Source: an optimization exercise on an open RTL-to-GDS flow (aim: small area and a short achievable clock period). Production flows keep margins and buffers that such runs may drop. At most, simulation tests tie the RTL to the original design; equivalence was not proved. Not every run is shown, and edits may drop behaviour that the tests do not exercise. Only the layout flow was run in runs 2 and 3; the RTL was not checked for function there. Power and IR drop assume default switching activity.

## flow/config.mk

```make
export PLATFORM = sky130hd
export DESIGN_NAME = topmod
export DESIGN_NICKNAME = topmod
export VERILOG_FILES = /design/flow/design.v
export SDC_FILE = /design/flow/constraint.sdc
export NUM_CORES = 4
export LEC_CHECK = 0
export CAP_MARGIN = 20
export CORE_MARGIN = 2
export CORE_UTILIZATION = 40
export SLEW_MARGIN = 20
```

## flow/constraint.sdc

```tcl
create_clock -name core_clock -period 4.2 [get_ports {clk}]
set_input_delay 0.8400 -clock core_clock [delete_from_list [all_inputs] [get_ports {clk}]]
set_output_delay 0.8400 -clock core_clock [all_outputs]
set_load 0.01 [all_outputs]
```

## flow/design.v

```verilog
module SPI (tx_valid,tx_data,rx_valid,rx_data,rst_n,clk,SS_n,MISO,MOSI);
parameter IDLE = 3'b000;
parameter CHK_CMD = 3'b001;
parameter READ_ADD = 3'b010;
parameter READ_DATA = 3'b011;
parameter WRITE = 3'b100;
input MOSI,SS_n,rst_n,clk,tx_valid;
input [7:0] tx_data;
output rx_valid,MISO;
output [9:0] rx_data;
reg rx_valid_tmp,MISO_tmp;
reg [9:0] rx_data_tmp;
reg [2:0] cs,ns;
reg [3:0] shift_counter;
reg read_state;
reg state;
always @(posedge clk or negedge rst_n) begin
    if(!rst_n) begin
        cs<=IDLE;
    end
    else begin
        cs<=ns;
    end
end 
always @(cs or MOSI or SS_n or tx_valid or tx_data or state or read_state) begin
    case (cs)
    IDLE:begin
        if(!SS_n) begin
            ns=CHK_CMD;
        end
        else begin
            ns=IDLE;
        end
    end
     CHK_CMD:begin
        if(SS_n) begin
            ns=IDLE;
        end
        else begin
            if(!({SS_n,MOSI}))begin
                ns=WRITE;
            end
            else if((!(SS_n))&&(MOSI)&&(!(state))) begin
                ns=READ_ADD;
            end
            else begin
                ns=READ_DATA;
            end
        end
     end
     READ_ADD:begin
        if(~SS_n) begin
            ns=READ_ADD;
        end
        else begin
            ns=IDLE;
        end
     end   
     READ_DATA:begin
           if(~SS_n) begin
            ns=READ_DATA;
        end
        else begin
            ns=IDLE;
        end
     end
     WRITE:begin
           if(~SS_n) begin
            ns=WRITE;
        end
        else begin
            ns=IDLE;
        end
     end
     default:begin
        ns=IDLE;
     end
    endcase
end
always @(posedge clk ) begin
case(cs)
IDLE:begin
    shift_counter<=10;  
    MISO_tmp<=0;
    rx_data_tmp<=0;
    rx_valid_tmp<=0;
    end
READ_ADD:begin
      if(shift_counter==0) begin
        rx_valid_tmp<=1;
        shift_counter<=10;
    end
    else begin
        rx_data_tmp<={MOSI,rx_data_tmp[9:1]};
        shift_counter<=shift_counter-1;
    end
end
READ_DATA:begin
    if((shift_counter==0)&&(!(read_state))) begin
        shift_counter<=8;
        rx_valid_tmp<=1;
    end
    else if ((shift_counter>0)&&(!(read_state))) begin
         rx_data_tmp<={MOSI,rx_data_tmp[9:1]};
         shift_counter<=shift_counter-1;  rx_valid_tmp<=0;
    end
    else if ((shift_counter==0)&&(read_state)) begin
        shift_counter<=10;
        rx_valid_tmp<=0;
    end
    else if (tx_valid) begin
        MISO_tmp<=tx_data[shift_counter-1];
        shift_counter<=shift_counter-1; rx_valid_tmp<=0;
    end
    end
WRITE:begin
    if(shift_counter==0) begin
        rx_valid_tmp<=1;
    end
    else begin
        rx_data_tmp<={MOSI,rx_data_tmp[9:1]};
        shift_counter<=shift_counter-1;
    end
end
endcase    
end
always @(posedge clk or negedge rst_n) begin
  if(~rst_n) begin
        state<=0;
        read_state<=0;
    end
    else begin
        case (cs)
        IDLE:begin
            read_state<=0;
        end
            READ_ADD:begin
                if(shift_counter==0) begin
                    state<=1;
                end
            end
           READ_DATA:begin
             if((shift_counter==0)&&(!(read_state))) begin
                read_state<=1;
             end
             else if ((shift_counter==0)&&(read_state)) begin
                read_state<=0;
                state<=0;
             end
           end
        endcase
    end   
end
assign MISO=MISO_tmp;
assign rx_data=rx_data_tmp;
assign rx_valid=rx_valid_tmp;
endmodule 
module rram (din,clk,rst_n,rx_valid,dout,tx_valid);
parameter MEM_DEPTH=256;
parameter ADDR_SIZE = 8;
input [9:0] din;
input clk,rst_n,rx_valid;
output [7:0] dout;
output tx_valid;
reg [7:0] dout_tmp;
reg tx_valid_tmp;
reg [ADDR_SIZE-1:0] address_holder;
reg [7:0] mem [MEM_DEPTH-1:0];
always @(posedge clk or negedge rst_n) begin
    if(!rst_n) begin
        dout_tmp<=0;
        tx_valid_tmp<=0;
    end
    else begin if(rx_valid) begin case (din[9:8])
        2'b11:begin
            dout_tmp<=mem[address_holder];
            tx_valid_tmp<=1;
        end
        default:begin
        end
    endcase
    end
end  
end
always @(posedge clk) begin
    if(rst_n && rx_valid) begin case (din[9:8])
        2'b00:begin
            address_holder<=din[7:0];
        end
        2'b01:begin
          mem [address_holder]<=din[7:0];  
        end
        2'b10:begin
            address_holder<=din [7:0];
        end
        default:begin
        end
    endcase
    end
end
assign dout=dout_tmp;
assign tx_valid=tx_valid_tmp;
endmodule 
module topmod (rst_n,clk,SS_n,MISO,MOSI);
input  MOSI,SS_n,rst_n,clk ;
output MISO;
wire rx_valid,tx_valid;
wire [9:0] rx_data;
wire [7:0] tx_data;
rram RAM_INTERFACE(.din(rx_data),.clk(clk),.rst_n(rst_n),.rx_valid(rx_valid),.dout(tx_data),.tx_valid(tx_valid));
SPI SPI_INTERFACE(.tx_valid(tx_valid),.tx_data(tx_data),.rx_valid(rx_valid),.rx_data(rx_data),.rst_n(rst_n),.clk(clk),.SS_n(SS_n),.MISO(MISO),.MOSI(MOSI));
endmodule 
```

## flow/run.sh

```bash
#!/bin/bash
# synth_recipe.tcl (not shown) runs the flow's synth.tcl, then flattens the netlist and writes it again
# the make line also repeats each setting of config.mk as NAME=value (left out here)
make -C /OpenROAD-flow-scripts/flow DESIGN_CONFIG=/design/flow/config.mk WORK_HOME=/design/flow/orfs CLKGATE_MAP_FILE= SYNTH_SCRIPT=/design/flow/synth_recipe.tcl finish
```

**Run 1: where the registers sit**

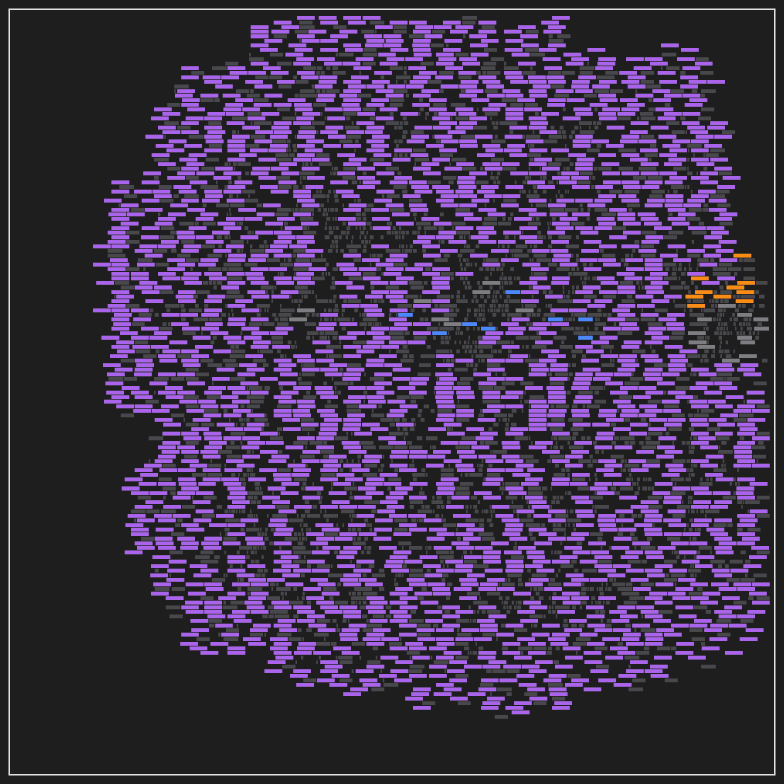
legend:
  orange:
    netlist_name: `SPI_INTERFACE.rx_data_tmp`
    flops: 10
  purple:
    netlist_name: `RAM_INTERFACE.mem`
    flops: 2048
    where: spread over the die
  blue:
    netlist_name: `RAM_INTERFACE.dout_tmp`
    flops: 8
not colored: 20

**Run 1: routed metal per tile**

Bar = 100 µm. 23 x 23 tiles, from dark blue (low) to red (high), scaled to the fullest tile. Values are wire area over tile area, all layers added.
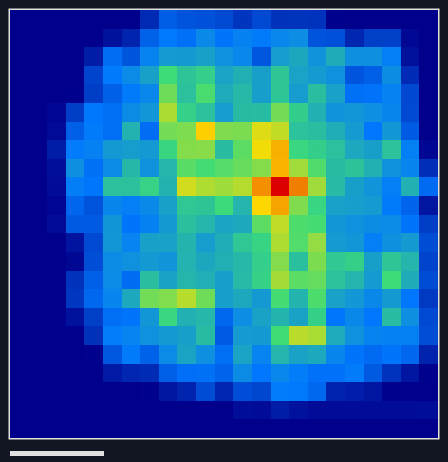
densest ninth of the die: center
nearly empty tiles: 25%
fullest tile: 0.67
Total GRT Usage: 20.2%
routed len/inst: 29.4 µm
DRT Wirelength: 209 mm
via count: 40911

==> flow_metrics.py, run 1 <==
metrics = {
    "finish": {
        "final-nonclk-buf-share_pct": 3.87,
        "syn2layout_area_growth_pct": 15.2,
        "largest_reg_flops": 2048,
        "drive_gt1_share_pct": 27.6,
        "regMostFlops": "RAM_INTERFACE.mem",
        "stdcell_count": 7116,
        "postLayoutCoreUtil_pct": 46.3,
        "seq_cell_count": 2086,
        "clk_share_pct": 7.14,
        "layout_common_cells": "edfxtp_1, mux4_2, buf_4",
        "design_area_mm2": 0.0937,
        "layout.area.seq_mm2": 0.0626,
        "largestClassByArea": "sequential cells",
        "nClkBuffers": 247,
        "nMultiInputCombCells": 1543,
    },
    "yosys": {
        "netlist_area_mm2": 0.0813,
        "yosys_warnings": 2,
        "ys_seq_area_share_pct": 76.9,
        "syn_area_per_cell_um2": 21.0,
        "netlist_instances": 3870,
        "synth-compound-area-share_pct": 2.42,
        "ys_seq_elements": 2086,
        "synth_top_area_share_pct": 76.5,
        "synth_most_common_cell": "edfxtp_1",
        "synth_top_family_by_area": "multiplexers",
        "muxShareOfSynthArea_pct": 15.6,
        "syn_nets": 3875,
        "synthDistinctLibCells": 70,
        "synth_fa_ha_area_share_pct": 0.0154,
        "synthSimpleGateAreaFrac_pct": 3.28,
        "synth.top_cells.by_count": "edfxtp_1, mux4_2, nor2_1, nand2_1, mux2i_1",
    },
    "critical_path": {
        "regToRegStartpoint": "RAM_INTERFACE.address_holder[5]",
        "slowest_delay_ns": 0.80,
        "critPathLaunchType": "flip-flop",
        "cp.required_ns": 5.00,
        "cp-end-kind": "flip-flop",
        "reg2reg_slack_ns": 0.29,
        "cp.arrival_ns": 4.71,
        "path_class": "reg -> reg",
        "critPathTopFamily": "simple AND/OR/NAND/NOR gates",
        "worst-path-stages": 9,
        "cpMaxStageDelayCell": "edfxtp_1",
    },
    "clocking": {
        "root_buffer": "clkbuf_16",
        "htree_levels": 4,
        "post_cts_buffers": 0,
        "hold_buffers": 0,
        "cts_resized": 0,
        "clock_sinks": 2086,
        "clk_pin_slew_ns": 0.07,
    },
    "placed_design": {
        "dpl_cell_area_mm2": 0.0870,
    },
    "pwr": {
        "pwr-share-clk_pct": 38.8,
        "p_leak_nw": 29.9,
        "p_comb_share_pct": 10.0,
        "power.internal_mw": 35.7,
        "power_density_mw_per_mm2": 502,
        "p_seq_mw": 24.1,
        "switching_share_pct": 24.1,
        "pg_clk_mw": 18.2,
        "fin_total_pwr_mw": 47.0,
        "p_sw_mw": 11.3,
    },
    "floorplanning": {
        "rows": 165,
        "start_util_pct": 40.2,
        "coreArea_mm2": 0.202,
    },
    "timing": {
        "slew_violations": 0,
        "clock.fmax_mhz": 256,
        "whs_ns": 0.397,
        "hold_viol": 0,
        "worstMarginPinSlew_ns": 1.18,
        "rsz0062_at_grt": "false",
    },
    "drt": {
        "route.met2.wl_mm": 97.8,
        "drt-pass1-iter-count": 5,
    },
    "global_routing": {
        "grt_pass1_wl_mm": 301,
        "grt_max_degree": 187,
        "gr-usage-met3_pct": 3.81,
        "grt.overflow.total": 0,
        "grt_use_met1_pct": 28.7,
    },
    "hold_path": {
        "worstHoldPathType": "in -> async",
    },
    "outcome": {
        "status": "timing/DRC/antenna clean",
    },
}
**Run 1: clock wiring as the flow saved it**

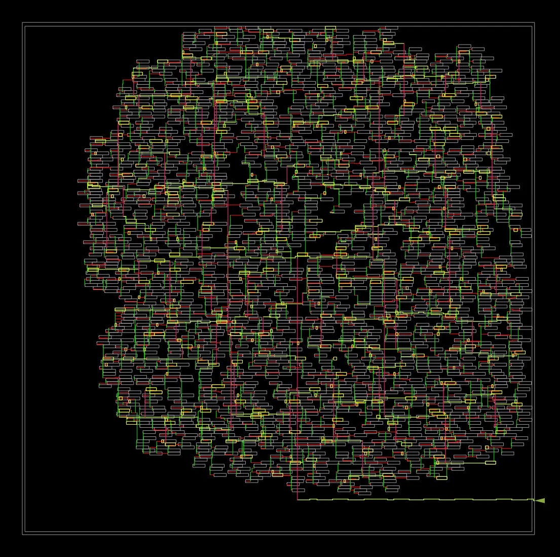
Clock Skew: 0.0557 ns
CTS Buf Count: 208

**Run 1: nets reached from selected ports**

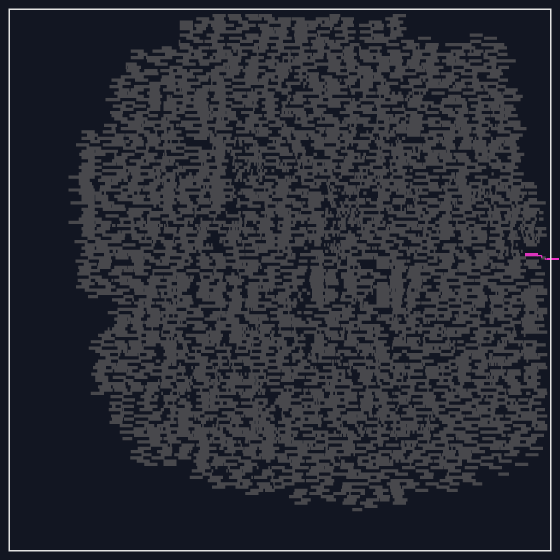

==> run 2: changes to the inputs <==
--- a/flow/design.v
+++ b/flow/design.v
@@ -160,2 +160,4 @@
 parameter ADDR_SIZE = 8;
+localparam GROUP = 32;
+localparam NGRP = MEM_DEPTH/GROUP;
 input [9:0] din;
@@ -167,33 +169,62 @@
 reg [ADDR_SIZE-1:0] address_holder;
-reg [7:0] mem [MEM_DEPTH-1:0];
+reg [8*MEM_DEPTH-1:0] cells;
+reg phase, phase_d;
+reg wr_prev, rd_prev;
+reg [7:0] wdata;
+reg [8*NGRP-1:0] grp;
+wire wr_now = rx_valid & ~din[9] & din[8];
+wire rd_now = rx_valid & din[9] & din[8];
+wire [7:0] col = wr_prev ? (wdata ^ {8{phase}}) :
+                 (wr_now & rst_n) ? (din[7:0] ^ {8{phase}}) : 8'd0;
+reg [MEM_DEPTH-1:0] sel;
+integer i;
+always @* begin
+    for (i = 0; i < MEM_DEPTH; i = i + 1)
+        sel[i] = (address_holder == i);
+end
+genvar w, g, b;
+generate
+for (w = 0; w < MEM_DEPTH; w = w + 1) begin : row
+    always @(posedge clk)
+        cells[w*8 +: 8] <= ~(({8{sel[w]}} & col) | cells[w*8 +: 8]);
+end
+for (g = 0; g < NGRP; g = g + 1) begin : stage1
+    reg [7:0] acc;
+    integer k;
+    always @* begin
+        acc = 8'd0;
+        for (k = 0; k < GROUP; k = k + 1)
+            acc = acc | ({8{sel[g*GROUP+k]}} & cells[(g*GROUP+k)*8 +: 8]);
+    end
+    always @(posedge clk)
+        grp[g*8 +: 8] <= acc;
+end
+endgenerate
+reg [7:0] rdv;
+integer j;
+always @* begin
+    rdv = 8'd0;
+    for (j = 0; j < NGRP; j = j + 1)
+        rdv = rdv | grp[j*8 +: 8];
+    rdv = rdv ^ {8{phase_d}};
+end
+always @(posedge clk) begin
+    phase <= ~phase;
+    phase_d <= phase;
+    wr_prev <= wr_now & rst_n;
+    wdata <= din[7:0];
+    if (rst_n && rx_valid && !din[8])
+        address_holder <= din[7:0];
+end
 always @(posedge clk or negedge rst_n) begin
-    if(!rst_n) begin
-        dout_tmp<=0;
-        tx_valid_tmp<=0;
-    end
-    else begin if(rx_valid) begin case (din[9:8])
-        2'b11:begin
-            dout_tmp<=mem[address_holder];
-            tx_valid_tmp<=1;
-        end
-        default:begin
-        end
-    endcase
-    end
-end  
-end
-always @(posedge clk) begin
-    if(rst_n && rx_valid) begin case (din[9:8])
-        2'b00:begin
-            address_holder<=din[7:0];
-        end
-        2'b01:begin
-          mem [address_holder]<=din[7:0];  
-        end
-        2'b10:begin
-            address_holder<=din [7:0];
-        end
-        default:begin
-        end
-    endcase
+    if (!rst_n) begin
+        dout_tmp <= 0;
+        tx_valid_tmp <= 0;
+        rd_prev <= 0;
+    end else begin
+        rd_prev <= rd_now;
+        if (rd_now | rd_prev)
+            dout_tmp <= rdv;
+        if (rd_now)
+            tx_valid_tmp <= 1;
     end
@@ -202,3 +233,3 @@
 assign tx_valid=tx_valid_tmp;
-endmodule 
+endmodule
 module topmod (rst_n,clk,SS_n,MISO,MOSI);
**Run 2: nets reached from selected ports**

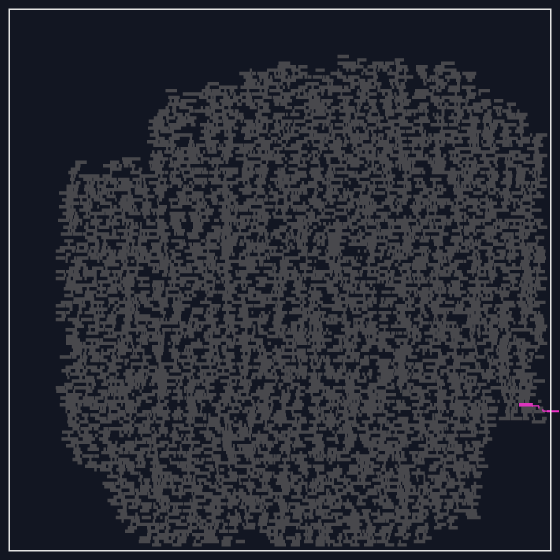
legend:
  magenta:
    port: `MISO`
    direction: output
    edge: east
    end_cells: 1
    wire: 14.1 µm
io pins: 5
PortBufs: 4

==> run 2 against run 1 <==
Against the previous run:
- maximum frequency rose by 11%
- final area down 12%
- via count is 36% higher
- utilization shrank 0.77 points
- wire length grew 9.7%
- area after synthesis down 11%
- clock-buffer cell count grew 50
- critical path depth shrank 2
- largest cell class unchanged
==> flow_metrics.py, run 2 <==
metrics = {
    "clocking": {
        "cts_resized": 0,
        "clk_pin_slew_ns": 0.06,
        "root_buffer": "clkbuf_16",
        "cts_buffers": 211,
        "post_cts_buffers": 0,
        "clock_sinks": 2162,
        "htree_levels": 4,
        "hold_buffers": 0,
    },
    "critical_path": {
        "critPathTopFamily": "buffers and inverters",
        "cp.required_ns": 4.98,
        "slowest_delay_ns": 0.87,
        "path_class": "reg -> reg",
        "regToRegStartpoint": "RAM_INTERFACE.address_holder[1]",
        "reg2reg_slack_ns": 0.67,
        "cp-end-kind": "flip-flop",
        "critPathLaunchType": "flip-flop",
        "cp.arrival_ns": 4.31,
        "critPathBufInv": 3,
        "worst-path-stages": 7,
        "cpMaxStageDelayCell": "edfxtp_1",
    },
    "yosys": {
        "synth_area_leaders": "dfxtp_1, a21oi_1, mux2i_1, a22oi_1, buf_2",
        "syn_area_per_cell_um2": 10.5,
        "ys_seq_elements": 2162,
        "synth-compound-area-share_pct": 25.4,
        "synthSimpleGateAreaFrac_pct": 3.71,
        "synthDistinctLibCells": 67,
        "synth_fa_ha_area_share_pct": 0.0310,
        "netlist_area_mm2": 0.0726,
        "synth_top_area_share_pct": 58.5,
        "synth_top_family_by_area": "compound AO/OA/AOI/OAI gates",
        "syn_nets": 6946,
        "synth_most_common_cell": "a21oi_1",
        "netlist_instances": 6941,
        "synth.top_cells.by_count": "a21oi_1, dfxtp_1, mux2i_1, nor2_1, a22oi_1",
        "yosys_warnings": 2,
        "muxShareOfSynthArea_pct": 7.00,
        "ys_seq_area_share_pct": 60.1,
    },
    "global_routing": {
        "grt_pass1_vias": 52710,
        "gr-usage-met3_pct": 4.16,
        "grt_max_degree": 104,
        "grt_use_met1_pct": 33.9,
        "grt_use_total_pct": 23.9,
        "grt.overflow.total": 0,
        "grt_pass1_wl_mm": 342,
        "grt-busiest-layer": "met2",
    },
    "timing": {
        "worst_slack_ns": 0.666,
        "finalClockSkew_ns": 0.0723,
        "worstMarginPinSlew_ns": 1.19,
        "clock.fmax_mhz": 283,
        "post-route-min-period_ns": 3.53,
        "hold_viol": 0,
        "max_slew_margin_pct": 20.5,
        "whs_ns": 0.399,
        "slew_violations": 0,
        "rsz0062_at_grt": "false",
    },
    "pwr": {
        "pwr-share-clk_pct": 44.9,
        "switching_share_pct": 24.0,
        "power.internal_mw": 32.5,
        "fin_total_pwr_mw": 42.8,
        "p_leak_nw": 29.6,
        "p_comb_share_pct": 5.7,
        "pg_clk_mw": 19.2,
        "p_seq_mw": 21.1,
        "max-vdd-ir-drop_v": 0.000428,
        "p_sw_mw": 10.3,
        "power_density_mw_per_mm2": 520,
    },
    "finish": {
        "largestClassByArea": "sequential cells",
        "nNetsFinal": 6802,
        "regMostFlops": "RAM_INTERFACE.cells",
        "largest_reg_flops": 2048,
        "syn2layout_area_growth_pct": 13.3,
        "seq_cell_count": 2162,
        "layout_common_cells": "dfxtp_1, a21oi_1, mux2i_1",
        "drive_gt1_share_pct": 9.08,
        "postLayoutCoreUtil_pct": 45.6,
        "clk_share_pct": 8.57,
        "nMultiInputCombCells": 4218,
        "nClkBuffers": 297,
        "stdcell_count": 9336,
        "final-nonclk-buf-share_pct": 2.49,
        "n_all_buffers": 191,
        "design_area_mm2": 0.0823,
        "layout.area.seq_mm2": 0.0436,
    },
    "drt": {
        "route.met2.wl_mm": 102,
        "num_vias": 55822,
        "wl_mm": 229,
        "drt-pass1-iter-count": 7,
        "dr.first_iter.drc_count": 6543,
        "avgRoutedWirePerCell_um": 24.6,
    },
    "outcome": {
        "status": "timing/DRC/antenna clean",
    },
    "placed_design": {
        "dpl_cell_area_mm2": 0.0752,
        "dp.cells": 8953,
    },
    "floorplanning": {
        "coreArea_mm2": 0.181,
        "start_util_pct": 40.2,
        "rows": 156,
    },
    "hold_path": {
        "worstHoldPathType": "in -> async",
    },
}
**Run 2: routed metal per tile**

Bar = 100 µm. 22 x 22 tiles, from dark blue (low) to red (high), scaled to the fullest tile. Values are wire area over tile area, all layers added.
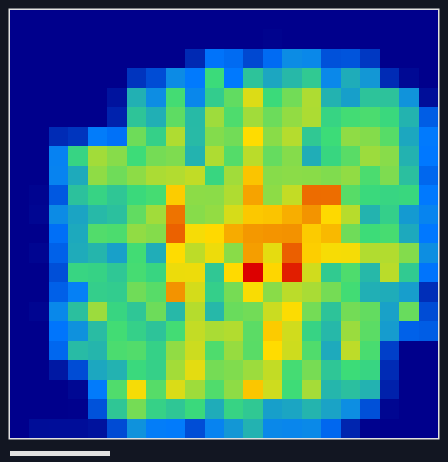
nearly empty tiles: 25%
densest ninth of the die: center
mean over tiles: 0.20
emptiest ninth of the die: north-west

**Run 2: where the registers sit**

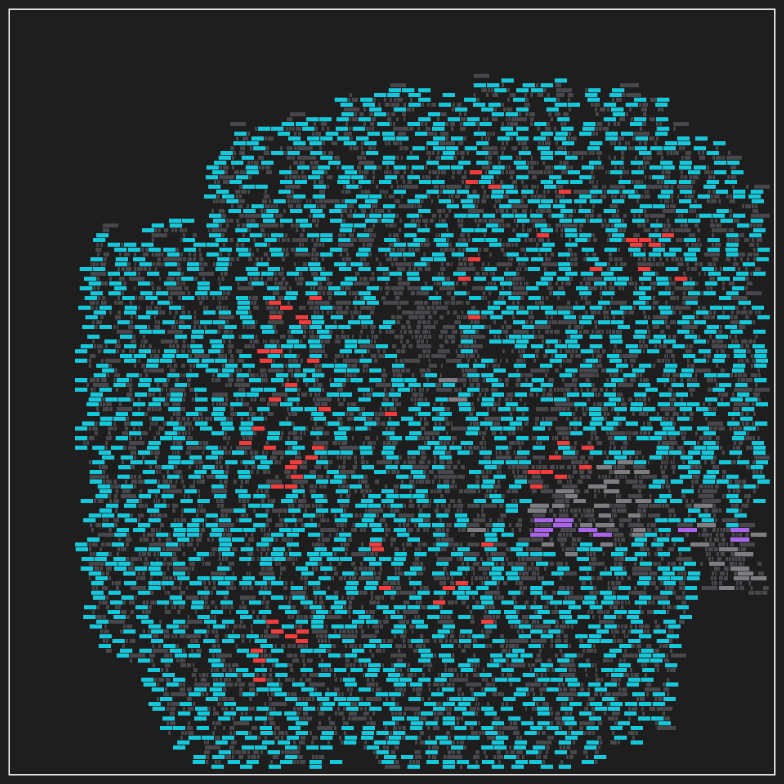

==> run 3: changes to the inputs <==
--- a/flow/config.mk
+++ b/flow/config.mk
@@ -9,3 +9,4 @@
 export CORE_MARGIN = 2
-export CORE_UTILIZATION = 40
+export CORE_UTILIZATION = 55
+export SETUP_SLACK_MARGIN = 1.8
 export SLEW_MARGIN = 20
**Run 3: where the registers sit**

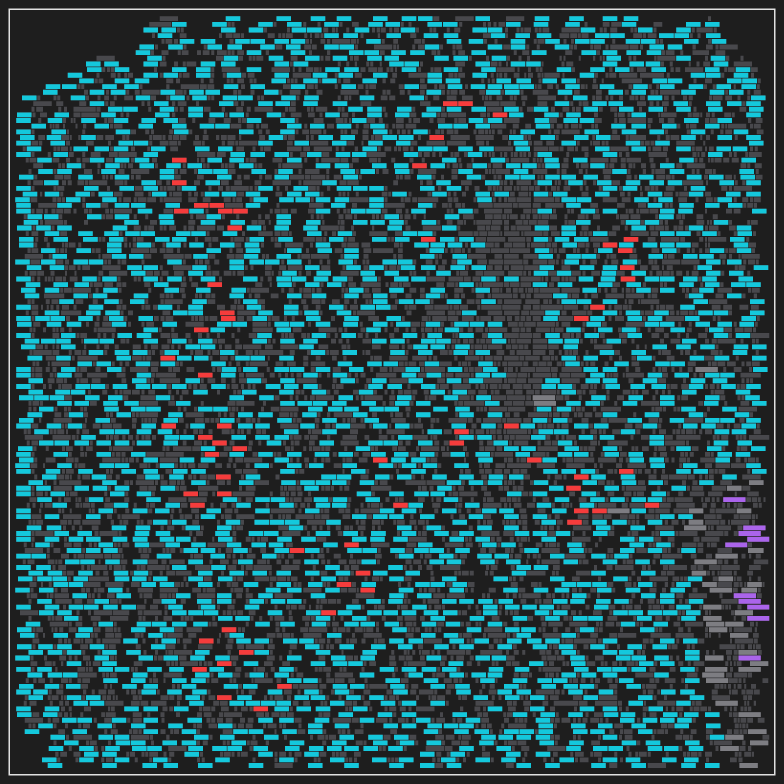
legend:
  red:
    netlist_name: `RAM_INTERFACE.grp`
    flops: 64
  cyan:
    netlist_name: `RAM_INTERFACE.cells`
    flops: 2048
    where: spread over the die
  purple:
    netlist_name: `SPI_INTERFACE.rx_data_tmp`
    flops: 10
    where: south-east
not colored: 40
fin util: 67.7%
Sequential Power: 21.1 mW
Sequential Area: 0.0436 mm²
Seq/total area: 49.1%

==> run 3 against run 2 <==
Against the previous run:
- largest power group unchanged
- die area fell by 27%
- non-clock buffer count grew 270
- sequential share of layout area down 3.9 points
- clock-buffer cell count increased by 26
- still clean
- worst hold slack gained 0.0018 ns
- clock power decreased by 3%
==> flow_metrics.py, run 3 <==
metrics = {
    "drt": {
        "num_vias": 59175,
        "dr.first_iter.drc_count": 7324,
        "vias_per_cell": 6.58,
        "drt-pass1-iter-count": 9,
        "route.met2.wl_mm": 117,
    },
    "critical_path": {
        "worst-path-stages": 8,
        "cp.arrival_ns": 3.53,
        "critPathTopFamily": "compound AO/OA/AOI/OAI gates",
        "reg2reg_slack_ns": 1.40,
        "path_class": "reg -> reg",
        "cpMaxStageDelayCell": "a222oi_1",
        "cp-end-kind": "flip-flop",
        "regToRegStartpoint": "RAM_INTERFACE.address_holder[0]",
        "worstSetupEndpoint": "RAM_INTERFACE.grp[35]",
        "cp.required_ns": 4.93,
        "slowest_delay_ns": 0.94,
        "critPathBufInv": 4,
        "critPathLaunchType": "flip-flop",
    },
    "yosys": {
        "synth_top_area_share_pct": 58.5,
        "synth_fa_ha_area_share_pct": 0.0310,
        "synthSimpleGateAreaFrac_pct": 3.71,
        "synth_most_common_cell": "a21oi_1",
        "ys_seq_elements": 2162,
        "synth_top_family_by_area": "compound AO/OA/AOI/OAI gates",
        "netlist_area_mm2": 0.0726,
        "synthDistinctLibCells": 67,
        "netlist_instances": 6941,
        "synth.top_cells.by_count": "a21oi_1, dfxtp_1, mux2i_1, nor2_1, a22oi_1",
        "synth_ff_type": "dfxtp_1",
        "synth_area_leaders": "dfxtp_1, a21oi_1, mux2i_1, a22oi_1, buf_2",
        "ys_seq_area_share_pct": 60.1,
        "syn_area_per_cell_um2": 10.5,
        "muxShareOfSynthArea_pct": 7.00,
        "yosys_warnings": 2,
        "syn_nets": 6946,
        "synth-compound-area-share_pct": 25.4,
    },
    "outcome": {
        "status": "timing/DRC/antenna clean",
    },
    "hold_path": {
        "min_from": "RAM_INTERFACE.cells[1015]",
        "worstHoldPathType": "reg -> reg",
    },
    "finish": {
        "n_all_inverters": 13,
        "nClkBuffers": 323,
        "stdcell_count": 8996,
        "n_all_buffers": 461,
        "syn2layout_area_growth_pct": 22.4,
        "largestClassByArea": "sequential cells",
        "seq_cell_count": 2162,
        "drive_gt1_share_pct": 19.1,
        "nNetsFinal": 7079,
        "largest_reg_flops": 2048,
        "design_area_mm2": 0.0888,
        "regMostFlops": "RAM_INTERFACE.cells",
        "layout_common_cells": "dfxtp_1, a21oi_1, mux2i_1",
        "final-nonclk-buf-share_pct": 7.59,
        "clk_share_pct": 7.64,
        "insertedDiodeCount": 3,
        "nMultiInputCombCells": 4226,
    },
    "pwr": {
        "p_leak_nw": 32.1,
        "p_comb_share_pct": 8.7,
        "power_density_mw_per_mm2": 491,
        "seqPwrFrac_pct": 48.5,
        "switching_share_pct": 24.7,
        "p_sw_mw": 10.8,
        "pwr-share-clk_pct": 42.9,
        "fin_total_pwr_mw": 43.6,
        "p_comb_mw": 3.78,
        "max-vdd-ir-drop_v": 0.000417,
        "pg_clk_mw": 18.7,
        "power.internal_mw": 32.8,
    },
    "clocking": {
        "clk_pin_slew_ns": 0.06,
        "root_buffer": "clkbuf_16",
        "post_cts_buffers": 96,
        "cts_tree": "yes",
        "htree_levels": 4,
        "hold_buffers": 0,
        "cts_buffers": 210,
        "cts_resized": 461,
        "clock_sinks": 2162,
    },
    "global_routing": {
        "gr-usage-met3_pct": 6.34,
        "grt_pass1_wl_mm": 362,
        "grt.overflow.total": 0,
        "grt_pass1_vias": 54454,
        "grt-busiest-layer": "met2",
        "grt_max_degree": 113,
        "grt_use_met1_pct": 49.3,
    },
    "floorplanning": {
        "num_io_pins": 5,
        "start_util_pct": 55.3,
        "coreArea_mm2": 0.131,
        "nWellTaps": 1755,
        "rows": 133,
    },
    "timing": {
        "slew_violations": 0,
        "worst_slack_ns": 1.40,
        "post-route-min-period_ns": 2.80,
        "max_slew_margin_pct": 14.8,
        "worstMarginPinSlew_ns": 1.27,
        "whs_ns": 0.401,
        "finalClockSkew_ns": 0.0304,
        "rsz0062_at_grt": "true",
        "clock.fmax_mhz": 357,
        "hold_viol": 0,
    },
    "placed_design": {
        "portBuffers": 4,
        "routabilityCongestion": 0.870,
        "dp_hpwl_mm": 144,
        "dpl_cell_area_mm2": 0.0746,
        "dp.cells": 8353,
    },
    "run": {
        "max_cap_viol_count": 0,
    },
}
**Run 3: routed metal per tile**

Bar = 100 µm. 37 x 37 tiles, from dark blue (low) to red (high), scaled to the fullest tile. Values are wire area over tile area, all layers added.
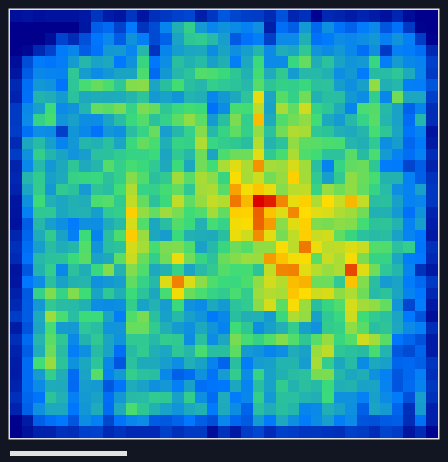
emptiest ninth of the die: north-west
densest ninth of the die: center
fullest tile: 0.88
nearly empty tiles: 1.5%
tiles over half the peak: 24%
DRT Wirelength: 266 mm
routed len/inst: 29.6 µm
Total GRT Usage: 35.5%

**Run 3: clock wiring as the flow saved it**

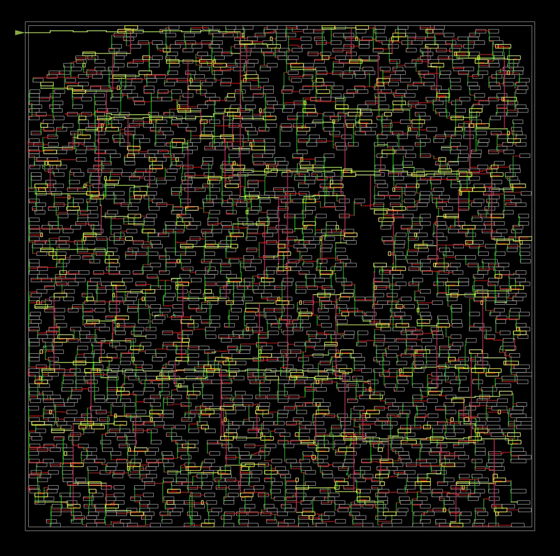

==> run 4: changes to the inputs <==
--- a/flow/design.v
+++ b/flow/design.v
@@ -168,3 +168,3 @@
 reg tx_valid_tmp;
-reg [ADDR_SIZE-1:0] address_holder;
+reg [15:0] addr_hi_n, addr_lo_n;
 reg [8*MEM_DEPTH-1:0] cells;
@@ -182,3 +182,3 @@
     for (i = 0; i < MEM_DEPTH; i = i + 1)
-        sel[i] = (address_holder == i);
+        sel[i] = ~(addr_hi_n[i/16] | addr_lo_n[i%16]);
 end
@@ -215,4 +215,8 @@
     wdata <= din[7:0];
-    if (rst_n && rx_valid && !din[8])
-        address_holder <= din[7:0];
+    if (rst_n && rx_valid && !din[8]) begin
+        for (i = 0; i < 16; i = i + 1) begin
+            addr_hi_n[i] <= (din[7:4] != i);
+            addr_lo_n[i] <= (din[3:0] != i);
+        end
+    end
 end
**Run 4: clock wiring as the flow saved it**

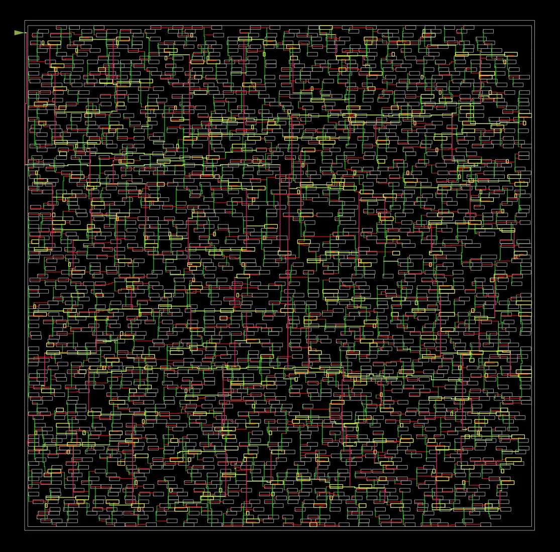
clk pwr: 19.0 mW
Clock Skew: 0.0316 ns
CTS Buf Count: 210
clock insertion delay at the later pin of the skew report: 0.84 ns
clk sinks: 2186

==> run 4 against run 3 <==
Against the previous run:
- clock-buffer cell count fell by 2
- clock power is essentially flat
- setup slack improved by 0.28 ns
- still clean on timing, DRC and antenna
- register-to-register slack improved by 0.28 ns
- via count decreased by 5.1%
- final cell count decreased by 5.5%
- area after synthesis down 2.5%
- maximum frequency increased by 11%
- final area is 6.9% lower
- utilization shrank 2.9 points
- first-iteration DRC count down 12%
==> flow_metrics.py, run 4 <==
metrics = {
    "outcome": {
        "status": "timing/DRC/antenna clean",
    },
    "finish": {
        "drive_gt1_share_pct": 11.9,
        "layout.area.seq_mm2": 0.0443,
        "n_all_buffers": 244,
        "largestClassByArea": "sequential cells",
        "nMultiInputCombCells": 3974,
        "nNetsFinal": 6674,
        "design_area_mm2": 0.0827,
        "insertedDiodeCount": 1,
        "seq_area_share_pct": 53.6,
        "regMostFlops": "RAM_INTERFACE.cells",
        "clk_share_pct": 8.34,
        "postLayoutCoreUtil_pct": 64.8,
        "largest_reg_flops": 2048,
        "nClkBuffers": 321,
        "n_all_inverters": 53,
        "seq_cell_count": 2186,
        "syn2layout_area_growth_pct": 16.9,
        "layout_common_cells": "dfxtp_1, a21oi_1, nor2_1",
    },
    "floorplanning": {
        "start_util_pct": 55.4,
        "nWellTaps": 1662,
        "coreArea_mm2": 0.128,
        "num_io_pins": 5,
    },
    "critical_path": {
        "reg2reg_slack_ns": 1.67,
        "slowest_delay_ns": 0.56,
        "cpMaxStageDelayCell": "or4_4",
        "path_class": "reg -> reg",
        "critPathLaunchType": "flip-flop",
        "cp.arrival_ns": 3.22,
        "cp-end-kind": "flip-flop",
        "critPathTopFamily": "compound AO/OA/AOI/OAI gates",
        "regToRegStartpoint": "RAM_INTERFACE.addr_lo_n[11]",
        "worst-path-stages": 5,
        "cp.required_ns": 4.89,
        "critPathBufInv": 2,
    },
    "timing": {
        "max_slew_margin_pct": 25.7,
        "hold_viol": 0,
        "rsz0062_at_grt": "true",
        "whs_ns": 0.397,
        "clock.fmax_mhz": 395,
        "worst_slack_ns": 1.67,
        "worstMarginPinSlew_ns": 1.11,
        "slew_violations": 0,
    },
    "placed_design": {
        "dp_hpwl_mm": 124,
        "portBuffers": 4,
        "dp.cells": 7983,
        "routabilityCongestion": 0.807,
        "dpl_cell_area_mm2": 0.0720,
    },
    "pwr": {
        "p_seq_mw": 22.3,
        "pwr-share-clk_pct": 43.2,
        "p_comb_mw": 2.70,
        "seqPwrFrac_pct": 50.7,
        "power.internal_mw": 33.6,
        "p_comb_share_pct": 6.2,
        "switching_share_pct": 23.6,
        "fin_total_pwr_mw": 43.9,
        "p_leak_nw": 30.0,
        "p_sw_mw": 10.4,
        "max-vdd-ir-drop_v": 0.000447,
    },
    "yosys": {
        "yosys_warnings": 2,
        "synth_most_common_cell": "dfxtp_1",
        "synthSimpleGateAreaFrac_pct": 5.14,
        "syn_area_per_cell_um2": 10.5,
        "ys_seq_area_share_pct": 62.6,
        "syn_nets": 6752,
        "synthDistinctLibCells": 46,
        "synth_fa_ha_area_share_pct": 0.0177,
        "ys_seq_elements": 2186,
        "netlist_area_mm2": 0.0708,
        "synth.top_cells.by_count": "dfxtp_1, a21oi_1, a221oi_1, buf_2, nor2_1",
        "synth_area_leaders": "dfxtp_1, a21oi_1, a221oi_1, a22o_1, edfxtp_1",
        "muxShareOfSynthArea_pct": 0.0636,
        "synth_ff_type": "dfxtp_1",
        "synth-compound-area-share_pct": 28.3,
        "synth_top_family_by_area": "compound AO/OA/AOI/OAI gates",
    },
    "drt": {
        "dr.first_iter.drc_count": 6460,
        "vias_per_cell": 6.60,
        "wl_mm": 241,
        "route.met2.wl_mm": 106,
        "num_vias": 56156,
        "avgRoutedWirePerCell_um": 28.4,
        "drt-pass1-iter-count": 8,
    },
    "hold_path": {
        "min_from": "RAM_INTERFACE.cells[669]",
    },
    "global_routing": {
        "grt_use_total_pct": 33.3,
        "grt_use_met1_pct": 48.1,
        "gr-usage-met3_pct": 5.44,
        "grt_max_degree": 117,
        "grt_pass1_wl_mm": 336,
        "grt-busiest-layer": "met2",
    },
    "run": {
        "max_cap_viol_count": 0,
    },
    "clocking": {
        "hold_buffers": 0,
        "clk_pin_slew_ns": 0.07,
        "cts_resized": 156,
        "htree_levels": 4,
        "post_cts_buffers": 34,
    },
}
**Run 4: nets reached from selected ports**

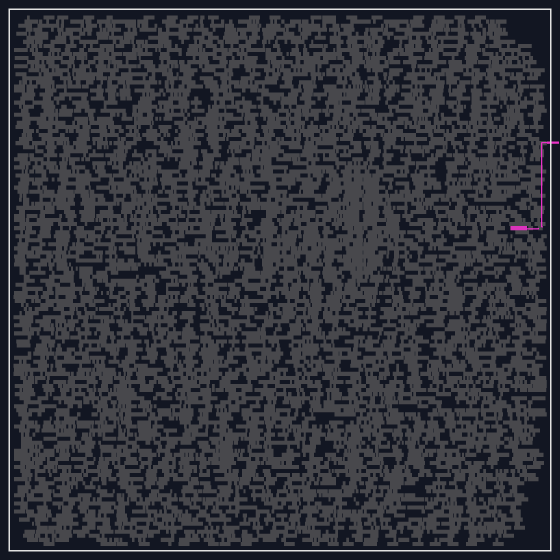
legend:
  magenta:
    port: `MISO`
    direction: output
    edge: east
    end_cells: 1
    wire: 70.3 µm

**Run 4: routed metal per tile**

Bar = 100 µm. 36 x 36 tiles, from dark blue (low) to red (high), scaled to the fullest tile. Values are wire area over tile area, all layers added.
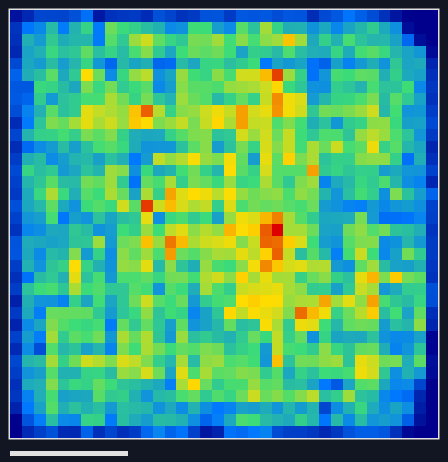

==> run 5: changes to the inputs <==
--- a/flow/config.mk
+++ b/flow/config.mk
@@ -10,2 +10,4 @@
 export CORE_UTILIZATION = 55
+export CTS_CLUSTER_DIAMETER = 80
+export CTS_CLUSTER_SIZE = 30
 export SETUP_SLACK_MARGIN = 1.8
**Run 5: routed metal per tile**

Bar = 100 µm. 36 x 36 tiles, from dark blue (low) to red (high), scaled to the fullest tile. Values are wire area over tile area, all layers added.
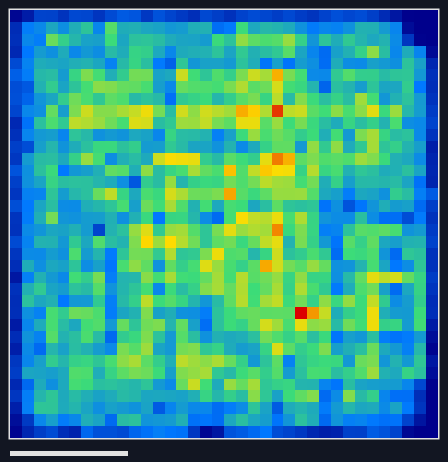
densest ninth of the die: center
mean over tiles: 0.30
nearly empty tiles: 1.5%
tiles over half the peak: 28%
fullest tile: 0.73

**Run 5: drive-strength map**

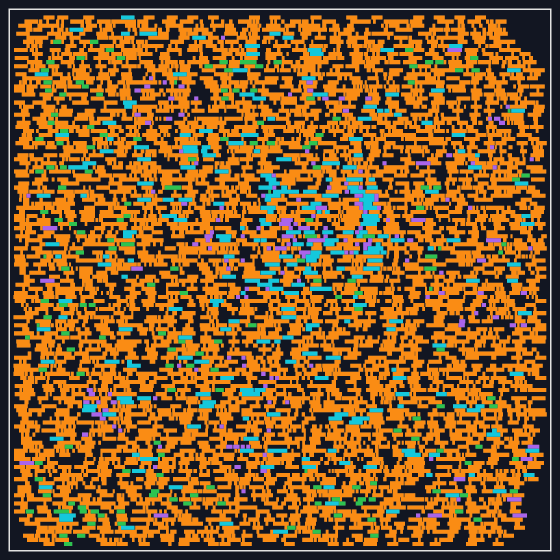
legend:
  cyan:
    size: x6 and larger
    cells: 268
    most_used: clkbuf_16
  orange:
    size: x1 and smaller
    cells: 5948
    most_used: dfxtp_1
  purple:
    size: x3 and x4
    cells: 177
    most_used: buf_4
  green:
    size: x2
    cells: 182
    most_used: a221oi_2

==> run 5 against run 4 <==
Against the previous run:
- utilization is 3.2 points lower
- maximum frequency is 1.5% higher
- wire length is 2.1% lower
- worst hold slack worse by 0.11 ns
- die area stayed put
- setup slack improved by 0.037 ns
- sequential share of layout area rose by 2.8 points
- critical path depth grew 3
- via count down 2.2%
- non-clock buffer count down 15
- largest power group unchanged
==> flow_metrics.py, run 5 <==
metrics = {
    "timing": {
        "finalClockSkew_ns": 0.0389,
        "rsz0062_at_grt": "true",
        "slew_violations": 0,
        "hold_viol": 0,
        "max_slew_margin_pct": 21.3,
        "whs_ns": 0.289,
    },
    "yosys": {
        "netlist_instances": 6747,
        "yosys_warnings": 2,
        "syn_area_per_cell_um2": 10.5,
        "netlist_area_mm2": 0.0708,
        "synth-compound-area-share_pct": 28.3,
        "synth_most_common_cell": "dfxtp_1",
        "synth_ff_type": "dfxtp_1",
        "syn_nets": 6752,
        "ys_seq_area_share_pct": 62.6,
        "synth_area_leaders": "dfxtp_1, a21oi_1, a221oi_1, a22o_1, edfxtp_1",
        "synth.top_cells.by_count": "dfxtp_1, a21oi_1, a221oi_1, buf_2, nor2_1",
        "synth_top_area_share_pct": 60.0,
        "synthSimpleGateAreaFrac_pct": 5.14,
    },
    "clocking": {
        "htree_levels": 3,
        "cts_tree": "yes",
        "cts_resized": 192,
        "hold_buffers": 0,
    },
    "run": {
        "max_cap_viol_count": 0,
    },
    "finish": {
        "nClkBuffers": 105,
        "n_all_buffers": 229,
        "clk_share_pct": 3.52,
        "layout_common_cells": "dfxtp_1, a21oi_1, nor2_1",
        "largest_reg_flops": 2048,
        "stdcell_count": 8242,
        "syn2layout_area_growth_pct": 11.0,
        "postLayoutCoreUtil_pct": 61.6,
        "n_all_inverters": 52,
        "layout.area.seq_mm2": 0.0443,
        "nMultiInputCombCells": 3974,
        "final-nonclk-buf-share_pct": 4.54,
    },
    "critical_path": {
        "critPathBufInv": 3,
        "cp.required_ns": 4.81,
        "reg2reg_slack_ns": 1.71,
        "cp-end-kind": "flip-flop",
    },
    "global_routing": {
        "grt_pass1_vias": 50520,
        "grt.overflow.total": 0,
        "grt_pass1_wl_mm": 330,
        "grt_use_total_pct": 32.8,
        "grt_use_met1_pct": 48.0,
    },
    "pwr": {
        "p_seq_mw": 22.2,
        "switching_share_pct": 25.1,
        "p_leak_nw": 27.8,
    },
    "floorplanning": {
        "rows": 131,
        "num_io_pins": 5,
    },
    "outcome": {
        "status": "timing/DRC/antenna clean",
    },
    "drt": {
        "vias_per_cell": 6.67,
        "num_vias": 54939,
        "avgRoutedWirePerCell_um": 28.7,
        "route.met2.wl_mm": 104,
        "wl_mm": 236,
    },
    "placed_design": {
        "dp.cells": 7983,
        "portBuffers": 4,
    },
}
==> run 6: changes to the inputs <==
--- a/flow/config.mk
+++ b/flow/config.mk
@@ -9,6 +9,4 @@
 export CORE_MARGIN = 2
-export CORE_UTILIZATION = 55
-export CTS_CLUSTER_DIAMETER = 80
-export CTS_CLUSTER_SIZE = 30
-export SETUP_SLACK_MARGIN = 1.8
+export CORE_UTILIZATION = 65
+export SETUP_SLACK_MARGIN = 2.2
 export SLEW_MARGIN = 20
==> run 6 against run 5 <==
Against the previous run:
- the flow now stops in global routing (5_1_grt)
- synthesized cell count did not move
- area after synthesis unchanged
==> flow_metrics.py, run 6 <==
metrics = {
    "outcome": {
        "status": "aborted with a tool error",
        "stop_stage": "global routing (5_1_grt)",
        "error_line": "[ERROR DPL-0038] Utilization greater than 100%, impossible to legalize",
    },
    "clocking": {
        "htree_levels": 4,
        "root_buffer": "clkbuf_16",
        "clock_sinks": 2186,
        "hold_buffers": 0,
        "cts_resized": 2059,
        "clk_path_buf_depth": 3,
        "cts_buffers": 202,
        "post_cts_buffers": 362,
    },
    "yosys": {
        "synth_fa_ha_area_share_pct": 0.0177,
        "ys_seq_area_share_pct": 62.6,
        "yosysTopAreaCell": "dfxtp_1",
        "ys_seq_elements": 2186,
        "synthXorXnorAreaFrac_pct": 0.124,
        "netlist_area_mm2": 0.0708,
        "synth_ff_type": "dfxtp_1",
        "synth_edf_count": 48,
        "synth_top_family_by_area": "compound AO/OA/AOI/OAI gates",
        "synthSimpleGateAreaFrac_pct": 5.14,
        "syn_nets": 6752,
        "synth_area_leaders": "dfxtp_1, a21oi_1, a221oi_1, a22o_1, edfxtp_1",
        "netlist_instances": 6747,
        "synth.top_cells.by_count": "dfxtp_1, a21oi_1, a221oi_1, buf_2, nor2_1",
        "muxShareOfSynthArea_pct": 0.0636,
        "yosys_warnings": 2,
        "syn_area_per_cell_um2": 10.5,
        "synthDistinctLibCells": 46,
        "synth_top_area_share_pct": 60.0,
        "synth_most_common_cell": "dfxtp_1",
        "async_flop_share_pct": 0.686,
        "synth-compound-area-share_pct": 28.3,
    },
    "placed_design": {
        "portBuffers": 4,
        "pre_cts_slack_ns": 0.267,
        "dp_hpwl_mm": 120,
        "dpl_cell_area_mm2": 0.0717,
        "dp.cells": 7737,
        "routabilityCongestion": 0.845,
    },
    "floorplanning": {
        "die_h_um": 334,
        "num_io_pins": 5,
        "die_w_um": 334,
        "start_util_pct": 65.3,
        "rows": 121,
    },
    "global_routing": {
        "grt_max_degree": 81,
    },
    "timing": {
        "worstEpCategory": "sequential cell input",
        "worstEndpointGrtRepair": "RAM_INTERFACE.cells[158]$_DFF_P_/D",
    },
}
==> run 7: changes to the inputs <==
--- a/flow/design.v
+++ b/flow/design.v
@@ -171,9 +171,9 @@
 reg phase, phase_d;
-reg wr_prev, rd_prev;
-reg [7:0] wdata;
-reg [8*NGRP-1:0] grp;
-wire wr_now = rx_valid & ~din[9] & din[8];
+reg [7:0] din_d, din_dd;
+reg aset_d, wr_d, wr_dd;
+reg rd_d, rd_dd;
+reg [8*NGRP-1:0] grp_n;
 wire rd_now = rx_valid & din[9] & din[8];
-wire [7:0] col = wr_prev ? (wdata ^ {8{phase}}) :
-                 (wr_now & rst_n) ? (din[7:0] ^ {8{phase}}) : 8'd0;
+wire [7:0] col = wr_dd ? (din_dd ^ {8{phase}}) :
+                 wr_d ? (din_d ^ {8{phase}}) : 8'd0;
 reg [MEM_DEPTH-1:0] sel;
@@ -184,3 +184,3 @@
 end
-genvar w, g, b;
+genvar w, g;
 generate
@@ -199,3 +199,3 @@
     always @(posedge clk)
-        grp[g*8 +: 8] <= acc;
+        grp_n[g*8 +: 8] <= ~acc;
 end
@@ -205,6 +205,6 @@
 always @* begin
-    rdv = 8'd0;
+    rdv = 8'hff;
     for (j = 0; j < NGRP; j = j + 1)
-        rdv = rdv | grp[j*8 +: 8];
-    rdv = rdv ^ {8{phase_d}};
+        rdv = rdv & grp_n[j*8 +: 8];
+    rdv = ~rdv ^ {8{phase_d}};
 end
@@ -213,8 +213,11 @@
     phase_d <= phase;
-    wr_prev <= wr_now & rst_n;
-    wdata <= din[7:0];
-    if (rst_n && rx_valid && !din[8]) begin
+    din_d <= din[7:0];
+    din_dd <= din_d;
+    aset_d <= rst_n & rx_valid & ~din[8];
+    wr_d <= rst_n & rx_valid & ~din[9] & din[8];
+    wr_dd <= wr_d;
+    if (aset_d) begin
         for (i = 0; i < 16; i = i + 1) begin
-            addr_hi_n[i] <= (din[7:4] != i);
-            addr_lo_n[i] <= (din[3:0] != i);
+            addr_hi_n[i] <= (din_d[7:4] != i);
+            addr_lo_n[i] <= (din_d[3:0] != i);
         end
@@ -226,6 +229,8 @@
         tx_valid_tmp <= 0;
-        rd_prev <= 0;
+        rd_d <= 0;
+        rd_dd <= 0;
     end else begin
-        rd_prev <= rd_now;
-        if (rd_now | rd_prev)
+        rd_d <= rd_now;
+        rd_dd <= rd_d;
+        if (rd_now | rd_d | rd_dd)
             dout_tmp <= rdv;
--- a/flow/config.mk
+++ b/flow/config.mk
@@ -9,4 +9,6 @@
 export CORE_MARGIN = 2
-export CORE_UTILIZATION = 65
-export SETUP_SLACK_MARGIN = 2.2
+export CORE_UTILIZATION = 55
+export CTS_CLUSTER_DIAMETER = 80
+export CTS_CLUSTER_SIZE = 30
+export SETUP_SLACK_MARGIN = 1.8
 export SLEW_MARGIN = 20
**Run 7: routed metal per tile**

Bar = 100 µm. 36 x 36 tiles, from dark blue (low) to red (high), scaled to the fullest tile. Values are wire area over tile area, all layers added.
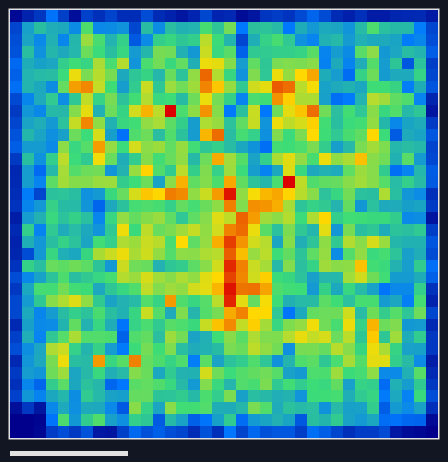
mean over tiles: 0.26
nearly empty tiles: 0.70%
densest ninth of the die: center
tiles over half the peak: 41%
fullest tile: 0.57

**Run 7: drive-strength map**

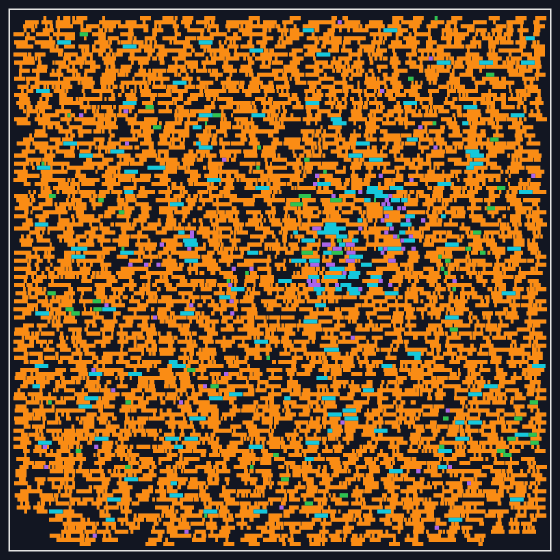
legend:
  orange:
    size: x1 and smaller
    cells: 6128
    most_used: dfxtp_1
  purple:
    size: x3 and x4
    cells: 90
    most_used: buf_4
  cyan:
    size: x6 and larger
    cells: 172
    most_used: clkbuf_16
  green:
    size: x2
    cells: 69
    most_used: a221oi_2

==> run 7 against run 6 <==
Against the previous run:
- now clean on timing, DRC and antenna
- synthesized cell count down 0.21%
- area after synthesis rose by 0.20%
==> flow_metrics.py, run 7 <==
metrics = {
    "outcome": {
        "status": "timing/DRC/antenna clean",
    },
    "clocking": {
        "clk_pin_slew_ns": 0.11,
        "cts_buffers": 90,
        "cts_resized": 33,
        "root_buffer": "clkbuf_16",
        "hold_buffers": 0,
    },
    "global_routing": {
        "grt.overflow.total": 0,
        "grt_max_degree": 137,
        "gr-usage-met3_pct": 4.18,
        "grt_pass1_vias": 49080,
    },
    "pwr": {
        "max-vdd-ir-drop_v": 0.000351,
        "p_seq_mw": 22.4,
        "pwr-share-clk_pct": 30.5,
    },
    "yosys": {
        "syn_nets": 6738,
        "yosysTopAreaCell": "dfxtp_1",
        "muxShareOfSynthArea_pct": 0.0635,
        "synthDistinctLibCells": 44,
        "yosys_warnings": 2,
        "synthSimpleGateAreaFrac_pct": 5.35,
        "synth_area_leaders": "dfxtp_1, a21oi_1, a22o_1, a221oi_1, nor2b_1",
        "synth_edf_count": 48,
        "synth.top_cells.by_count": "dfxtp_1, a21oi_1, a22o_1, a221oi_1, nor2_1",
        "netlist_instances": 6733,
        "syn_area_per_cell_um2": 10.5,
        "synth_most_common_cell": "dfxtp_1",
    },
    "timing": {
        "finalClockSkew_ns": 0.0313,
        "clock.fmax_mhz": 414,
        "post-route-min-period_ns": 2.41,
        "rsz0062_at_grt": "false",
        "max_slew_margin_pct": 24.0,
    },
    "drt": {
        "vias_per_cell": 6.44,
        "route.met2.wl_mm": 95.2,
        "avgRoutedWirePerCell_um": 26.3,
    },
    "finish": {
        "layout_common_cells": "dfxtp_1, a21oi_1, a22o_1",
        "syn2layout_area_growth_pct": 6.03,
        "regMostFlops": "RAM_INTERFACE.cells",
        "n_all_inverters": 31,
        "insertedDiodeCount": 4,
        "final-nonclk-buf-share_pct": 2.00,
        "postLayoutCoreUtil_pct": 58.8,
    },
    "placed_design": {
        "dpl_cell_area_mm2": 0.0720,
        "pre_cts_slack_ns": 1.50,
    },
    "critical_path": {
        "cp.arrival_ns": 3.04,
        "worstSetupEndpoint": "RAM_INTERFACE.grp_n[63]",
        "critPathBufInv": 1,
        "cpMaxStageDelayCell": "buf_4",
    },
    "floorplanning": {
        "die_h_um": 363,
        "nWellTaps": 1662,
        "coreArea_mm2": 0.128,
    },
}
**Run 7: clock wiring as the flow saved it**

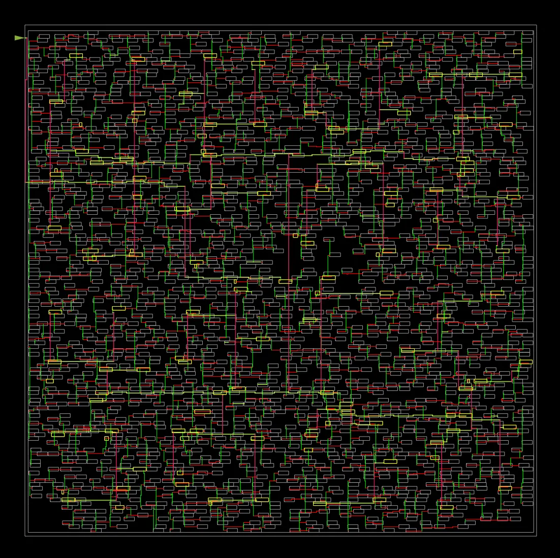

==> run 8: changes to the inputs <==
--- a/flow/config.mk
+++ b/flow/config.mk
@@ -12,3 +12,3 @@
 export CTS_CLUSTER_SIZE = 30
-export SETUP_SLACK_MARGIN = 1.8
+export SETUP_SLACK_MARGIN = 2.0
 export SLEW_MARGIN = 20
**Run 8: clock wiring as the flow saved it**

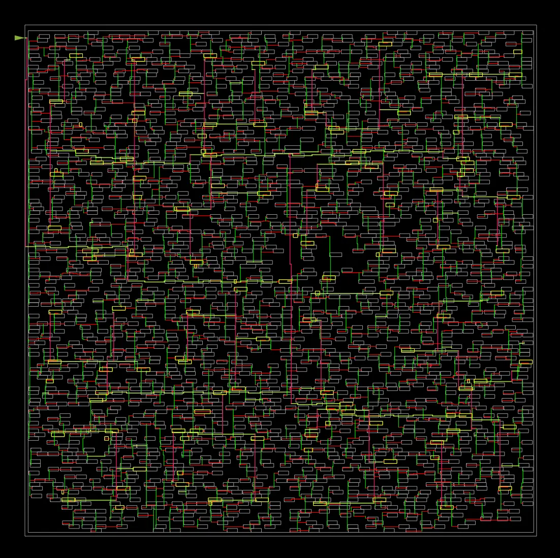
Layout clock buffers: 104
clk sinks: 2197
Clock Skew: 0.0294 ns
clk pwr: 11.1 mW

**Run 8: nets reached from selected ports**

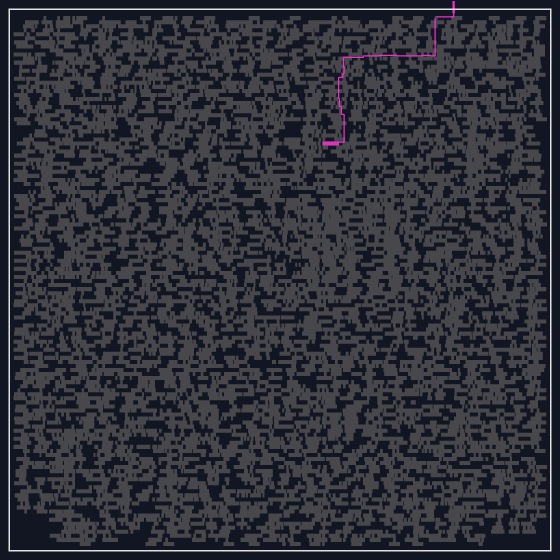
legend:
  magenta:
    port: `MISO`
    direction: output
    edge: north
    end_cells: 1
    wire: 174 µm

==> run 8 against run 7 <==
Against the previous run:
- combinational power up 8.0%
- synthesized cell count unchanged
- clock-buffer cell count unchanged
- wire length up 6.7%
- final cell count up 0.54%
- sequential power about the same
- critical path depth down 4
- worst hold slack better by 0.0090 ns
- die area unchanged
- first-iteration DRC count up 15%
- via count up 2.3%
- critical path type is now reg -> out
- critical endpoint is now MISO
- largest power group unchanged
==> flow_metrics.py, run 8 <==
metrics = {
    "placed_design": {
        "routabilityCongestion": 0.837,
        "dpl_cell_area_mm2": 0.0720,
        "dp_hpwl_mm": 123,
        "portBuffers": 4,
        "dp.cells": 7973,
    },
    "yosys": {
        "synth_most_common_cell": "dfxtp_1",
        "netlist_area_mm2": 0.0709,
        "yosys_warnings": 2,
        "netlist_instances": 6733,
        "synthDistinctLibCells": 44,
        "syn_area_per_cell_um2": 10.5,
        "synth_edf_count": 48,
        "synth_top_area_share_pct": 60.2,
        "yosysTopAreaCell": "dfxtp_1",
    },
    "drt": {
        "wl_mm": 228,
        "avgRoutedWirePerCell_um": 27.9,
        "num_vias": 53533,
    },
    "pwr": {
        "p_comb_mw": 2.97,
        "max-vdd-ir-drop_v": 0.000350,
        "power_density_mw_per_mm2": 477,
        "switching_share_pct": 25.1,
        "p_sw_mw": 9.16,
        "pwr-share-clk_pct": 30.5,
        "p_seq_mw": 22.4,
        "p_comb_share_pct": 8.1,
    },
    "finish": {
        "syn2layout_area_growth_pct": 7.79,
        "nNetsFinal": 6463,
        "regMostFlops": "RAM_INTERFACE.cells",
        "nMultiInputCombCells": 3974,
        "n_all_inverters": 34,
        "seq_cell_count": 2197,
        "n_all_buffers": 161,
        "stdcell_count": 8169,
        "final-nonclk-buf-share_pct": 2.76,
        "design_area_mm2": 0.0765,
        "seq_area_share_pct": 58.3,
        "postLayoutCoreUtil_pct": 59.8,
        "largestClassByArea": "sequential cells",
        "layout_common_cells": "dfxtp_1, a21oi_1, a22o_1",
        "drive_gt1_share_pct": 7.02,
    },
    "clocking": {
        "hold_buffers": 0,
        "root_buffer": "clkbuf_16",
        "cts_buffers": 90,
        "cts_resized": 130,
        "clk_path_buf_depth": 3,
        "clkLatencyLatePin_ns": 0.74,
        "htree_levels": 3,
        "clk_pin_slew_ns": 0.11,
    },
    "critical_path": {
        "cp.required_ns": 3.36,
        "regToRegStartpoint": "RAM_INTERFACE.addr_lo_n[13]",
        "worst-path-stages": 1,
        "critPathBufInv": 1,
        "critPathLaunchType": "flip-flop",
        "slowest_delay_ns": 0.52,
    },
    "timing": {
        "whs_ns": 0.359,
        "worstMarginPinSlew_ns": 1.06,
        "slew_violations": 0,
        "rsz0062_at_grt": "true",
    },
    "global_routing": {
        "gr-usage-met3_pct": 4.83,
        "grt-busiest-layer": "met2",
        "grt_max_degree": 137,
        "grt_use_total_pct": 32.0,
    },
    "floorplanning": {
        "die_w_um": 363,
        "nWellTaps": 1662,
        "num_io_pins": 5,
        "die_h_um": 363,
    },
    "run": {
        "max_cap_viol_count": 0,
    },
    "outcome": {
        "status": "timing/DRC/antenna clean",
    },
    "hold_path": {
        "worstHoldPathType": "reg -> reg",
    },
}
**Run 8: drive-strength map**

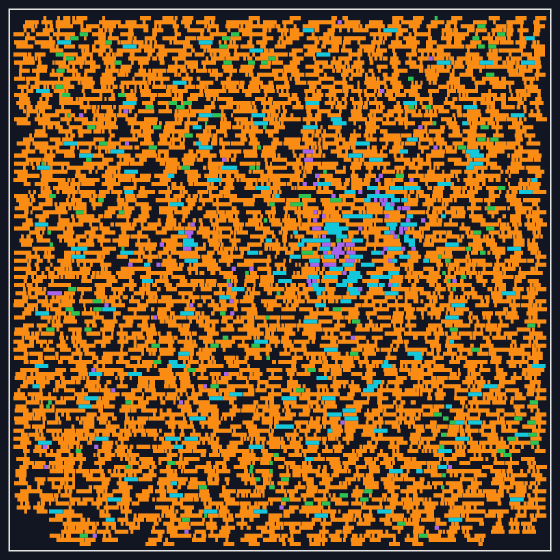

==> run 9: changes to the inputs <==
==> flow/flow/run.sh (new file) <==
#!/bin/bash
# The standard layout (standard.sh, unchanged synthesis), except that
# the port buffers that global placement inserts are buf_4 cells instead of
# the default pick. The make output goes to flow_make.log here; ORFS keeps
# each step's own log under orfs/logs/.
set -euo pipefail
bash standard.sh "BUFFER_PORTS_ARGS=-buffer_cell sky130_fd_sc_hd__buf_4" finish > flow_make.log 2>&1
==> flow/standard.sh (new file) <==
#!/bin/bash
# synth_recipe.tcl (not shown) runs the flow's synth.tcl, then flattens the netlist and writes it again
# the make line also repeats each setting of config.mk as NAME=value (left out here)
make -C /OpenROAD-flow-scripts/flow DESIGN_CONFIG=/design/flow/config.mk WORK_HOME=/design/flow/orfs CLKGATE_MAP_FILE= SYNTH_SCRIPT=/design/flow/synth_recipe.tcl "${@:-finish}"
removed: flow/run.sh
**Run 9: drive-strength map**

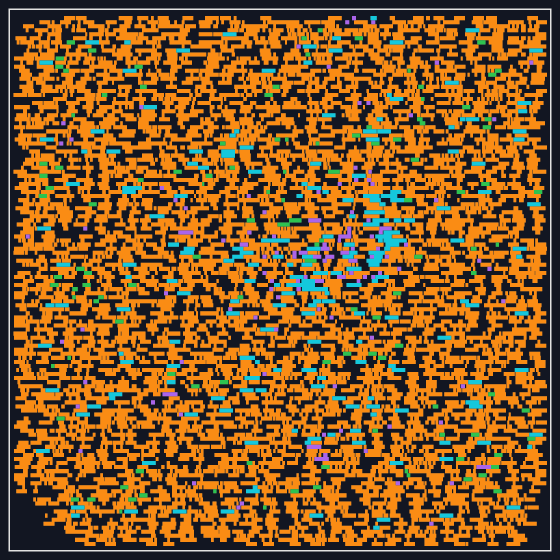
legend:
  purple:
    size: x3 and x4
    cells: 119
    most_used: buf_4
  green:
    size: x2
    cells: 119
    most_used: a221oi_2
  orange:
    size: x1 and smaller
    cells: 6068
    most_used: dfxtp_1
  cyan:
    size: x6 and larger
    cells: 213
    most_used: clkbuf_16
Final WS setup: 1.86 ns
Syn-to-layout area delta: 8.00%

==> run 9 against run 8 <==
Against the previous run:
- global-route usage fell by 0.084 points
- utilization rose by 0.12 points
- maximum frequency fell by 1.9%
- area after synthesis did not move
- via count fell by 0.17%
- first-iteration DRC count fell by 0.99%
- final area rose by 0.19%
- clock power barely moved
- worst hold slack got worse by 0.087 ns
- critical path type is now reg -> reg
- critical endpoint is now RAM_INTERFACE.grp_n[1]
- largest cell class unchanged
- highest routed layer unchanged
==> flow_metrics.py, run 9 <==
metrics = {
    "yosys": {
        "syn_area_per_cell_um2": 10.5,
        "netlist_area_mm2": 0.0709,
        "ys_seq_elements": 2197,
        "async_flop_share_pct": 0.728,
        "synth_top_area_share_pct": 60.2,
        "synthSimpleGateAreaFrac_pct": 5.35,
        "synthDistinctLibCells": 44,
        "synth_most_common_cell": "dfxtp_1",
        "muxShareOfSynthArea_pct": 0.0635,
        "netlist_instances": 6733,
        "synth-compound-area-share_pct": 28.1,
        "synthXorXnorAreaFrac_pct": 0.123,
        "synth_ff_type": "dfxtp_1",
        "ys_seq_area_share_pct": 62.8,
        "synth_area_leaders": "dfxtp_1, a21oi_1, a22o_1, a221oi_1, nor2b_1",
        "yosysTopAreaCell": "dfxtp_1",
    },
    "floorplanning": {
        "nWellTaps": 1662,
        "die_w_um": 363,
        "num_io_pins": 5,
        "coreArea_mm2": 0.128,
        "die_h_um": 363,
        "dieArea_mm2": 0.132,
    },
    "drt": {
        "vias_per_cell": 6.53,
        "route.met2.wl_mm": 101,
        "wl_mm": 225,
        "drt-pass1-iter-count": 5,
        "avgRoutedWirePerCell_um": 27.4,
        "num_vias": 53440,
        "dr.first_iter.drc_count": 5923,
    },
    "finish": {
        "regMostFlops": "RAM_INTERFACE.cells",
        "nMultiInputCombCells": 3974,
        "largestClassByArea": "sequential cells",
        "design_area_mm2": 0.0766,
        "clk_share_pct": 3.77,
        "layout_common_cells": "dfxtp_1, a21oi_1, a22o_1",
        "layout.area.seq_mm2": 0.0445,
        "drive_gt1_share_pct": 6.92,
        "n_all_inverters": 32,
        "final-nonclk-buf-share_pct": 2.88,
        "insertedDiodeCount": 5,
        "stdcell_count": 8186,
        "n_all_buffers": 174,
        "postLayoutCoreUtil_pct": 59.9,
    },
    "critical_path": {
        "reg2reg_slack_ns": 1.86,
        "cpMaxStageDelayCell": "edfxtp_1",
        "slowest_delay_ns": 0.46,
        "critPathTopFamily": "compound AO/OA/AOI/OAI gates",
        "cp-end-kind": "flip-flop",
        "worstSetupEndpoint": "RAM_INTERFACE.grp_n[1]",
        "worst-path-stages": 7,
        "critPathBufInv": 2,
        "cp.required_ns": 4.87,
    },
    "clocking": {
        "post_cts_buffers": 15,
        "clk_pin_slew_ns": 0.12,
        "cts_tree": "yes",
        "htree_levels": 3,
        "clock_sinks": 2197,
        "clk_path_buf_depth": 3,
        "clkLatencyLatePin_ns": 0.76,
        "cts_resized": 129,
    },
    "timing": {
        "max_slew_margin_pct": 34.1,
        "worstMarginPinSlew_ns": 0.989,
        "rsz0062_at_grt": "true",
        "clock.fmax_mhz": 427,
        "post-route-min-period_ns": 2.34,
        "hold_viol": 0,
        "whs_ns": 0.273,
    },
    "pwr": {
        "power.internal_mw": 27.4,
        "p_comb_share_pct": 8.1,
        "switching_share_pct": 25.5,
        "p_comb_mw": 2.97,
        "max-vdd-ir-drop_v": 0.000362,
        "power_density_mw_per_mm2": 479,
        "p_leak_nw": 32.0,
        "fin_total_pwr_mw": 36.7,
        "seqPwrFrac_pct": 61.0,
        "p_seq_mw": 22.4,
    },
    "placed_design": {
        "routabilityCongestion": 0.813,
        "pre_cts_slack_ns": 1.42,
        "portBuffers": 4,
        "dpl_cell_area_mm2": 0.0721,
    },
    "global_routing": {
        "grt_use_total_pct": 32.0,
        "grt_pass1_vias": 49364,
        "grt_pass1_wl_mm": 322,
        "grt-busiest-layer": "met2",
        "gr-usage-met3_pct": 4.43,
    },
    "outcome": {
        "status": "timing/DRC/antenna clean",
    },
    "hold_path": {
        "worstHoldPathType": "in -> reg",
        "min_from": "SS_n",
    },
    "run": {
        "max_cap_viol_count": 0,
    },
}
**Run 9: clock wiring as the flow saved it**

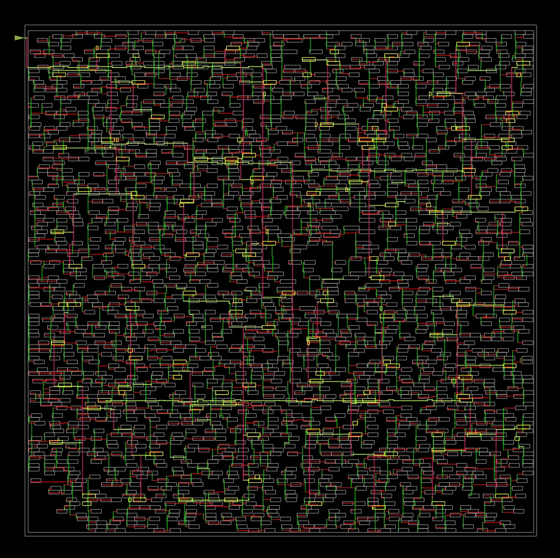
clk pwr: 11.3 mW
Layout clock buffers: 110
Clock Skew: 0.0321 ns
FFs & Latches: 2197
CTS Buf Count: 93

**Run 9: nets reached from selected ports**

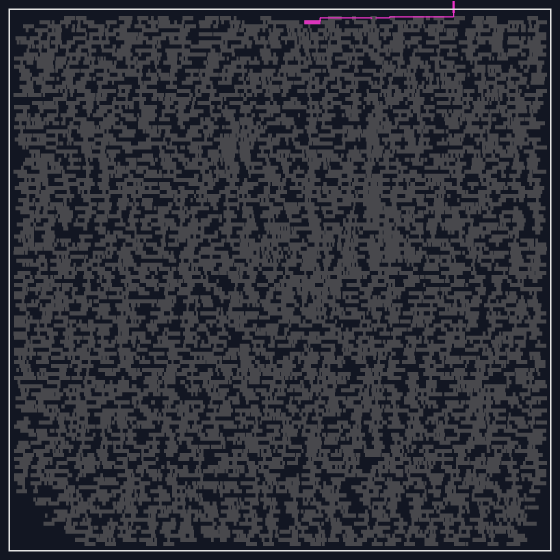

==> run 10: changes to the inputs <==
--- a/flow/design.v
+++ b/flow/design.v
@@ -83,3 +83,2 @@
     shift_counter<=10;  
-    MISO_tmp<=0;
     rx_data_tmp<=0;
@@ -111,3 +110,2 @@
     else if (tx_valid) begin
-        MISO_tmp<=tx_data[shift_counter-1];
         shift_counter<=shift_counter-1; rx_valid_tmp<=0;
@@ -153,2 +151,7 @@
 end
+wire miso_clr = (cs == IDLE);
+wire miso_load = (cs == READ_DATA) && read_state && (shift_counter != 0) && tx_valid;
+wire miso_bit = tx_data[shift_counter-1];
+always @(posedge clk)
+    MISO_tmp <= (~miso_clr & miso_load & miso_bit) | (~miso_clr & ~miso_load & MISO_tmp);
 assign MISO=MISO_tmp;
@@ -218,7 +221,5 @@
     wr_dd <= wr_d;
-    if (aset_d) begin
-        for (i = 0; i < 16; i = i + 1) begin
-            addr_hi_n[i] <= (din_d[7:4] != i);
-            addr_lo_n[i] <= (din_d[3:0] != i);
-        end
+    for (i = 0; i < 16; i = i + 1) begin
+        addr_hi_n[i] <= (aset_d & (din_d[7:4] != i)) | (~aset_d & addr_hi_n[i]);
+        addr_lo_n[i] <= (aset_d & (din_d[3:0] != i)) | (~aset_d & addr_lo_n[i]);
     end
==> flow/run.sh (new file) <==
#!/bin/bash
# synth_recipe.tcl (not shown) runs the flow's synth.tcl, then flattens the netlist and writes it again
# the make line also repeats each setting of config.mk as NAME=value (left out here)
make -C /OpenROAD-flow-scripts/flow DESIGN_CONFIG=/design/flow/config.mk WORK_HOME=/design/flow/orfs CLKGATE_MAP_FILE= SYNTH_SCRIPT=/design/flow/synth_recipe.tcl finish
removed: flow/flow/run.sh
removed: flow/standard.sh
**Run 10: nets reached from selected ports**

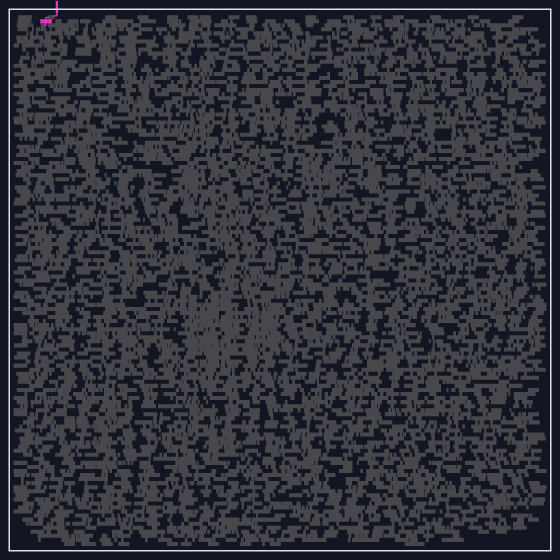
legend:
  magenta:
    port: `MISO`
    direction: output
    edge: north
    end_cells: 1
    wire: 17.3 µm

==> run 10 against run 9 <==
Against the previous run:
- worst hold slack better by 0.086 ns
- largest power group unchanged
- sequential power is essentially flat
- final cell count up 2.2%
- still clean
- setup slack lost 0.041 ns
==> flow_metrics.py, run 10 <==
metrics = {
    "timing": {
        "clock.fmax_mhz": 420,
        "max_slew_margin_pct": 22.5,
        "post-route-min-period_ns": 2.38,
        "slew_violations": 0,
        "worstMarginPinSlew_ns": 1.16,
    },
    "clocking": {
        "hold_buffers": 0,
        "clkLatencyLatePin_ns": 0.77,
    },
    "finish": {
        "largest_reg_flops": 2048,
        "layout_common_cells": "dfxtp_1, a21oi_1, a22oi_1",
        "layout.area.seq_mm2": 0.0445,
        "stdcell_count": 8369,
        "regMostFlops": "RAM_INTERFACE.cells",
        "seq_area_share_pct": 56.6,
        "postLayoutCoreUtil_pct": 61.7,
        "n_all_inverters": 52,
    },
    "global_routing": {
        "gr-usage-met3_pct": 6.69,
        "grt_pass1_vias": 52271,
        "grt_pass1_wl_mm": 370,
    },
    "yosys": {
        "synth-compound-area-share_pct": 28.2,
        "netlist_instances": 6724,
        "synth.top_cells.by_count": "dfxtp_1, a21oi_1, a22oi_1, nor2_1, buf_2",
        "synth_ff_type": "dfxtp_1",
        "synth_edf_count": 47,
        "yosys_warnings": 2,
        "synthXorXnorAreaFrac_pct": 0.112,
        "synthSimpleGateAreaFrac_pct": 5.02,
        "netlist_area_mm2": 0.0707,
        "synth_area_leaders": "dfxtp_1, a21oi_1, a22oi_1, a221oi_1, a22o_1",
    },
    "pwr": {
        "p_comb_mw": 3.42,
        "pwr-share-clk_pct": 31.0,
    },
    "critical_path": {
        "cp-end-kind": "flip-flop",
        "worstSetupEndpoint": "RAM_INTERFACE.grp_n[22]",
        "cp.required_ns": 4.86,
        "cp.arrival_ns": 3.04,
    },
    "placed_design": {
        "dpl_cell_area_mm2": 0.0726,
        "portBuffers": 4,
        "pre_cts_slack_ns": 1.31,
        "dp.cells": 8076,
    },
    "floorplanning": {
        "rows": 131,
        "dieArea_mm2": 0.131,
        "coreArea_mm2": 0.128,
    },
    "drt": {
        "vias_per_cell": 6.81,
        "num_vias": 56965,
    },
    "outcome": {
        "status": "timing/DRC/antenna clean",
    },
}
**Run 10: drive-strength map**

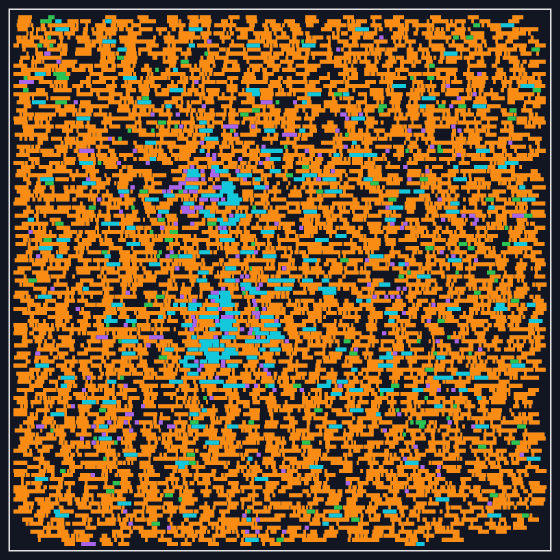
legend:
  purple:
    size: x3 and x4
    cells: 243
    most_used: buf_4
  orange:
    size: x1 and smaller
    cells: 6035
    most_used: dfxtp_1
  cyan:
    size: x6 and larger
    cells: 280
    most_used: clkbuf_16
  green:
    size: x2
    cells: 148
    most_used: nor2_2
Non-Filler Cell Area, Final: 0.0787 mm²
nonclk buf count: 340
Syn-to-layout area delta: 11.4%
Final WS setup: 1.82 ns

**Run 10: clock wiring as the flow saved it**

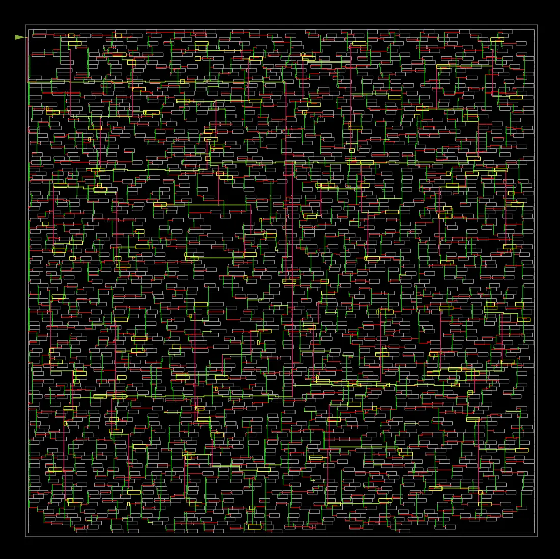

==> run 11: changes to the inputs <==
--- a/flow/design.v
+++ b/flow/design.v
@@ -179,4 +179,4 @@
 wire rd_now = rx_valid & din[9] & din[8];
-wire [7:0] col = wr_dd ? (din_dd ^ {8{phase}}) :
-                 wr_d ? (din_d ^ {8{phase}}) : 8'd0;
+reg [7:0] col;
+wire wr_now = rst_n & rx_valid & ~din[9] & din[8];
 reg [MEM_DEPTH-1:0] sel;
@@ -219,3 +219,5 @@
     aset_d <= rst_n & rx_valid & ~din[8];
-    wr_d <= rst_n & rx_valid & ~din[9] & din[8];
+    wr_d <= wr_now;
+    col <= wr_d ? (din_d ^ {8{~phase}}) :
+           wr_now ? (din[7:0] ^ {8{~phase}}) : 8'd0;
     wr_dd <= wr_d;
**Run 11: clock wiring as the flow saved it**

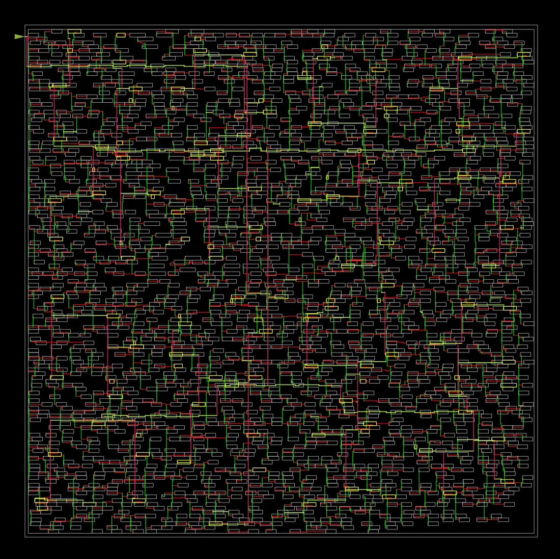
Layout clock buffers: 106
CTS Buf Count: 92

**Run 11: drive-strength map**

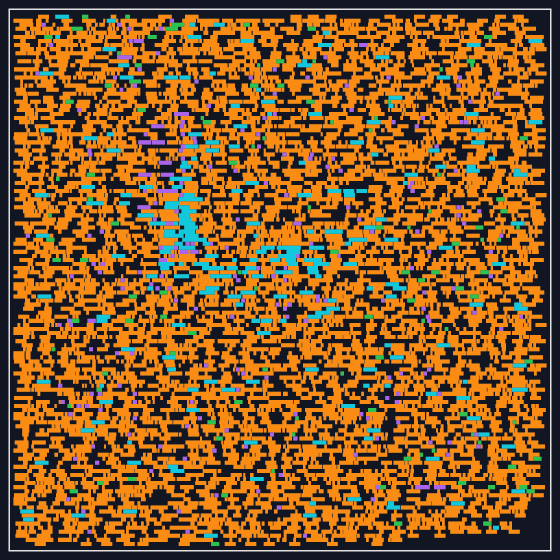
legend:
  purple:
    size: x3 and x4
    cells: 234
    most_used: buf_4
  orange:
    size: x1 and smaller
    cells: 6076
    most_used: dfxtp_1
  green:
    size: x2
    cells: 111
    most_used: a221oi_2
  cyan:
    size: x6 and larger
    cells: 229
    most_used: clkbuf_16

==> run 11 against run 10 <==
Against the previous run:
- wire length is 0.25% lower
- total power is 7.7% higher
- die area is 0.19% lower
- clock skew is 0.0040 ns lower
- maximum frequency is 2.9% higher
- sequential cell count is 1 lower
- synthesized cell count is 0.12% lower
- non-clock buffer count is 34 lower
- global-route usage is 0.88 points higher
- area after synthesis is 0.19% lower
- setup slack better by 0.068 ns
- critical path depth stayed put
==> flow_metrics.py, run 11 <==
metrics = {
    "finish": {
        "insertedDiodeCount": 0,
        "clk_share_pct": 3.65,
        "design_area_mm2": 0.0776,
        "stdcell_count": 8312,
        "layout.area.seq_mm2": 0.0445,
        "layout_common_cells": "dfxtp_1, a21oi_1, a221oi_1",
        "n_all_inverters": 48,
        "postLayoutCoreUtil_pct": 61.0,
        "final-nonclk-buf-share_pct": 4.48,
        "seq_area_share_pct": 57.4,
        "nNetsFinal": 6610,
        "nMultiInputCombCells": 3961,
        "largest_reg_flops": 2048,
        "n_all_buffers": 306,
    },
    "placed_design": {
        "routabilityCongestion": 0.855,
        "portBuffers": 4,
        "pre_cts_slack_ns": 1.46,
        "dp.cells": 8078,
        "dp_hpwl_mm": 152,
        "dpl_cell_area_mm2": 0.0726,
    },
    "timing": {
        "worstMarginPinSlew_ns": 1.16,
        "rsz0062_at_grt": "true",
        "worst_slack_ns": 1.89,
        "finalClockSkew_ns": 0.0320,
    },
    "clocking": {
        "clock_sinks": 2196,
        "htree_levels": 3,
        "clk_pin_slew_ns": 0.10,
        "root_buffer": "clkbuf_16",
        "cts_tree": "yes",
        "hold_buffers": 0,
        "clk_path_buf_depth": 3,
        "clkLatencyLatePin_ns": 0.76,
    },
    "yosys": {
        "async_flop_share_pct": 0.729,
        "synth_fa_ha_area_share_pct": 0.0319,
        "synth_top_area_share_pct": 60.5,
        "syn_area_per_cell_um2": 10.5,
        "synth_top_family_by_area": "compound AO/OA/AOI/OAI gates",
        "syn_nets": 6721,
        "synth_most_common_cell": "dfxtp_1",
        "ys_seq_elements": 2196,
        "netlist_area_mm2": 0.0706,
        "synthXorXnorAreaFrac_pct": 0.124,
        "netlist_instances": 6716,
        "synthSimpleGateAreaFrac_pct": 5.44,
        "yosysTopAreaCell": "dfxtp_1",
        "ys_seq_area_share_pct": 63.1,
        "synth_ff_type": "dfxtp_1",
        "yosys_warnings": 2,
        "synth_edf_count": 47,
    },
    "critical_path": {
        "cpMaxStageDelayCell": "nor2_1",
        "critPathBufInv": 2,
        "worst-path-stages": 6,
        "cp.arrival_ns": 2.94,
        "reg2reg_slack_ns": 1.89,
        "worstSetupEndpoint": "RAM_INTERFACE.grp_n[7]",
        "slowest_delay_ns": 0.77,
        "cp.required_ns": 4.82,
    },
    "pwr": {
        "p_leak_nw": 32.5,
        "fin_total_pwr_mw": 40.3,
        "p_seq_mw": 24.4,
        "max-vdd-ir-drop_v": 0.000369,
        "switching_share_pct": 27.9,
        "p_comb_share_pct": 11.2,
        "power_density_mw_per_mm2": 519,
        "seqPwrFrac_pct": 60.5,
        "power.internal_mw": 29.0,
        "p_comb_mw": 4.52,
        "pg_clk_mw": 11.4,
        "p_sw_mw": 11.2,
    },
    "floorplanning": {
        "num_io_pins": 5,
        "coreArea_mm2": 0.127,
        "die_h_um": 362,
        "rows": 131,
        "start_util_pct": 55.4,
        "die_w_um": 362,
        "nWellTaps": 1662,
    },
    "global_routing": {
        "grt_max_degree": 109,
        "grt_use_total_pct": 38.8,
        "grt.overflow.total": 0,
        "gr-usage-met3_pct": 7.80,
        "grt_pass1_vias": 52802,
        "grt_use_met1_pct": 54.1,
    },
    "outcome": {
        "status": "timing/DRC/antenna clean",
    },
    "hold_path": {
        "min_from": "RAM_INTERFACE.rd_d",
        "worstHoldPathType": "reg -> reg",
    },
    "drt": {
        "drt-pass1-iter-count": 6,
        "wl_mm": 266,
        "route.met2.wl_mm": 117,
        "avgRoutedWirePerCell_um": 32.0,
    },
    "run": {
        "max_cap_viol_count": 0,
    },
}
**Run 11: where the registers sit**

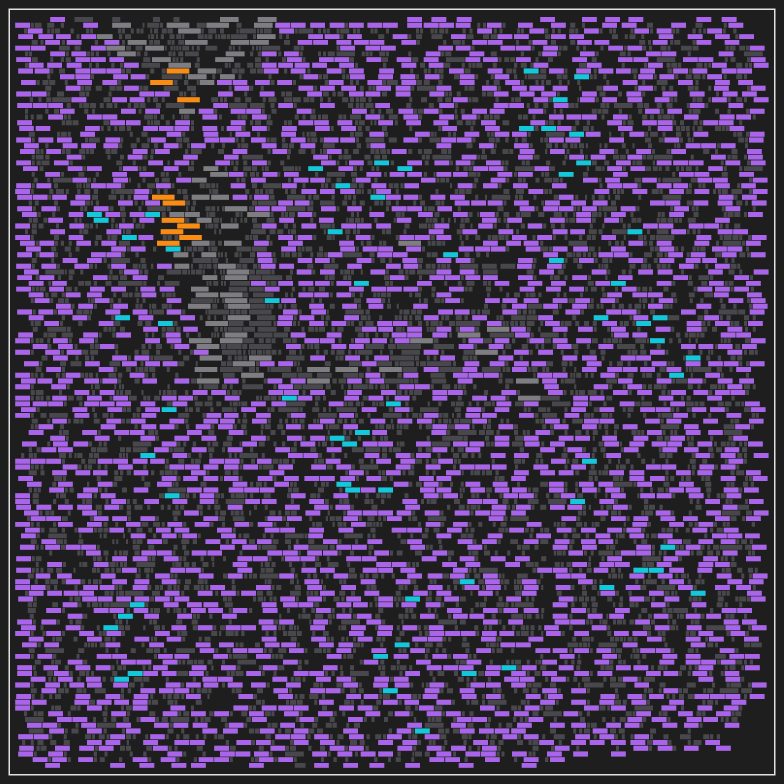

==> run 12: changes to the inputs <==
--- a/flow/design.v
+++ b/flow/design.v
@@ -163,4 +163,2 @@
 parameter ADDR_SIZE = 8;
-localparam GROUP = 32;
-localparam NGRP = MEM_DEPTH/GROUP;
 input [9:0] din;
@@ -177,3 +175,3 @@
 reg rd_d, rd_dd;
-reg [8*NGRP-1:0] grp_n;
+reg [8*16-1:0] grp_n;
 wire rd_now = rx_valid & din[9] & din[8];
@@ -193,3 +191,3 @@
 end
-for (g = 0; g < NGRP; g = g + 1) begin : stage1
+for (g = 0; g < 16; g = g + 1) begin : stage1
     reg [7:0] acc;
@@ -198,4 +196,4 @@
         acc = 8'd0;
-        for (k = 0; k < GROUP; k = k + 1)
-            acc = acc | ({8{sel[g*GROUP+k]}} & cells[(g*GROUP+k)*8 +: 8]);
+        for (k = 0; k < 16; k = k + 1)
+            acc = acc | ({8{~addr_lo_n[k]}} & cells[(g*16+k)*8 +: 8]);
     end
@@ -205,2 +203,3 @@
 endgenerate
+reg [15:0] hi_d;
 reg [7:0] rdv;
@@ -208,6 +207,6 @@
 always @* begin
-    rdv = 8'hff;
-    for (j = 0; j < NGRP; j = j + 1)
-        rdv = rdv & grp_n[j*8 +: 8];
-    rdv = ~rdv ^ {8{phase_d}};
+    rdv = 8'd0;
+    for (j = 0; j < 16; j = j + 1)
+        rdv = rdv | ({8{hi_d[j]}} & ~grp_n[j*8 +: 8]);
+    rdv = rdv ^ {8{phase_d}};
 end
@@ -216,2 +215,3 @@
     phase_d <= phase;
+    hi_d <= ~addr_hi_n;
     din_d <= din[7:0];
--- a/flow/config.mk
+++ b/flow/config.mk
@@ -9,3 +9,3 @@
 export CORE_MARGIN = 2
-export CORE_UTILIZATION = 55
+export CORE_UTILIZATION = 62
 export CTS_CLUSTER_DIAMETER = 80
**Run 12: where the registers sit**

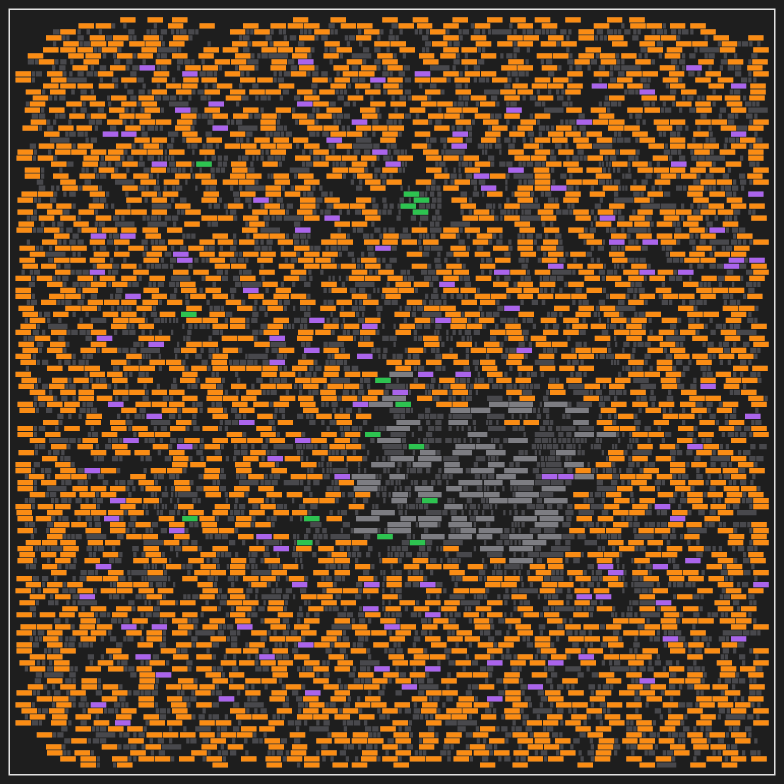
legend:
  green:
    netlist_name: `RAM_INTERFACE.hi_d`
    flops: 16
  orange:
    netlist_name: `RAM_INTERFACE.cells`
    flops: 2048
    where: spread over the die
  purple:
    netlist_name: `RAM_INTERFACE.grp_n`
    flops: 128
    where: spread over the die
not colored: 84
Sequential Area: 0.0461 mm²
Seq/total area: 61.1%
fin util: 65.0%
Sequential Power: 25.5 mW

**Run 12: drive-strength map**

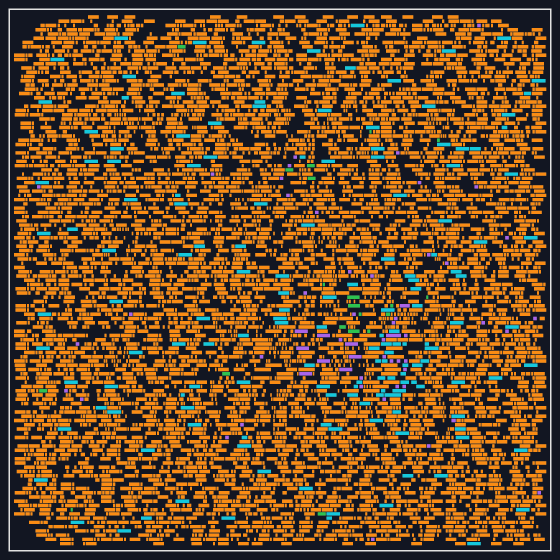
legend:
  cyan:
    size: x6 and larger
    cells: 155
    most_used: clkbuf_16
  orange:
    size: x1 and smaller
    cells: 6098
    most_used: dfxtp_1
  green:
    size: x2
    cells: 20
    most_used: a2111oi_2
  purple:
    size: x3 and x4
    cells: 57
    most_used: buf_4

==> run 12 against run 11 <==
Against the previous run:
- final area decreased by 2.8%
- sequential power increased by 5%
- sequential share of layout area increased by 3.8 points
- clock power decreased by 6%
==> flow_metrics.py, run 12 <==
metrics = {
    "yosys": {
        "synthXorXnorAreaFrac_pct": 0.109,
        "synth_edf_count": 47,
        "synth_ff_type": "dfxtp_1",
        "netlist_instances": 6663,
        "synth_most_common_cell": "dfxtp_1",
        "ys_seq_elements": 2276,
        "synth_top_family_by_area": "compound AO/OA/AOI/OAI gates",
        "ys_seq_area_share_pct": 63.7,
        "muxShareOfSynthArea_pct": 0.0760,
        "syn_area_per_cell_um2": 10.9,
        "synthDistinctLibCells": 46,
        "synth_area_leaders": "dfxtp_1, a21oi_1, a221oi_1, a22o_1, edfxtp_1",
        "synth_top_area_share_pct": 61.1,
        "async_flop_share_pct": 0.703,
        "synth_fa_ha_area_share_pct": 0.0311,
        "netlist_area_mm2": 0.0724,
        "syn_nets": 6668,
        "yosys_warnings": 2,
        "synth-compound-area-share_pct": 27.4,
        "synthSimpleGateAreaFrac_pct": 4.61,
    },
    "finish": {
        "nNetsFinal": 6311,
        "stdcell_count": 7858,
        "drive_gt1_share_pct": 3.67,
        "final-nonclk-buf-share_pct": 1.44,
        "n_all_buffers": 87,
        "nClkBuffers": 102,
        "seq_cell_count": 2276,
        "insertedDiodeCount": 4,
        "design_area_mm2": 0.0755,
        "largest_reg_flops": 2048,
        "nMultiInputCombCells": 3779,
        "clk_share_pct": 3.29,
        "syn2layout_area_growth_pct": 4.17,
        "layout_common_cells": "dfxtp_1, a21oi_1, a221oi_1",
        "regMostFlops": "RAM_INTERFACE.cells",
    },
    "floorplanning": {
        "nWellTaps": 1524,
        "coreArea_mm2": 0.116,
        "die_h_um": 346,
        "rows": 125,
        "num_io_pins": 5,
        "die_w_um": 346,
        "dieArea_mm2": 0.120,
        "start_util_pct": 62.4,
    },
    "pwr": {
        "pwr-share-clk_pct": 26.6,
        "seqPwrFrac_pct": 63.3,
        "power.internal_mw": 29.5,
        "pg_clk_mw": 10.7,
        "switching_share_pct": 26.6,
        "fin_total_pwr_mw": 40.2,
        "power_density_mw_per_mm2": 533,
        "max-vdd-ir-drop_v": 0.000406,
        "p_sw_mw": 10.7,
        "p_leak_nw": 31.3,
        "p_comb_share_pct": 10.1,
    },
    "drt": {
        "drt-pass1-iter-count": 6,
        "num_vias": 54854,
        "vias_per_cell": 6.98,
        "dr.first_iter.drc_count": 6822,
    },
    "timing": {
        "slew_violations": 0,
        "worstMarginPinSlew_ns": 1.16,
        "hold_viol": 0,
        "max_slew_margin_pct": 22.6,
        "post-route-min-period_ns": 2.24,
        "clock.fmax_mhz": 446,
        "whs_ns": 0.410,
        "finalClockSkew_ns": 0.0349,
    },
    "global_routing": {
        "gr-usage-met3_pct": 8.44,
        "grt_pass1_wl_mm": 346,
        "grt.overflow.total": 0,
        "grt_max_degree": 129,
        "grt_use_met1_pct": 53.8,
        "grt_use_total_pct": 38.2,
        "grt_pass1_vias": 51474,
    },
    "critical_path": {
        "critPathLaunchType": "flip-flop",
        "worstSetupEndpoint": "RAM_INTERFACE.grp_n[101]",
        "cpMaxStageDelayCell": "edfxtp_1",
        "cp.required_ns": 4.89,
        "critPathBufInv": 3,
        "slowest_delay_ns": 0.38,
        "cp.arrival_ns": 2.93,
        "path_class": "reg -> reg",
        "cp-end-kind": "flip-flop",
    },
    "clocking": {
        "htree_levels": 3,
        "cts_resized": 28,
        "cts_tree": "yes",
        "hold_buffers": 0,
        "clk_path_buf_depth": 3,
        "clk_pin_slew_ns": 0.12,
        "clkLatencyLatePin_ns": 0.75,
        "root_buffer": "clkbuf_16",
    },
    "placed_design": {
        "dpl_cell_area_mm2": 0.0728,
        "pre_cts_slack_ns": 1.55,
        "dp_hpwl_mm": 135,
        "routabilityCongestion": 0.941,
        "dp.cells": 7737,
        "portBuffers": 4,
    },
    "hold_path": {
        "min_from": "SPI_INTERFACE.rx_data_tmp[0]",
        "worstHoldPathType": "reg -> reg",
    },
    "outcome": {
        "status": "timing/DRC/antenna clean",
    },
    "run": {
        "max_cap_viol_count": 0,
    },
}
**Run 12: nets reached from selected ports**

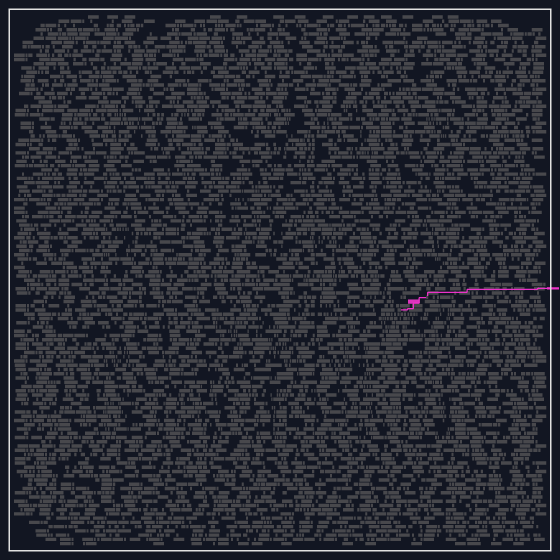

==> run 13: changes to the inputs <==
--- a/flow/config.mk
+++ b/flow/config.mk
@@ -12,3 +12,3 @@
 export CTS_CLUSTER_SIZE = 30
-export SETUP_SLACK_MARGIN = 2.0
+export SETUP_SLACK_MARGIN = 2.15
 export SLEW_MARGIN = 20
**Run 13: nets reached from selected ports**

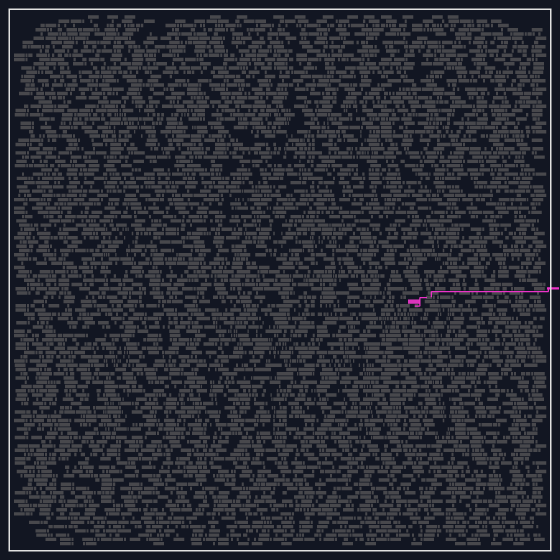
legend:
  magenta:
    port: `MISO`
    direction: output
    edge: east
    end_cells: 1
    wire: 95.0 µm

**Run 13: where the registers sit**

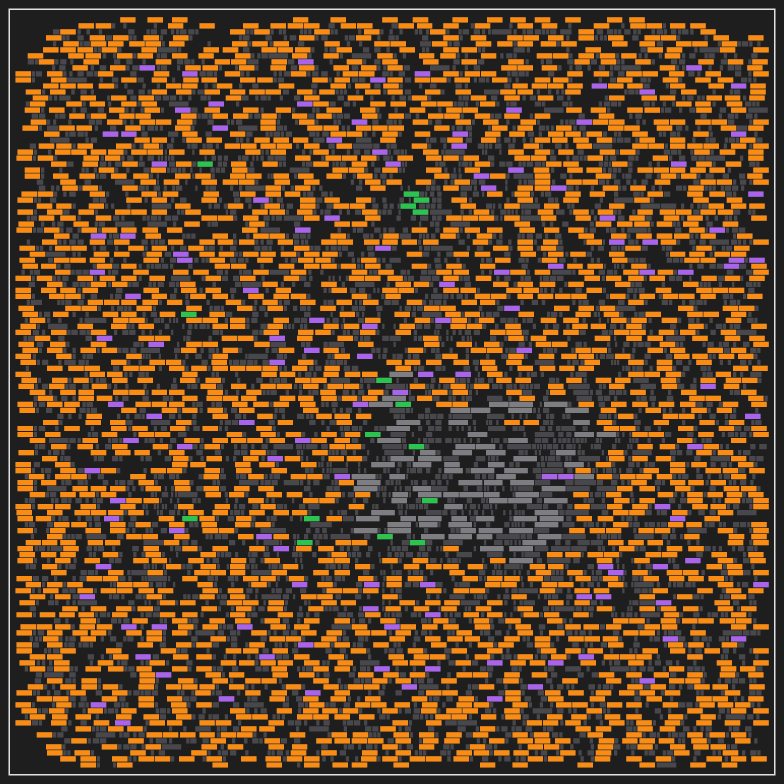
legend:
  purple:
    netlist_name: `RAM_INTERFACE.grp_n`
    flops: 128
    where: spread over the die
  orange:
    netlist_name: `RAM_INTERFACE.cells`
    flops: 2048
    where: spread over the die
  green:
    netlist_name: `RAM_INTERFACE.hi_d`
    flops: 16
not colored: 84
fin util: 65.5%
Sequential Area: 0.0461 mm²
Seq/total area: 60.7%

==> run 13 against run 12 <==
Against the previous run:
- non-clock buffer count grew 8
- largest power group unchanged
- sequential cell count is the same
- total power grew 0.28%
- utilization grew 0.46 points
- final area grew 0.71%
- sequential share of layout area shrank 0.43 points
- clock power is essentially flat
- maximum frequency grew 1.6%
- final cell count grew 0.11%
- clock skew shrank 0.0030 ns
- synthesized cell count is the same
- die area is the same
- largest cell class unchanged
==> flow_metrics.py, run 13 <==
metrics = {
    "finish": {
        "clk_share_pct": 3.26,
        "syn2layout_area_growth_pct": 4.91,
        "final-nonclk-buf-share_pct": 1.67,
        "regMostFlops": "RAM_INTERFACE.cells",
        "largest_reg_flops": 2048,
        "nClkBuffers": 102,
        "n_all_inverters": 76,
        "design_area_mm2": 0.0760,
        "n_all_buffers": 95,
    },
    "hold_path": {
        "worstHoldPathType": "reg -> reg",
        "min_from": "SPI_INTERFACE.rx_data_tmp[0]",
    },
    "critical_path": {
        "cp.arrival_ns": 2.79,
        "cp-end-kind": "flip-flop",
        "cpMaxStageDelayCell": "nor2_1",
        "path_class": "reg -> reg",
        "worst-path-stages": 2,
        "critPathTopFamily": "simple AND/OR/NAND/NOR gates",
    },
    "yosys": {
        "synthXorXnorAreaFrac_pct": 0.109,
        "synth_top_family_by_area": "compound AO/OA/AOI/OAI gates",
        "yosysTopAreaCell": "dfxtp_1",
        "muxShareOfSynthArea_pct": 0.0760,
        "synth_fa_ha_area_share_pct": 0.0311,
        "synthDistinctLibCells": 46,
        "synthSimpleGateAreaFrac_pct": 4.61,
        "synth_ff_type": "dfxtp_1",
        "ys_seq_area_share_pct": 63.7,
        "syn_nets": 6668,
        "synth.top_cells.by_count": "dfxtp_1, a21oi_1, a221oi_1, a22o_1, clkbuf_1",
        "netlist_area_mm2": 0.0724,
        "ys_seq_elements": 2276,
    },
    "pwr": {
        "p_comb_mw": 4.18,
        "p_comb_share_pct": 10.4,
        "p_seq_mw": 25.5,
        "p_sw_mw": 10.8,
        "fin_total_pwr_mw": 40.3,
        "p_leak_nw": 31.5,
        "power_density_mw_per_mm2": 531,
        "pg_clk_mw": 10.7,
    },
    "clocking": {
        "clk_pin_slew_ns": 0.12,
        "cts_tree": "yes",
        "htree_levels": 3,
        "cts_resized": 76,
        "post_cts_buffers": 3,
    },
    "floorplanning": {
        "die_w_um": 346,
        "start_util_pct": 62.4,
        "rows": 125,
    },
    "timing": {
        "whs_ns": 0.412,
        "rsz0062_at_grt": "true",
        "worstMarginPinSlew_ns": 1.21,
        "slew_violations": 0,
        "hold_viol": 0,
        "finalClockSkew_ns": 0.0319,
        "clock.fmax_mhz": 454,
        "worst_slack_ns": 2.00,
    },
    "placed_design": {
        "dp_hpwl_mm": 135,
        "pre_cts_slack_ns": 1.55,
        "portBuffers": 4,
    },
    "drt": {
        "drt-pass1-iter-count": 6,
        "vias_per_cell": 7.01,
        "num_vias": 55147,
        "dr.first_iter.drc_count": 6954,
        "wl_mm": 239,
    },
    "global_routing": {
        "grt-busiest-layer": "met2",
    },
    "outcome": {
        "status": "timing/DRC/antenna clean",
    },
}
**Run 13: routed metal per tile**

Bar = 100 µm. 35 x 35 tiles, from dark blue (low) to red (high), scaled to the fullest tile. Values are wire area over tile area, all layers added.
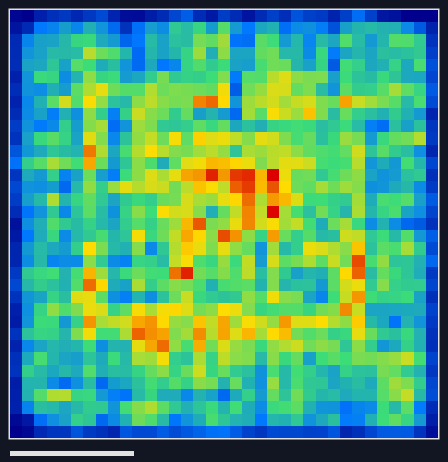

==> run 14: changes to the inputs <==
--- a/flow/config.mk
+++ b/flow/config.mk
@@ -9,6 +9,6 @@
 export CORE_MARGIN = 2
-export CORE_UTILIZATION = 62
+export CORE_UTILIZATION = 55
 export CTS_CLUSTER_DIAMETER = 80
 export CTS_CLUSTER_SIZE = 30
-export SETUP_SLACK_MARGIN = 2.15
+export SETUP_SLACK_MARGIN = 2.0
 export SLEW_MARGIN = 20
**Run 14: routed metal per tile**

Bar = 100 µm. 37 x 37 tiles, from dark blue (low) to red (high), scaled to the fullest tile. Values are wire area over tile area, all layers added.
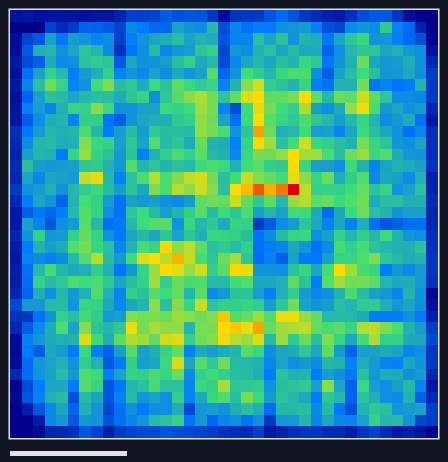
mean over tiles: 0.30
densest ninth of the die: center
nearly empty tiles: 1.2%
tiles over half the peak: 20%
fullest tile: 0.80

**Run 14: clock wiring as the flow saved it**

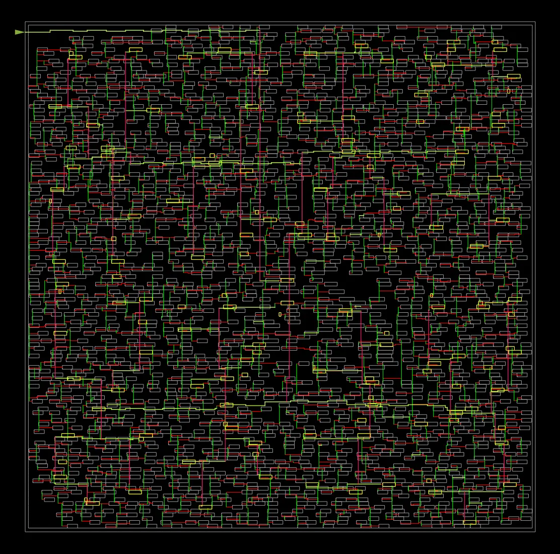
CTS Buf Count: 97
clk pwr: 11.9 mW
FFs & Latches: 2276

==> run 14 against run 13 <==
Against the previous run:
- sequential power is essentially flat
- still clean
- final area rose by 0.51%
- first-iteration DRC count is 5.3% lower
- non-clock buffer count up 4
- highest routed layer unchanged
- global-route usage shrank 3.5 points
- sequential share of layout area is 0.31 points lower
- clock-buffer cell count is 9 higher
- clock skew is essentially flat
- sequential cell count is the same
- setup slack gained 0.0086 ns
- wire length rose by 2.0%
==> flow_metrics.py, run 14 <==
metrics = {
    "critical_path": {
        "worstSetupEndpoint": "RAM_INTERFACE.grp_n[99]",
        "reg2reg_slack_ns": 2.00,
        "critPathLaunchType": "flip-flop",
        "cpMaxStageDelayCell": "inv_6",
        "path_class": "reg -> reg",
    },
    "timing": {
        "slew_violations": 0,
        "worstMarginPinSlew_ns": 1.20,
        "max_slew_margin_pct": 19.5,
        "rsz0062_at_grt": "true",
        "hold_viol": 0,
    },
    "pwr": {
        "seqPwrFrac_pct": 61.4,
        "pwr-share-clk_pct": 28.7,
        "p_comb_mw": 4.09,
    },
    "finish": {
        "insertedDiodeCount": 0,
        "n_all_buffers": 99,
        "syn2layout_area_growth_pct": 5.44,
        "clk_share_pct": 4.02,
        "design_area_mm2": 0.0764,
        "regMostFlops": "RAM_INTERFACE.cells",
        "nNetsFinal": 6333,
        "final-nonclk-buf-share_pct": 1.52,
        "largestClassByArea": "sequential cells",
    },
    "drt": {
        "vias_per_cell": 6.70,
        "num_vias": 54474,
        "dr.first_iter.drc_count": 6586,
    },
    "placed_design": {
        "dp_hpwl_mm": 143,
        "pre_cts_slack_ns": 1.64,
        "routabilityCongestion": 0.902,
    },
    "outcome": {
        "status": "timing/DRC/antenna clean",
    },
    "clocking": {
        "clk_pin_slew_ns": 0.11,
        "cts_resized": 22,
        "clk_path_buf_depth": 3,
    },
    "yosys": {
        "synth_edf_count": 47,
        "synthXorXnorAreaFrac_pct": 0.109,
        "synth_area_leaders": "dfxtp_1, a21oi_1, a221oi_1, a22o_1, edfxtp_1",
        "synthDistinctLibCells": 46,
        "syn_area_per_cell_um2": 10.9,
    },
    "floorplanning": {
        "start_util_pct": 55.2,
        "num_io_pins": 5,
    },
    "global_routing": {
        "grt.overflow.total": 0,
        "grt_use_total_pct": 35.1,
    },
    "hold_path": {
        "min_from": "RAM_INTERFACE.rd_d",
    },
}
**Run 14: where the registers sit**

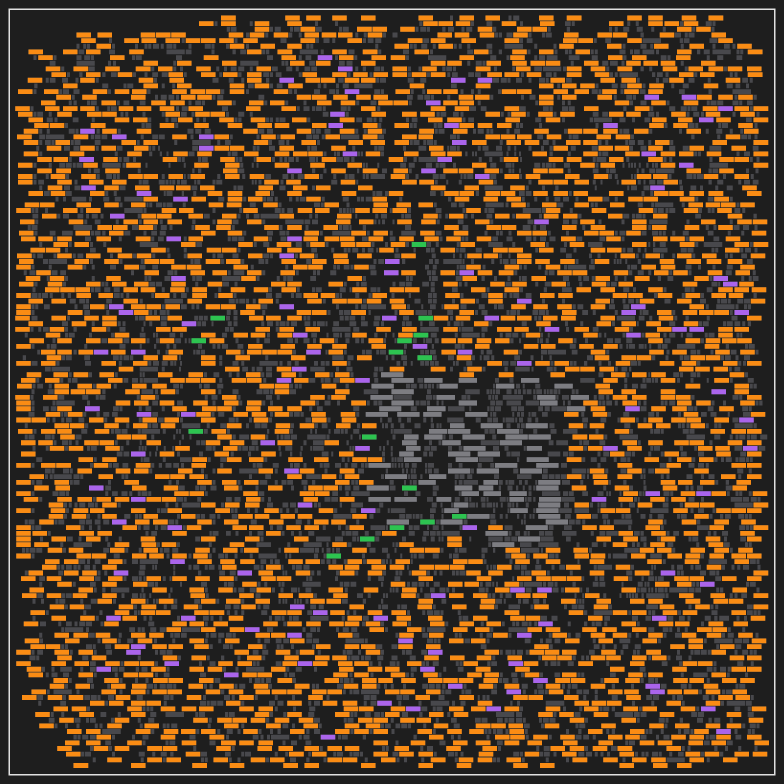

==> run 15: changes to the inputs <==
--- a/flow/config.mk
+++ b/flow/config.mk
@@ -9,5 +9,5 @@
 export CORE_MARGIN = 2
-export CORE_UTILIZATION = 55
-export CTS_CLUSTER_DIAMETER = 80
-export CTS_CLUSTER_SIZE = 30
+export CORE_UTILIZATION = 62
+export CTS_CLUSTER_DIAMETER = 60
+export CTS_CLUSTER_SIZE = 25
 export SETUP_SLACK_MARGIN = 2.0
**Run 15: where the registers sit**

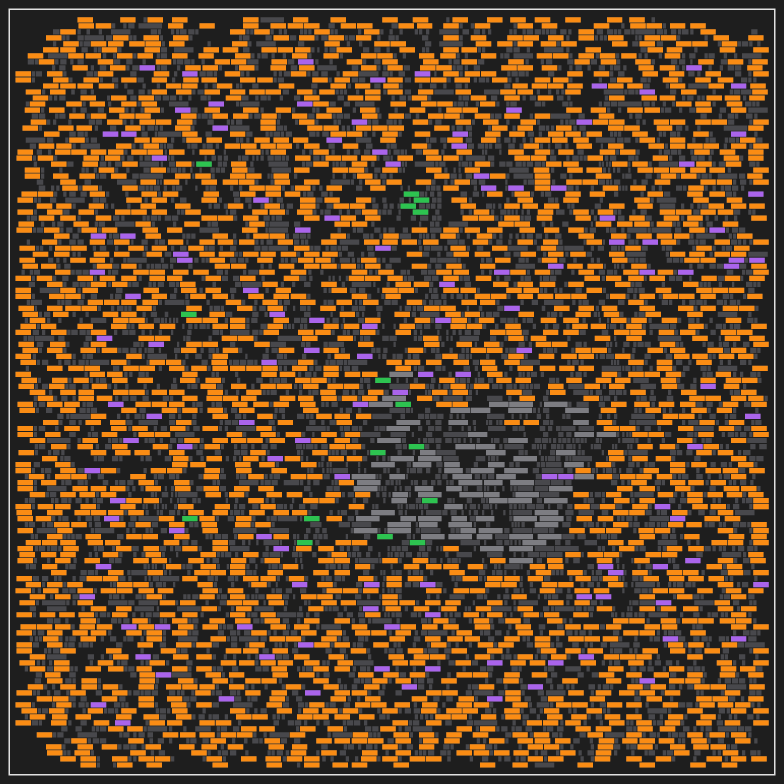
legend:
  green:
    netlist_name: `RAM_INTERFACE.hi_d`
    flops: 16
  orange:
    netlist_name: `RAM_INTERFACE.cells`
    flops: 2048
    where: spread over the die
  purple:
    netlist_name: `RAM_INTERFACE.grp_n`
    flops: 128
    where: spread over the die
not colored: 84

**Run 15: clock wiring as the flow saved it**

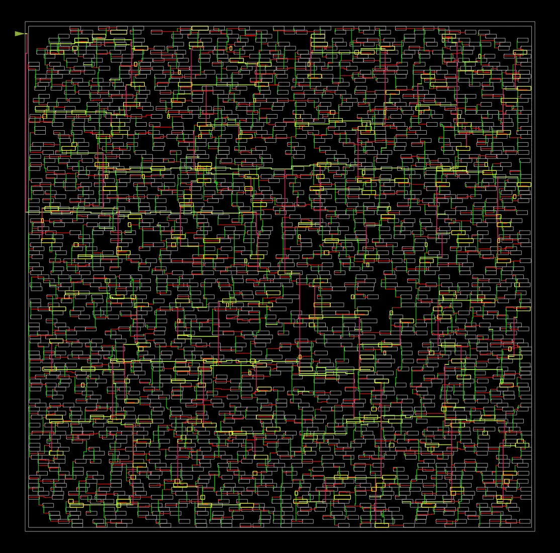
clock insertion delay at the later pin of the skew report: 0.78 ns
clk sinks: 2276
clk pwr: 15.3 mW
Layout clock buffers: 177

==> run 15 against run 14 <==
Against the previous run:
- critical path depth unchanged
- utilization grew 8.8 points
- clock-buffer cell count grew 66
- total power is 8.0% higher
- global-route usage increased by 3.6 points
- sequential power about the same
- setup slack got worse by 0.069 ns
- first-iteration DRC count grew 2.3%
- register-to-register slack got worse by 0.07 ns
- combinational power about the same
- final area up 1.8%
- largest cell class unchanged
- highest routed layer unchanged
==> flow_metrics.py, run 15 <==
metrics = {
    "placed_design": {
        "portBuffers": 4,
        "pre_cts_slack_ns": 1.55,
        "dpl_cell_area_mm2": 0.0728,
    },
    "timing": {
        "hold_viol": 0,
        "finalClockSkew_ns": 0.0368,
        "post-route-min-period_ns": 2.26,
        "max_slew_margin_pct": 23.0,
        "slew_violations": 0,
    },
    "critical_path": {
        "worstSetupEndpoint": "RAM_INTERFACE.dout_tmp[4]",
        "regToRegStartpoint": "RAM_INTERFACE.hi_d[6]",
        "critPathTopFamily": "compound AO/OA/AOI/OAI gates",
        "reg2reg_slack_ns": 1.94,
        "cp-end-kind": "flip-flop",
    },
    "yosys": {
        "async_flop_share_pct": 0.703,
        "synth_top_family_by_area": "compound AO/OA/AOI/OAI gates",
        "synth_fa_ha_area_share_pct": 0.0311,
        "synth-compound-area-share_pct": 27.4,
        "synth_ff_type": "dfxtp_1",
        "synth_area_leaders": "dfxtp_1, a21oi_1, a221oi_1, a22o_1, edfxtp_1",
        "muxShareOfSynthArea_pct": 0.0760,
        "ys_seq_area_share_pct": 63.7,
        "synth_most_common_cell": "dfxtp_1",
        "yosys_warnings": 2,
        "synth.top_cells.by_count": "dfxtp_1, a21oi_1, a221oi_1, a22o_1, clkbuf_1",
        "yosysTopAreaCell": "dfxtp_1",
        "syn_nets": 6668,
    },
    "pwr": {
        "p_sw_mw": 11.7,
        "seqPwrFrac_pct": 56.8,
        "p_comb_mw": 4.07,
        "switching_share_pct": 26.1,
        "pwr-share-clk_pct": 34.1,
        "p_comb_share_pct": 9.1,
    },
    "outcome": {
        "status": "timing/DRC/antenna clean",
    },
    "clocking": {
        "post_cts_buffers": 0,
        "cts_buffers": 142,
        "cts_resized": 30,
        "clk_path_buf_depth": 3,
        "hold_buffers": 0,
    },
    "finish": {
        "syn2layout_area_growth_pct": 7.38,
        "drive_gt1_share_pct": 5.47,
        "n_all_inverters": 75,
        "stdcell_count": 7995,
        "n_all_buffers": 88,
        "seq_area_share_pct": 59.3,
        "nMultiInputCombCells": 3779,
        "largest_reg_flops": 2048,
        "largestClassByArea": "sequential cells",
        "final-nonclk-buf-share_pct": 1.41,
        "insertedDiodeCount": 3,
    },
    "global_routing": {
        "grt-busiest-layer": "met2",
        "grt.overflow.total": 0,
        "grt_max_degree": 129,
    },
    "floorplanning": {
        "die_w_um": 346,
    },
    "drt": {
        "drt-pass1-iter-count": 8,
        "wl_mm": 238,
    },
    "run": {
        "max_cap_viol_count": 0,
    },
    "hold_path": {
        "worstHoldPathType": "reg -> reg",
    },
}

==> gallery <==
Nets reached from selected ports.
Plate I
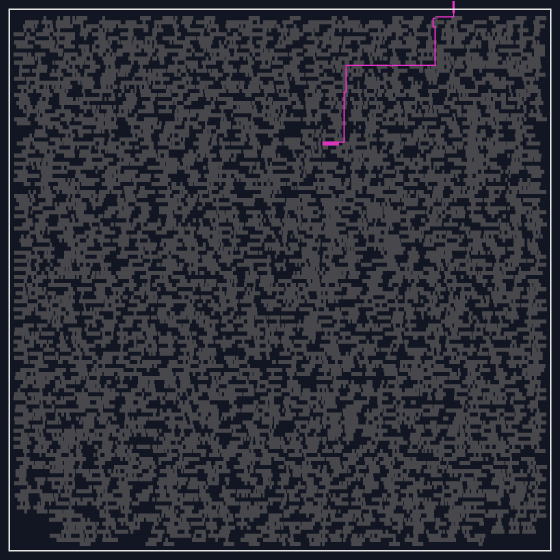
Plate II
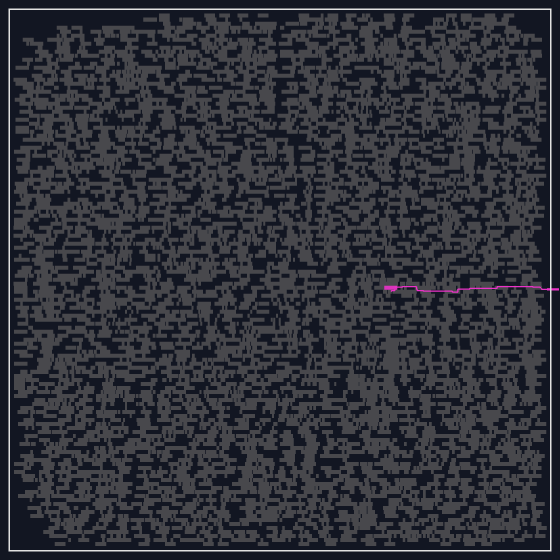
Plate III
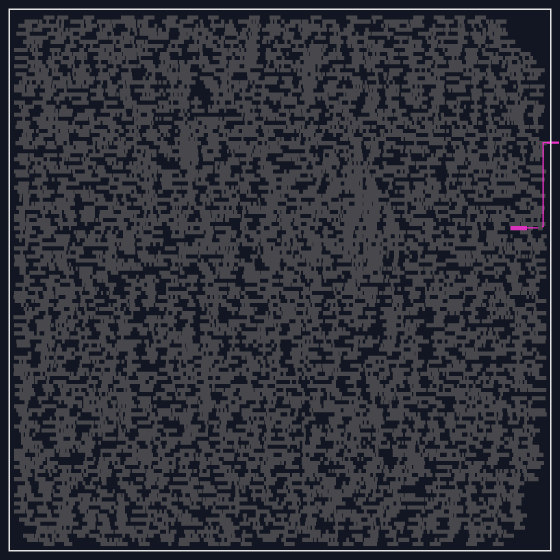
Plate IV
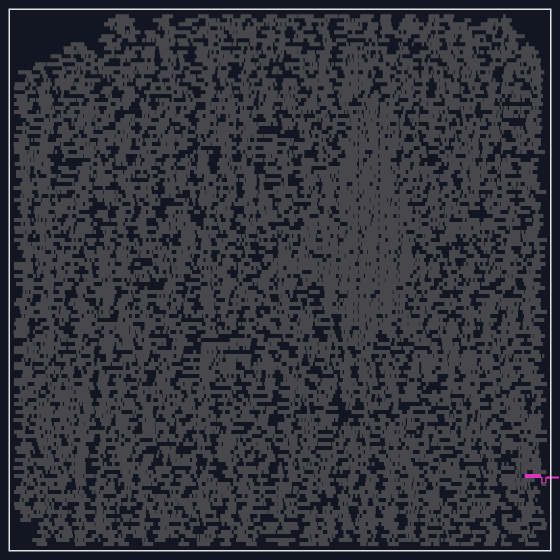
Plate V
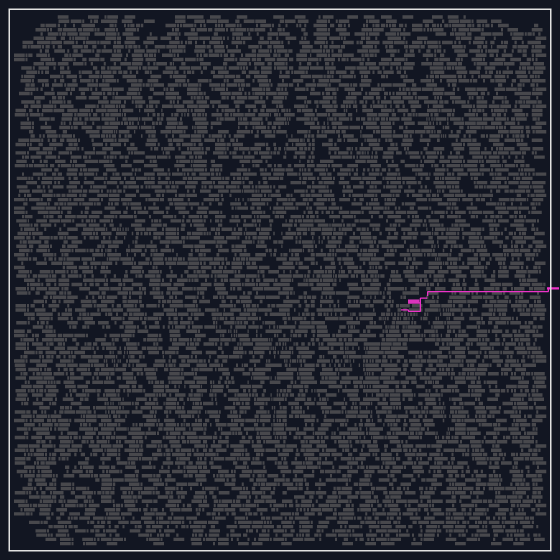
Plate VI
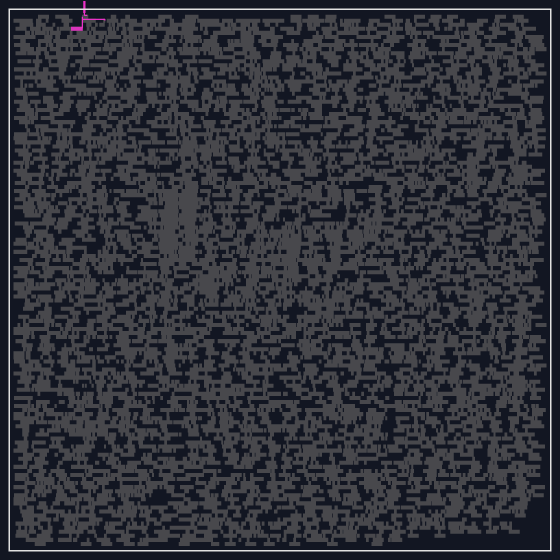
Plate III comes from run 5.
Plate I comes from run 7.
Plate V comes from run 15.
Plate VI comes from run 11.
Plate IV comes from run 3.
Plate II comes from run 14.


## Gallery

Drive-strength map.
picture 1
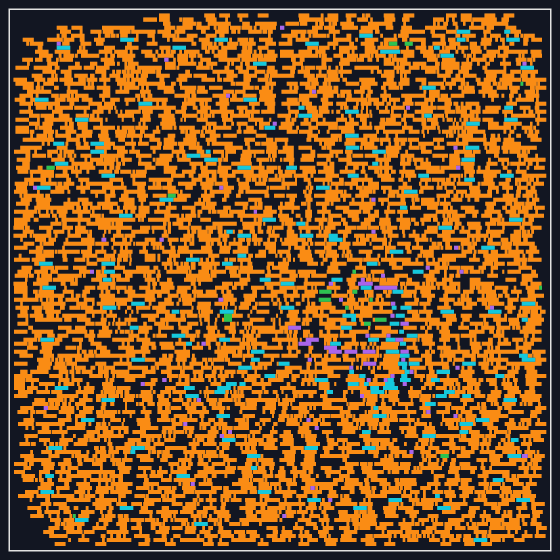
picture 2
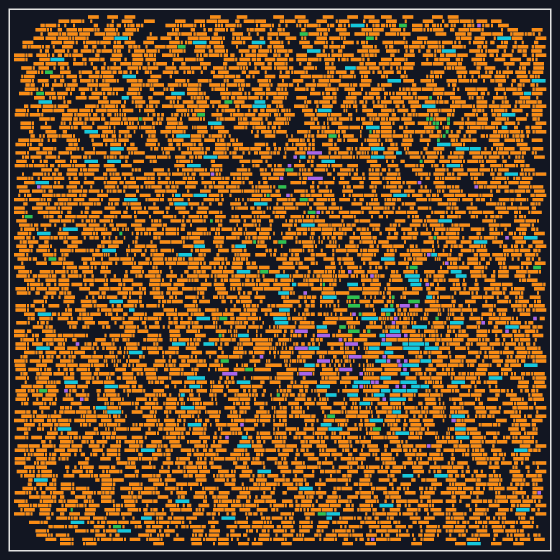
picture 3
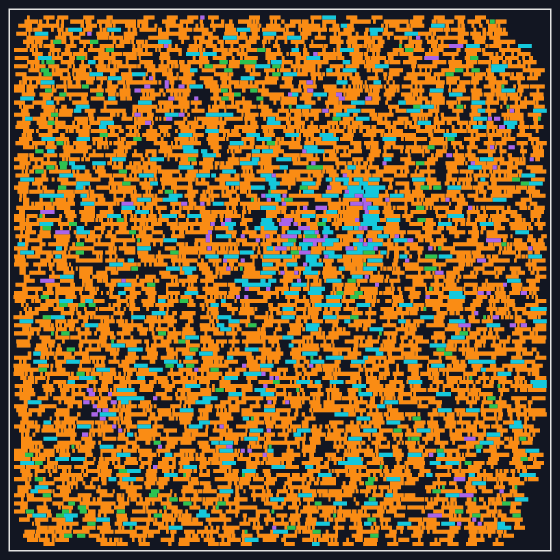
picture 4
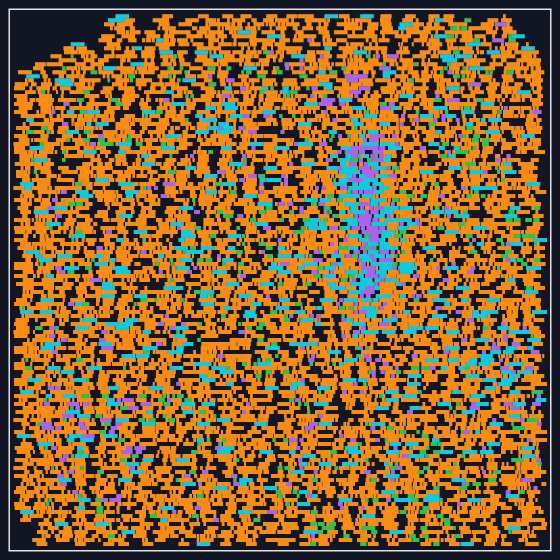
picture 3 -> run 4
picture 2 -> run 13
picture 4 -> run 3
picture 1 -> run 14

## re-timing with driven ports
How much do the figures lean on ideal ports? The routed layouts below were timed once more, with nothing changed but the port constraints. Step 1: set_driving_cell puts a clkbuf_16 on clk and a buf_2 on each other input, an assumption about the parent block. Step 2 moves the port delays by t, midway between the first and last clock arrival at a register: inputs arrive t later, outputs are due t later. That takes back most of the time a late clock gives input paths. a / b / c = ideal / step 1 / step 2; a / b = the first two.
run | t, ns | slack for setup (ns) | worst slew at a driven data input, ns
run 1 | 0.920 | 0.292 / 0.292 / 0.292 | 0.03
run 2 | 0.906 | 0.666 / 0.666 / 0.666 | 0.03
run 3 | 0.908 | 1.396 / 1.396 / 0.988 | 0.03
run 4 | 0.899 | 1.671 / 1.671 / 0.874 | 0.04
run 5 | 0.825 | 1.708 / 1.708 / 1.202 | 0.03
run 7 | 0.802 | 1.785 / 1.785 / 1.785 | 0.07
run 8 | 0.807 | 1.903 / 1.827 / 1.956 | 0.07
run 9 | 0.823 | 1.859 / 1.859 / 1.859 | 0.06
run 10 | 0.840 | 1.818 / 1.818 / 1.344 | 0.03
run 11 | 0.835 | 1.885 / 1.885 / 1.553 | 0.04
run 12 | 0.808 | 1.960 / 1.960 / 1.487 | 0.03
run 13 | 0.805 | 1.996 / 1.996 / 1.480 | 0.03
run 14 | 0.837 | 2.005 / 2.001 / 1.591 | 0.05
run 15 | 0.836 | 1.936 / 1.936 / 1.435 | 0.03
After both steps every run listed still meets setup and hold. For run 4, which loses most, drivers alone change the setup slack by 0.000 ns; drivers and shift together by -0.797 ns.
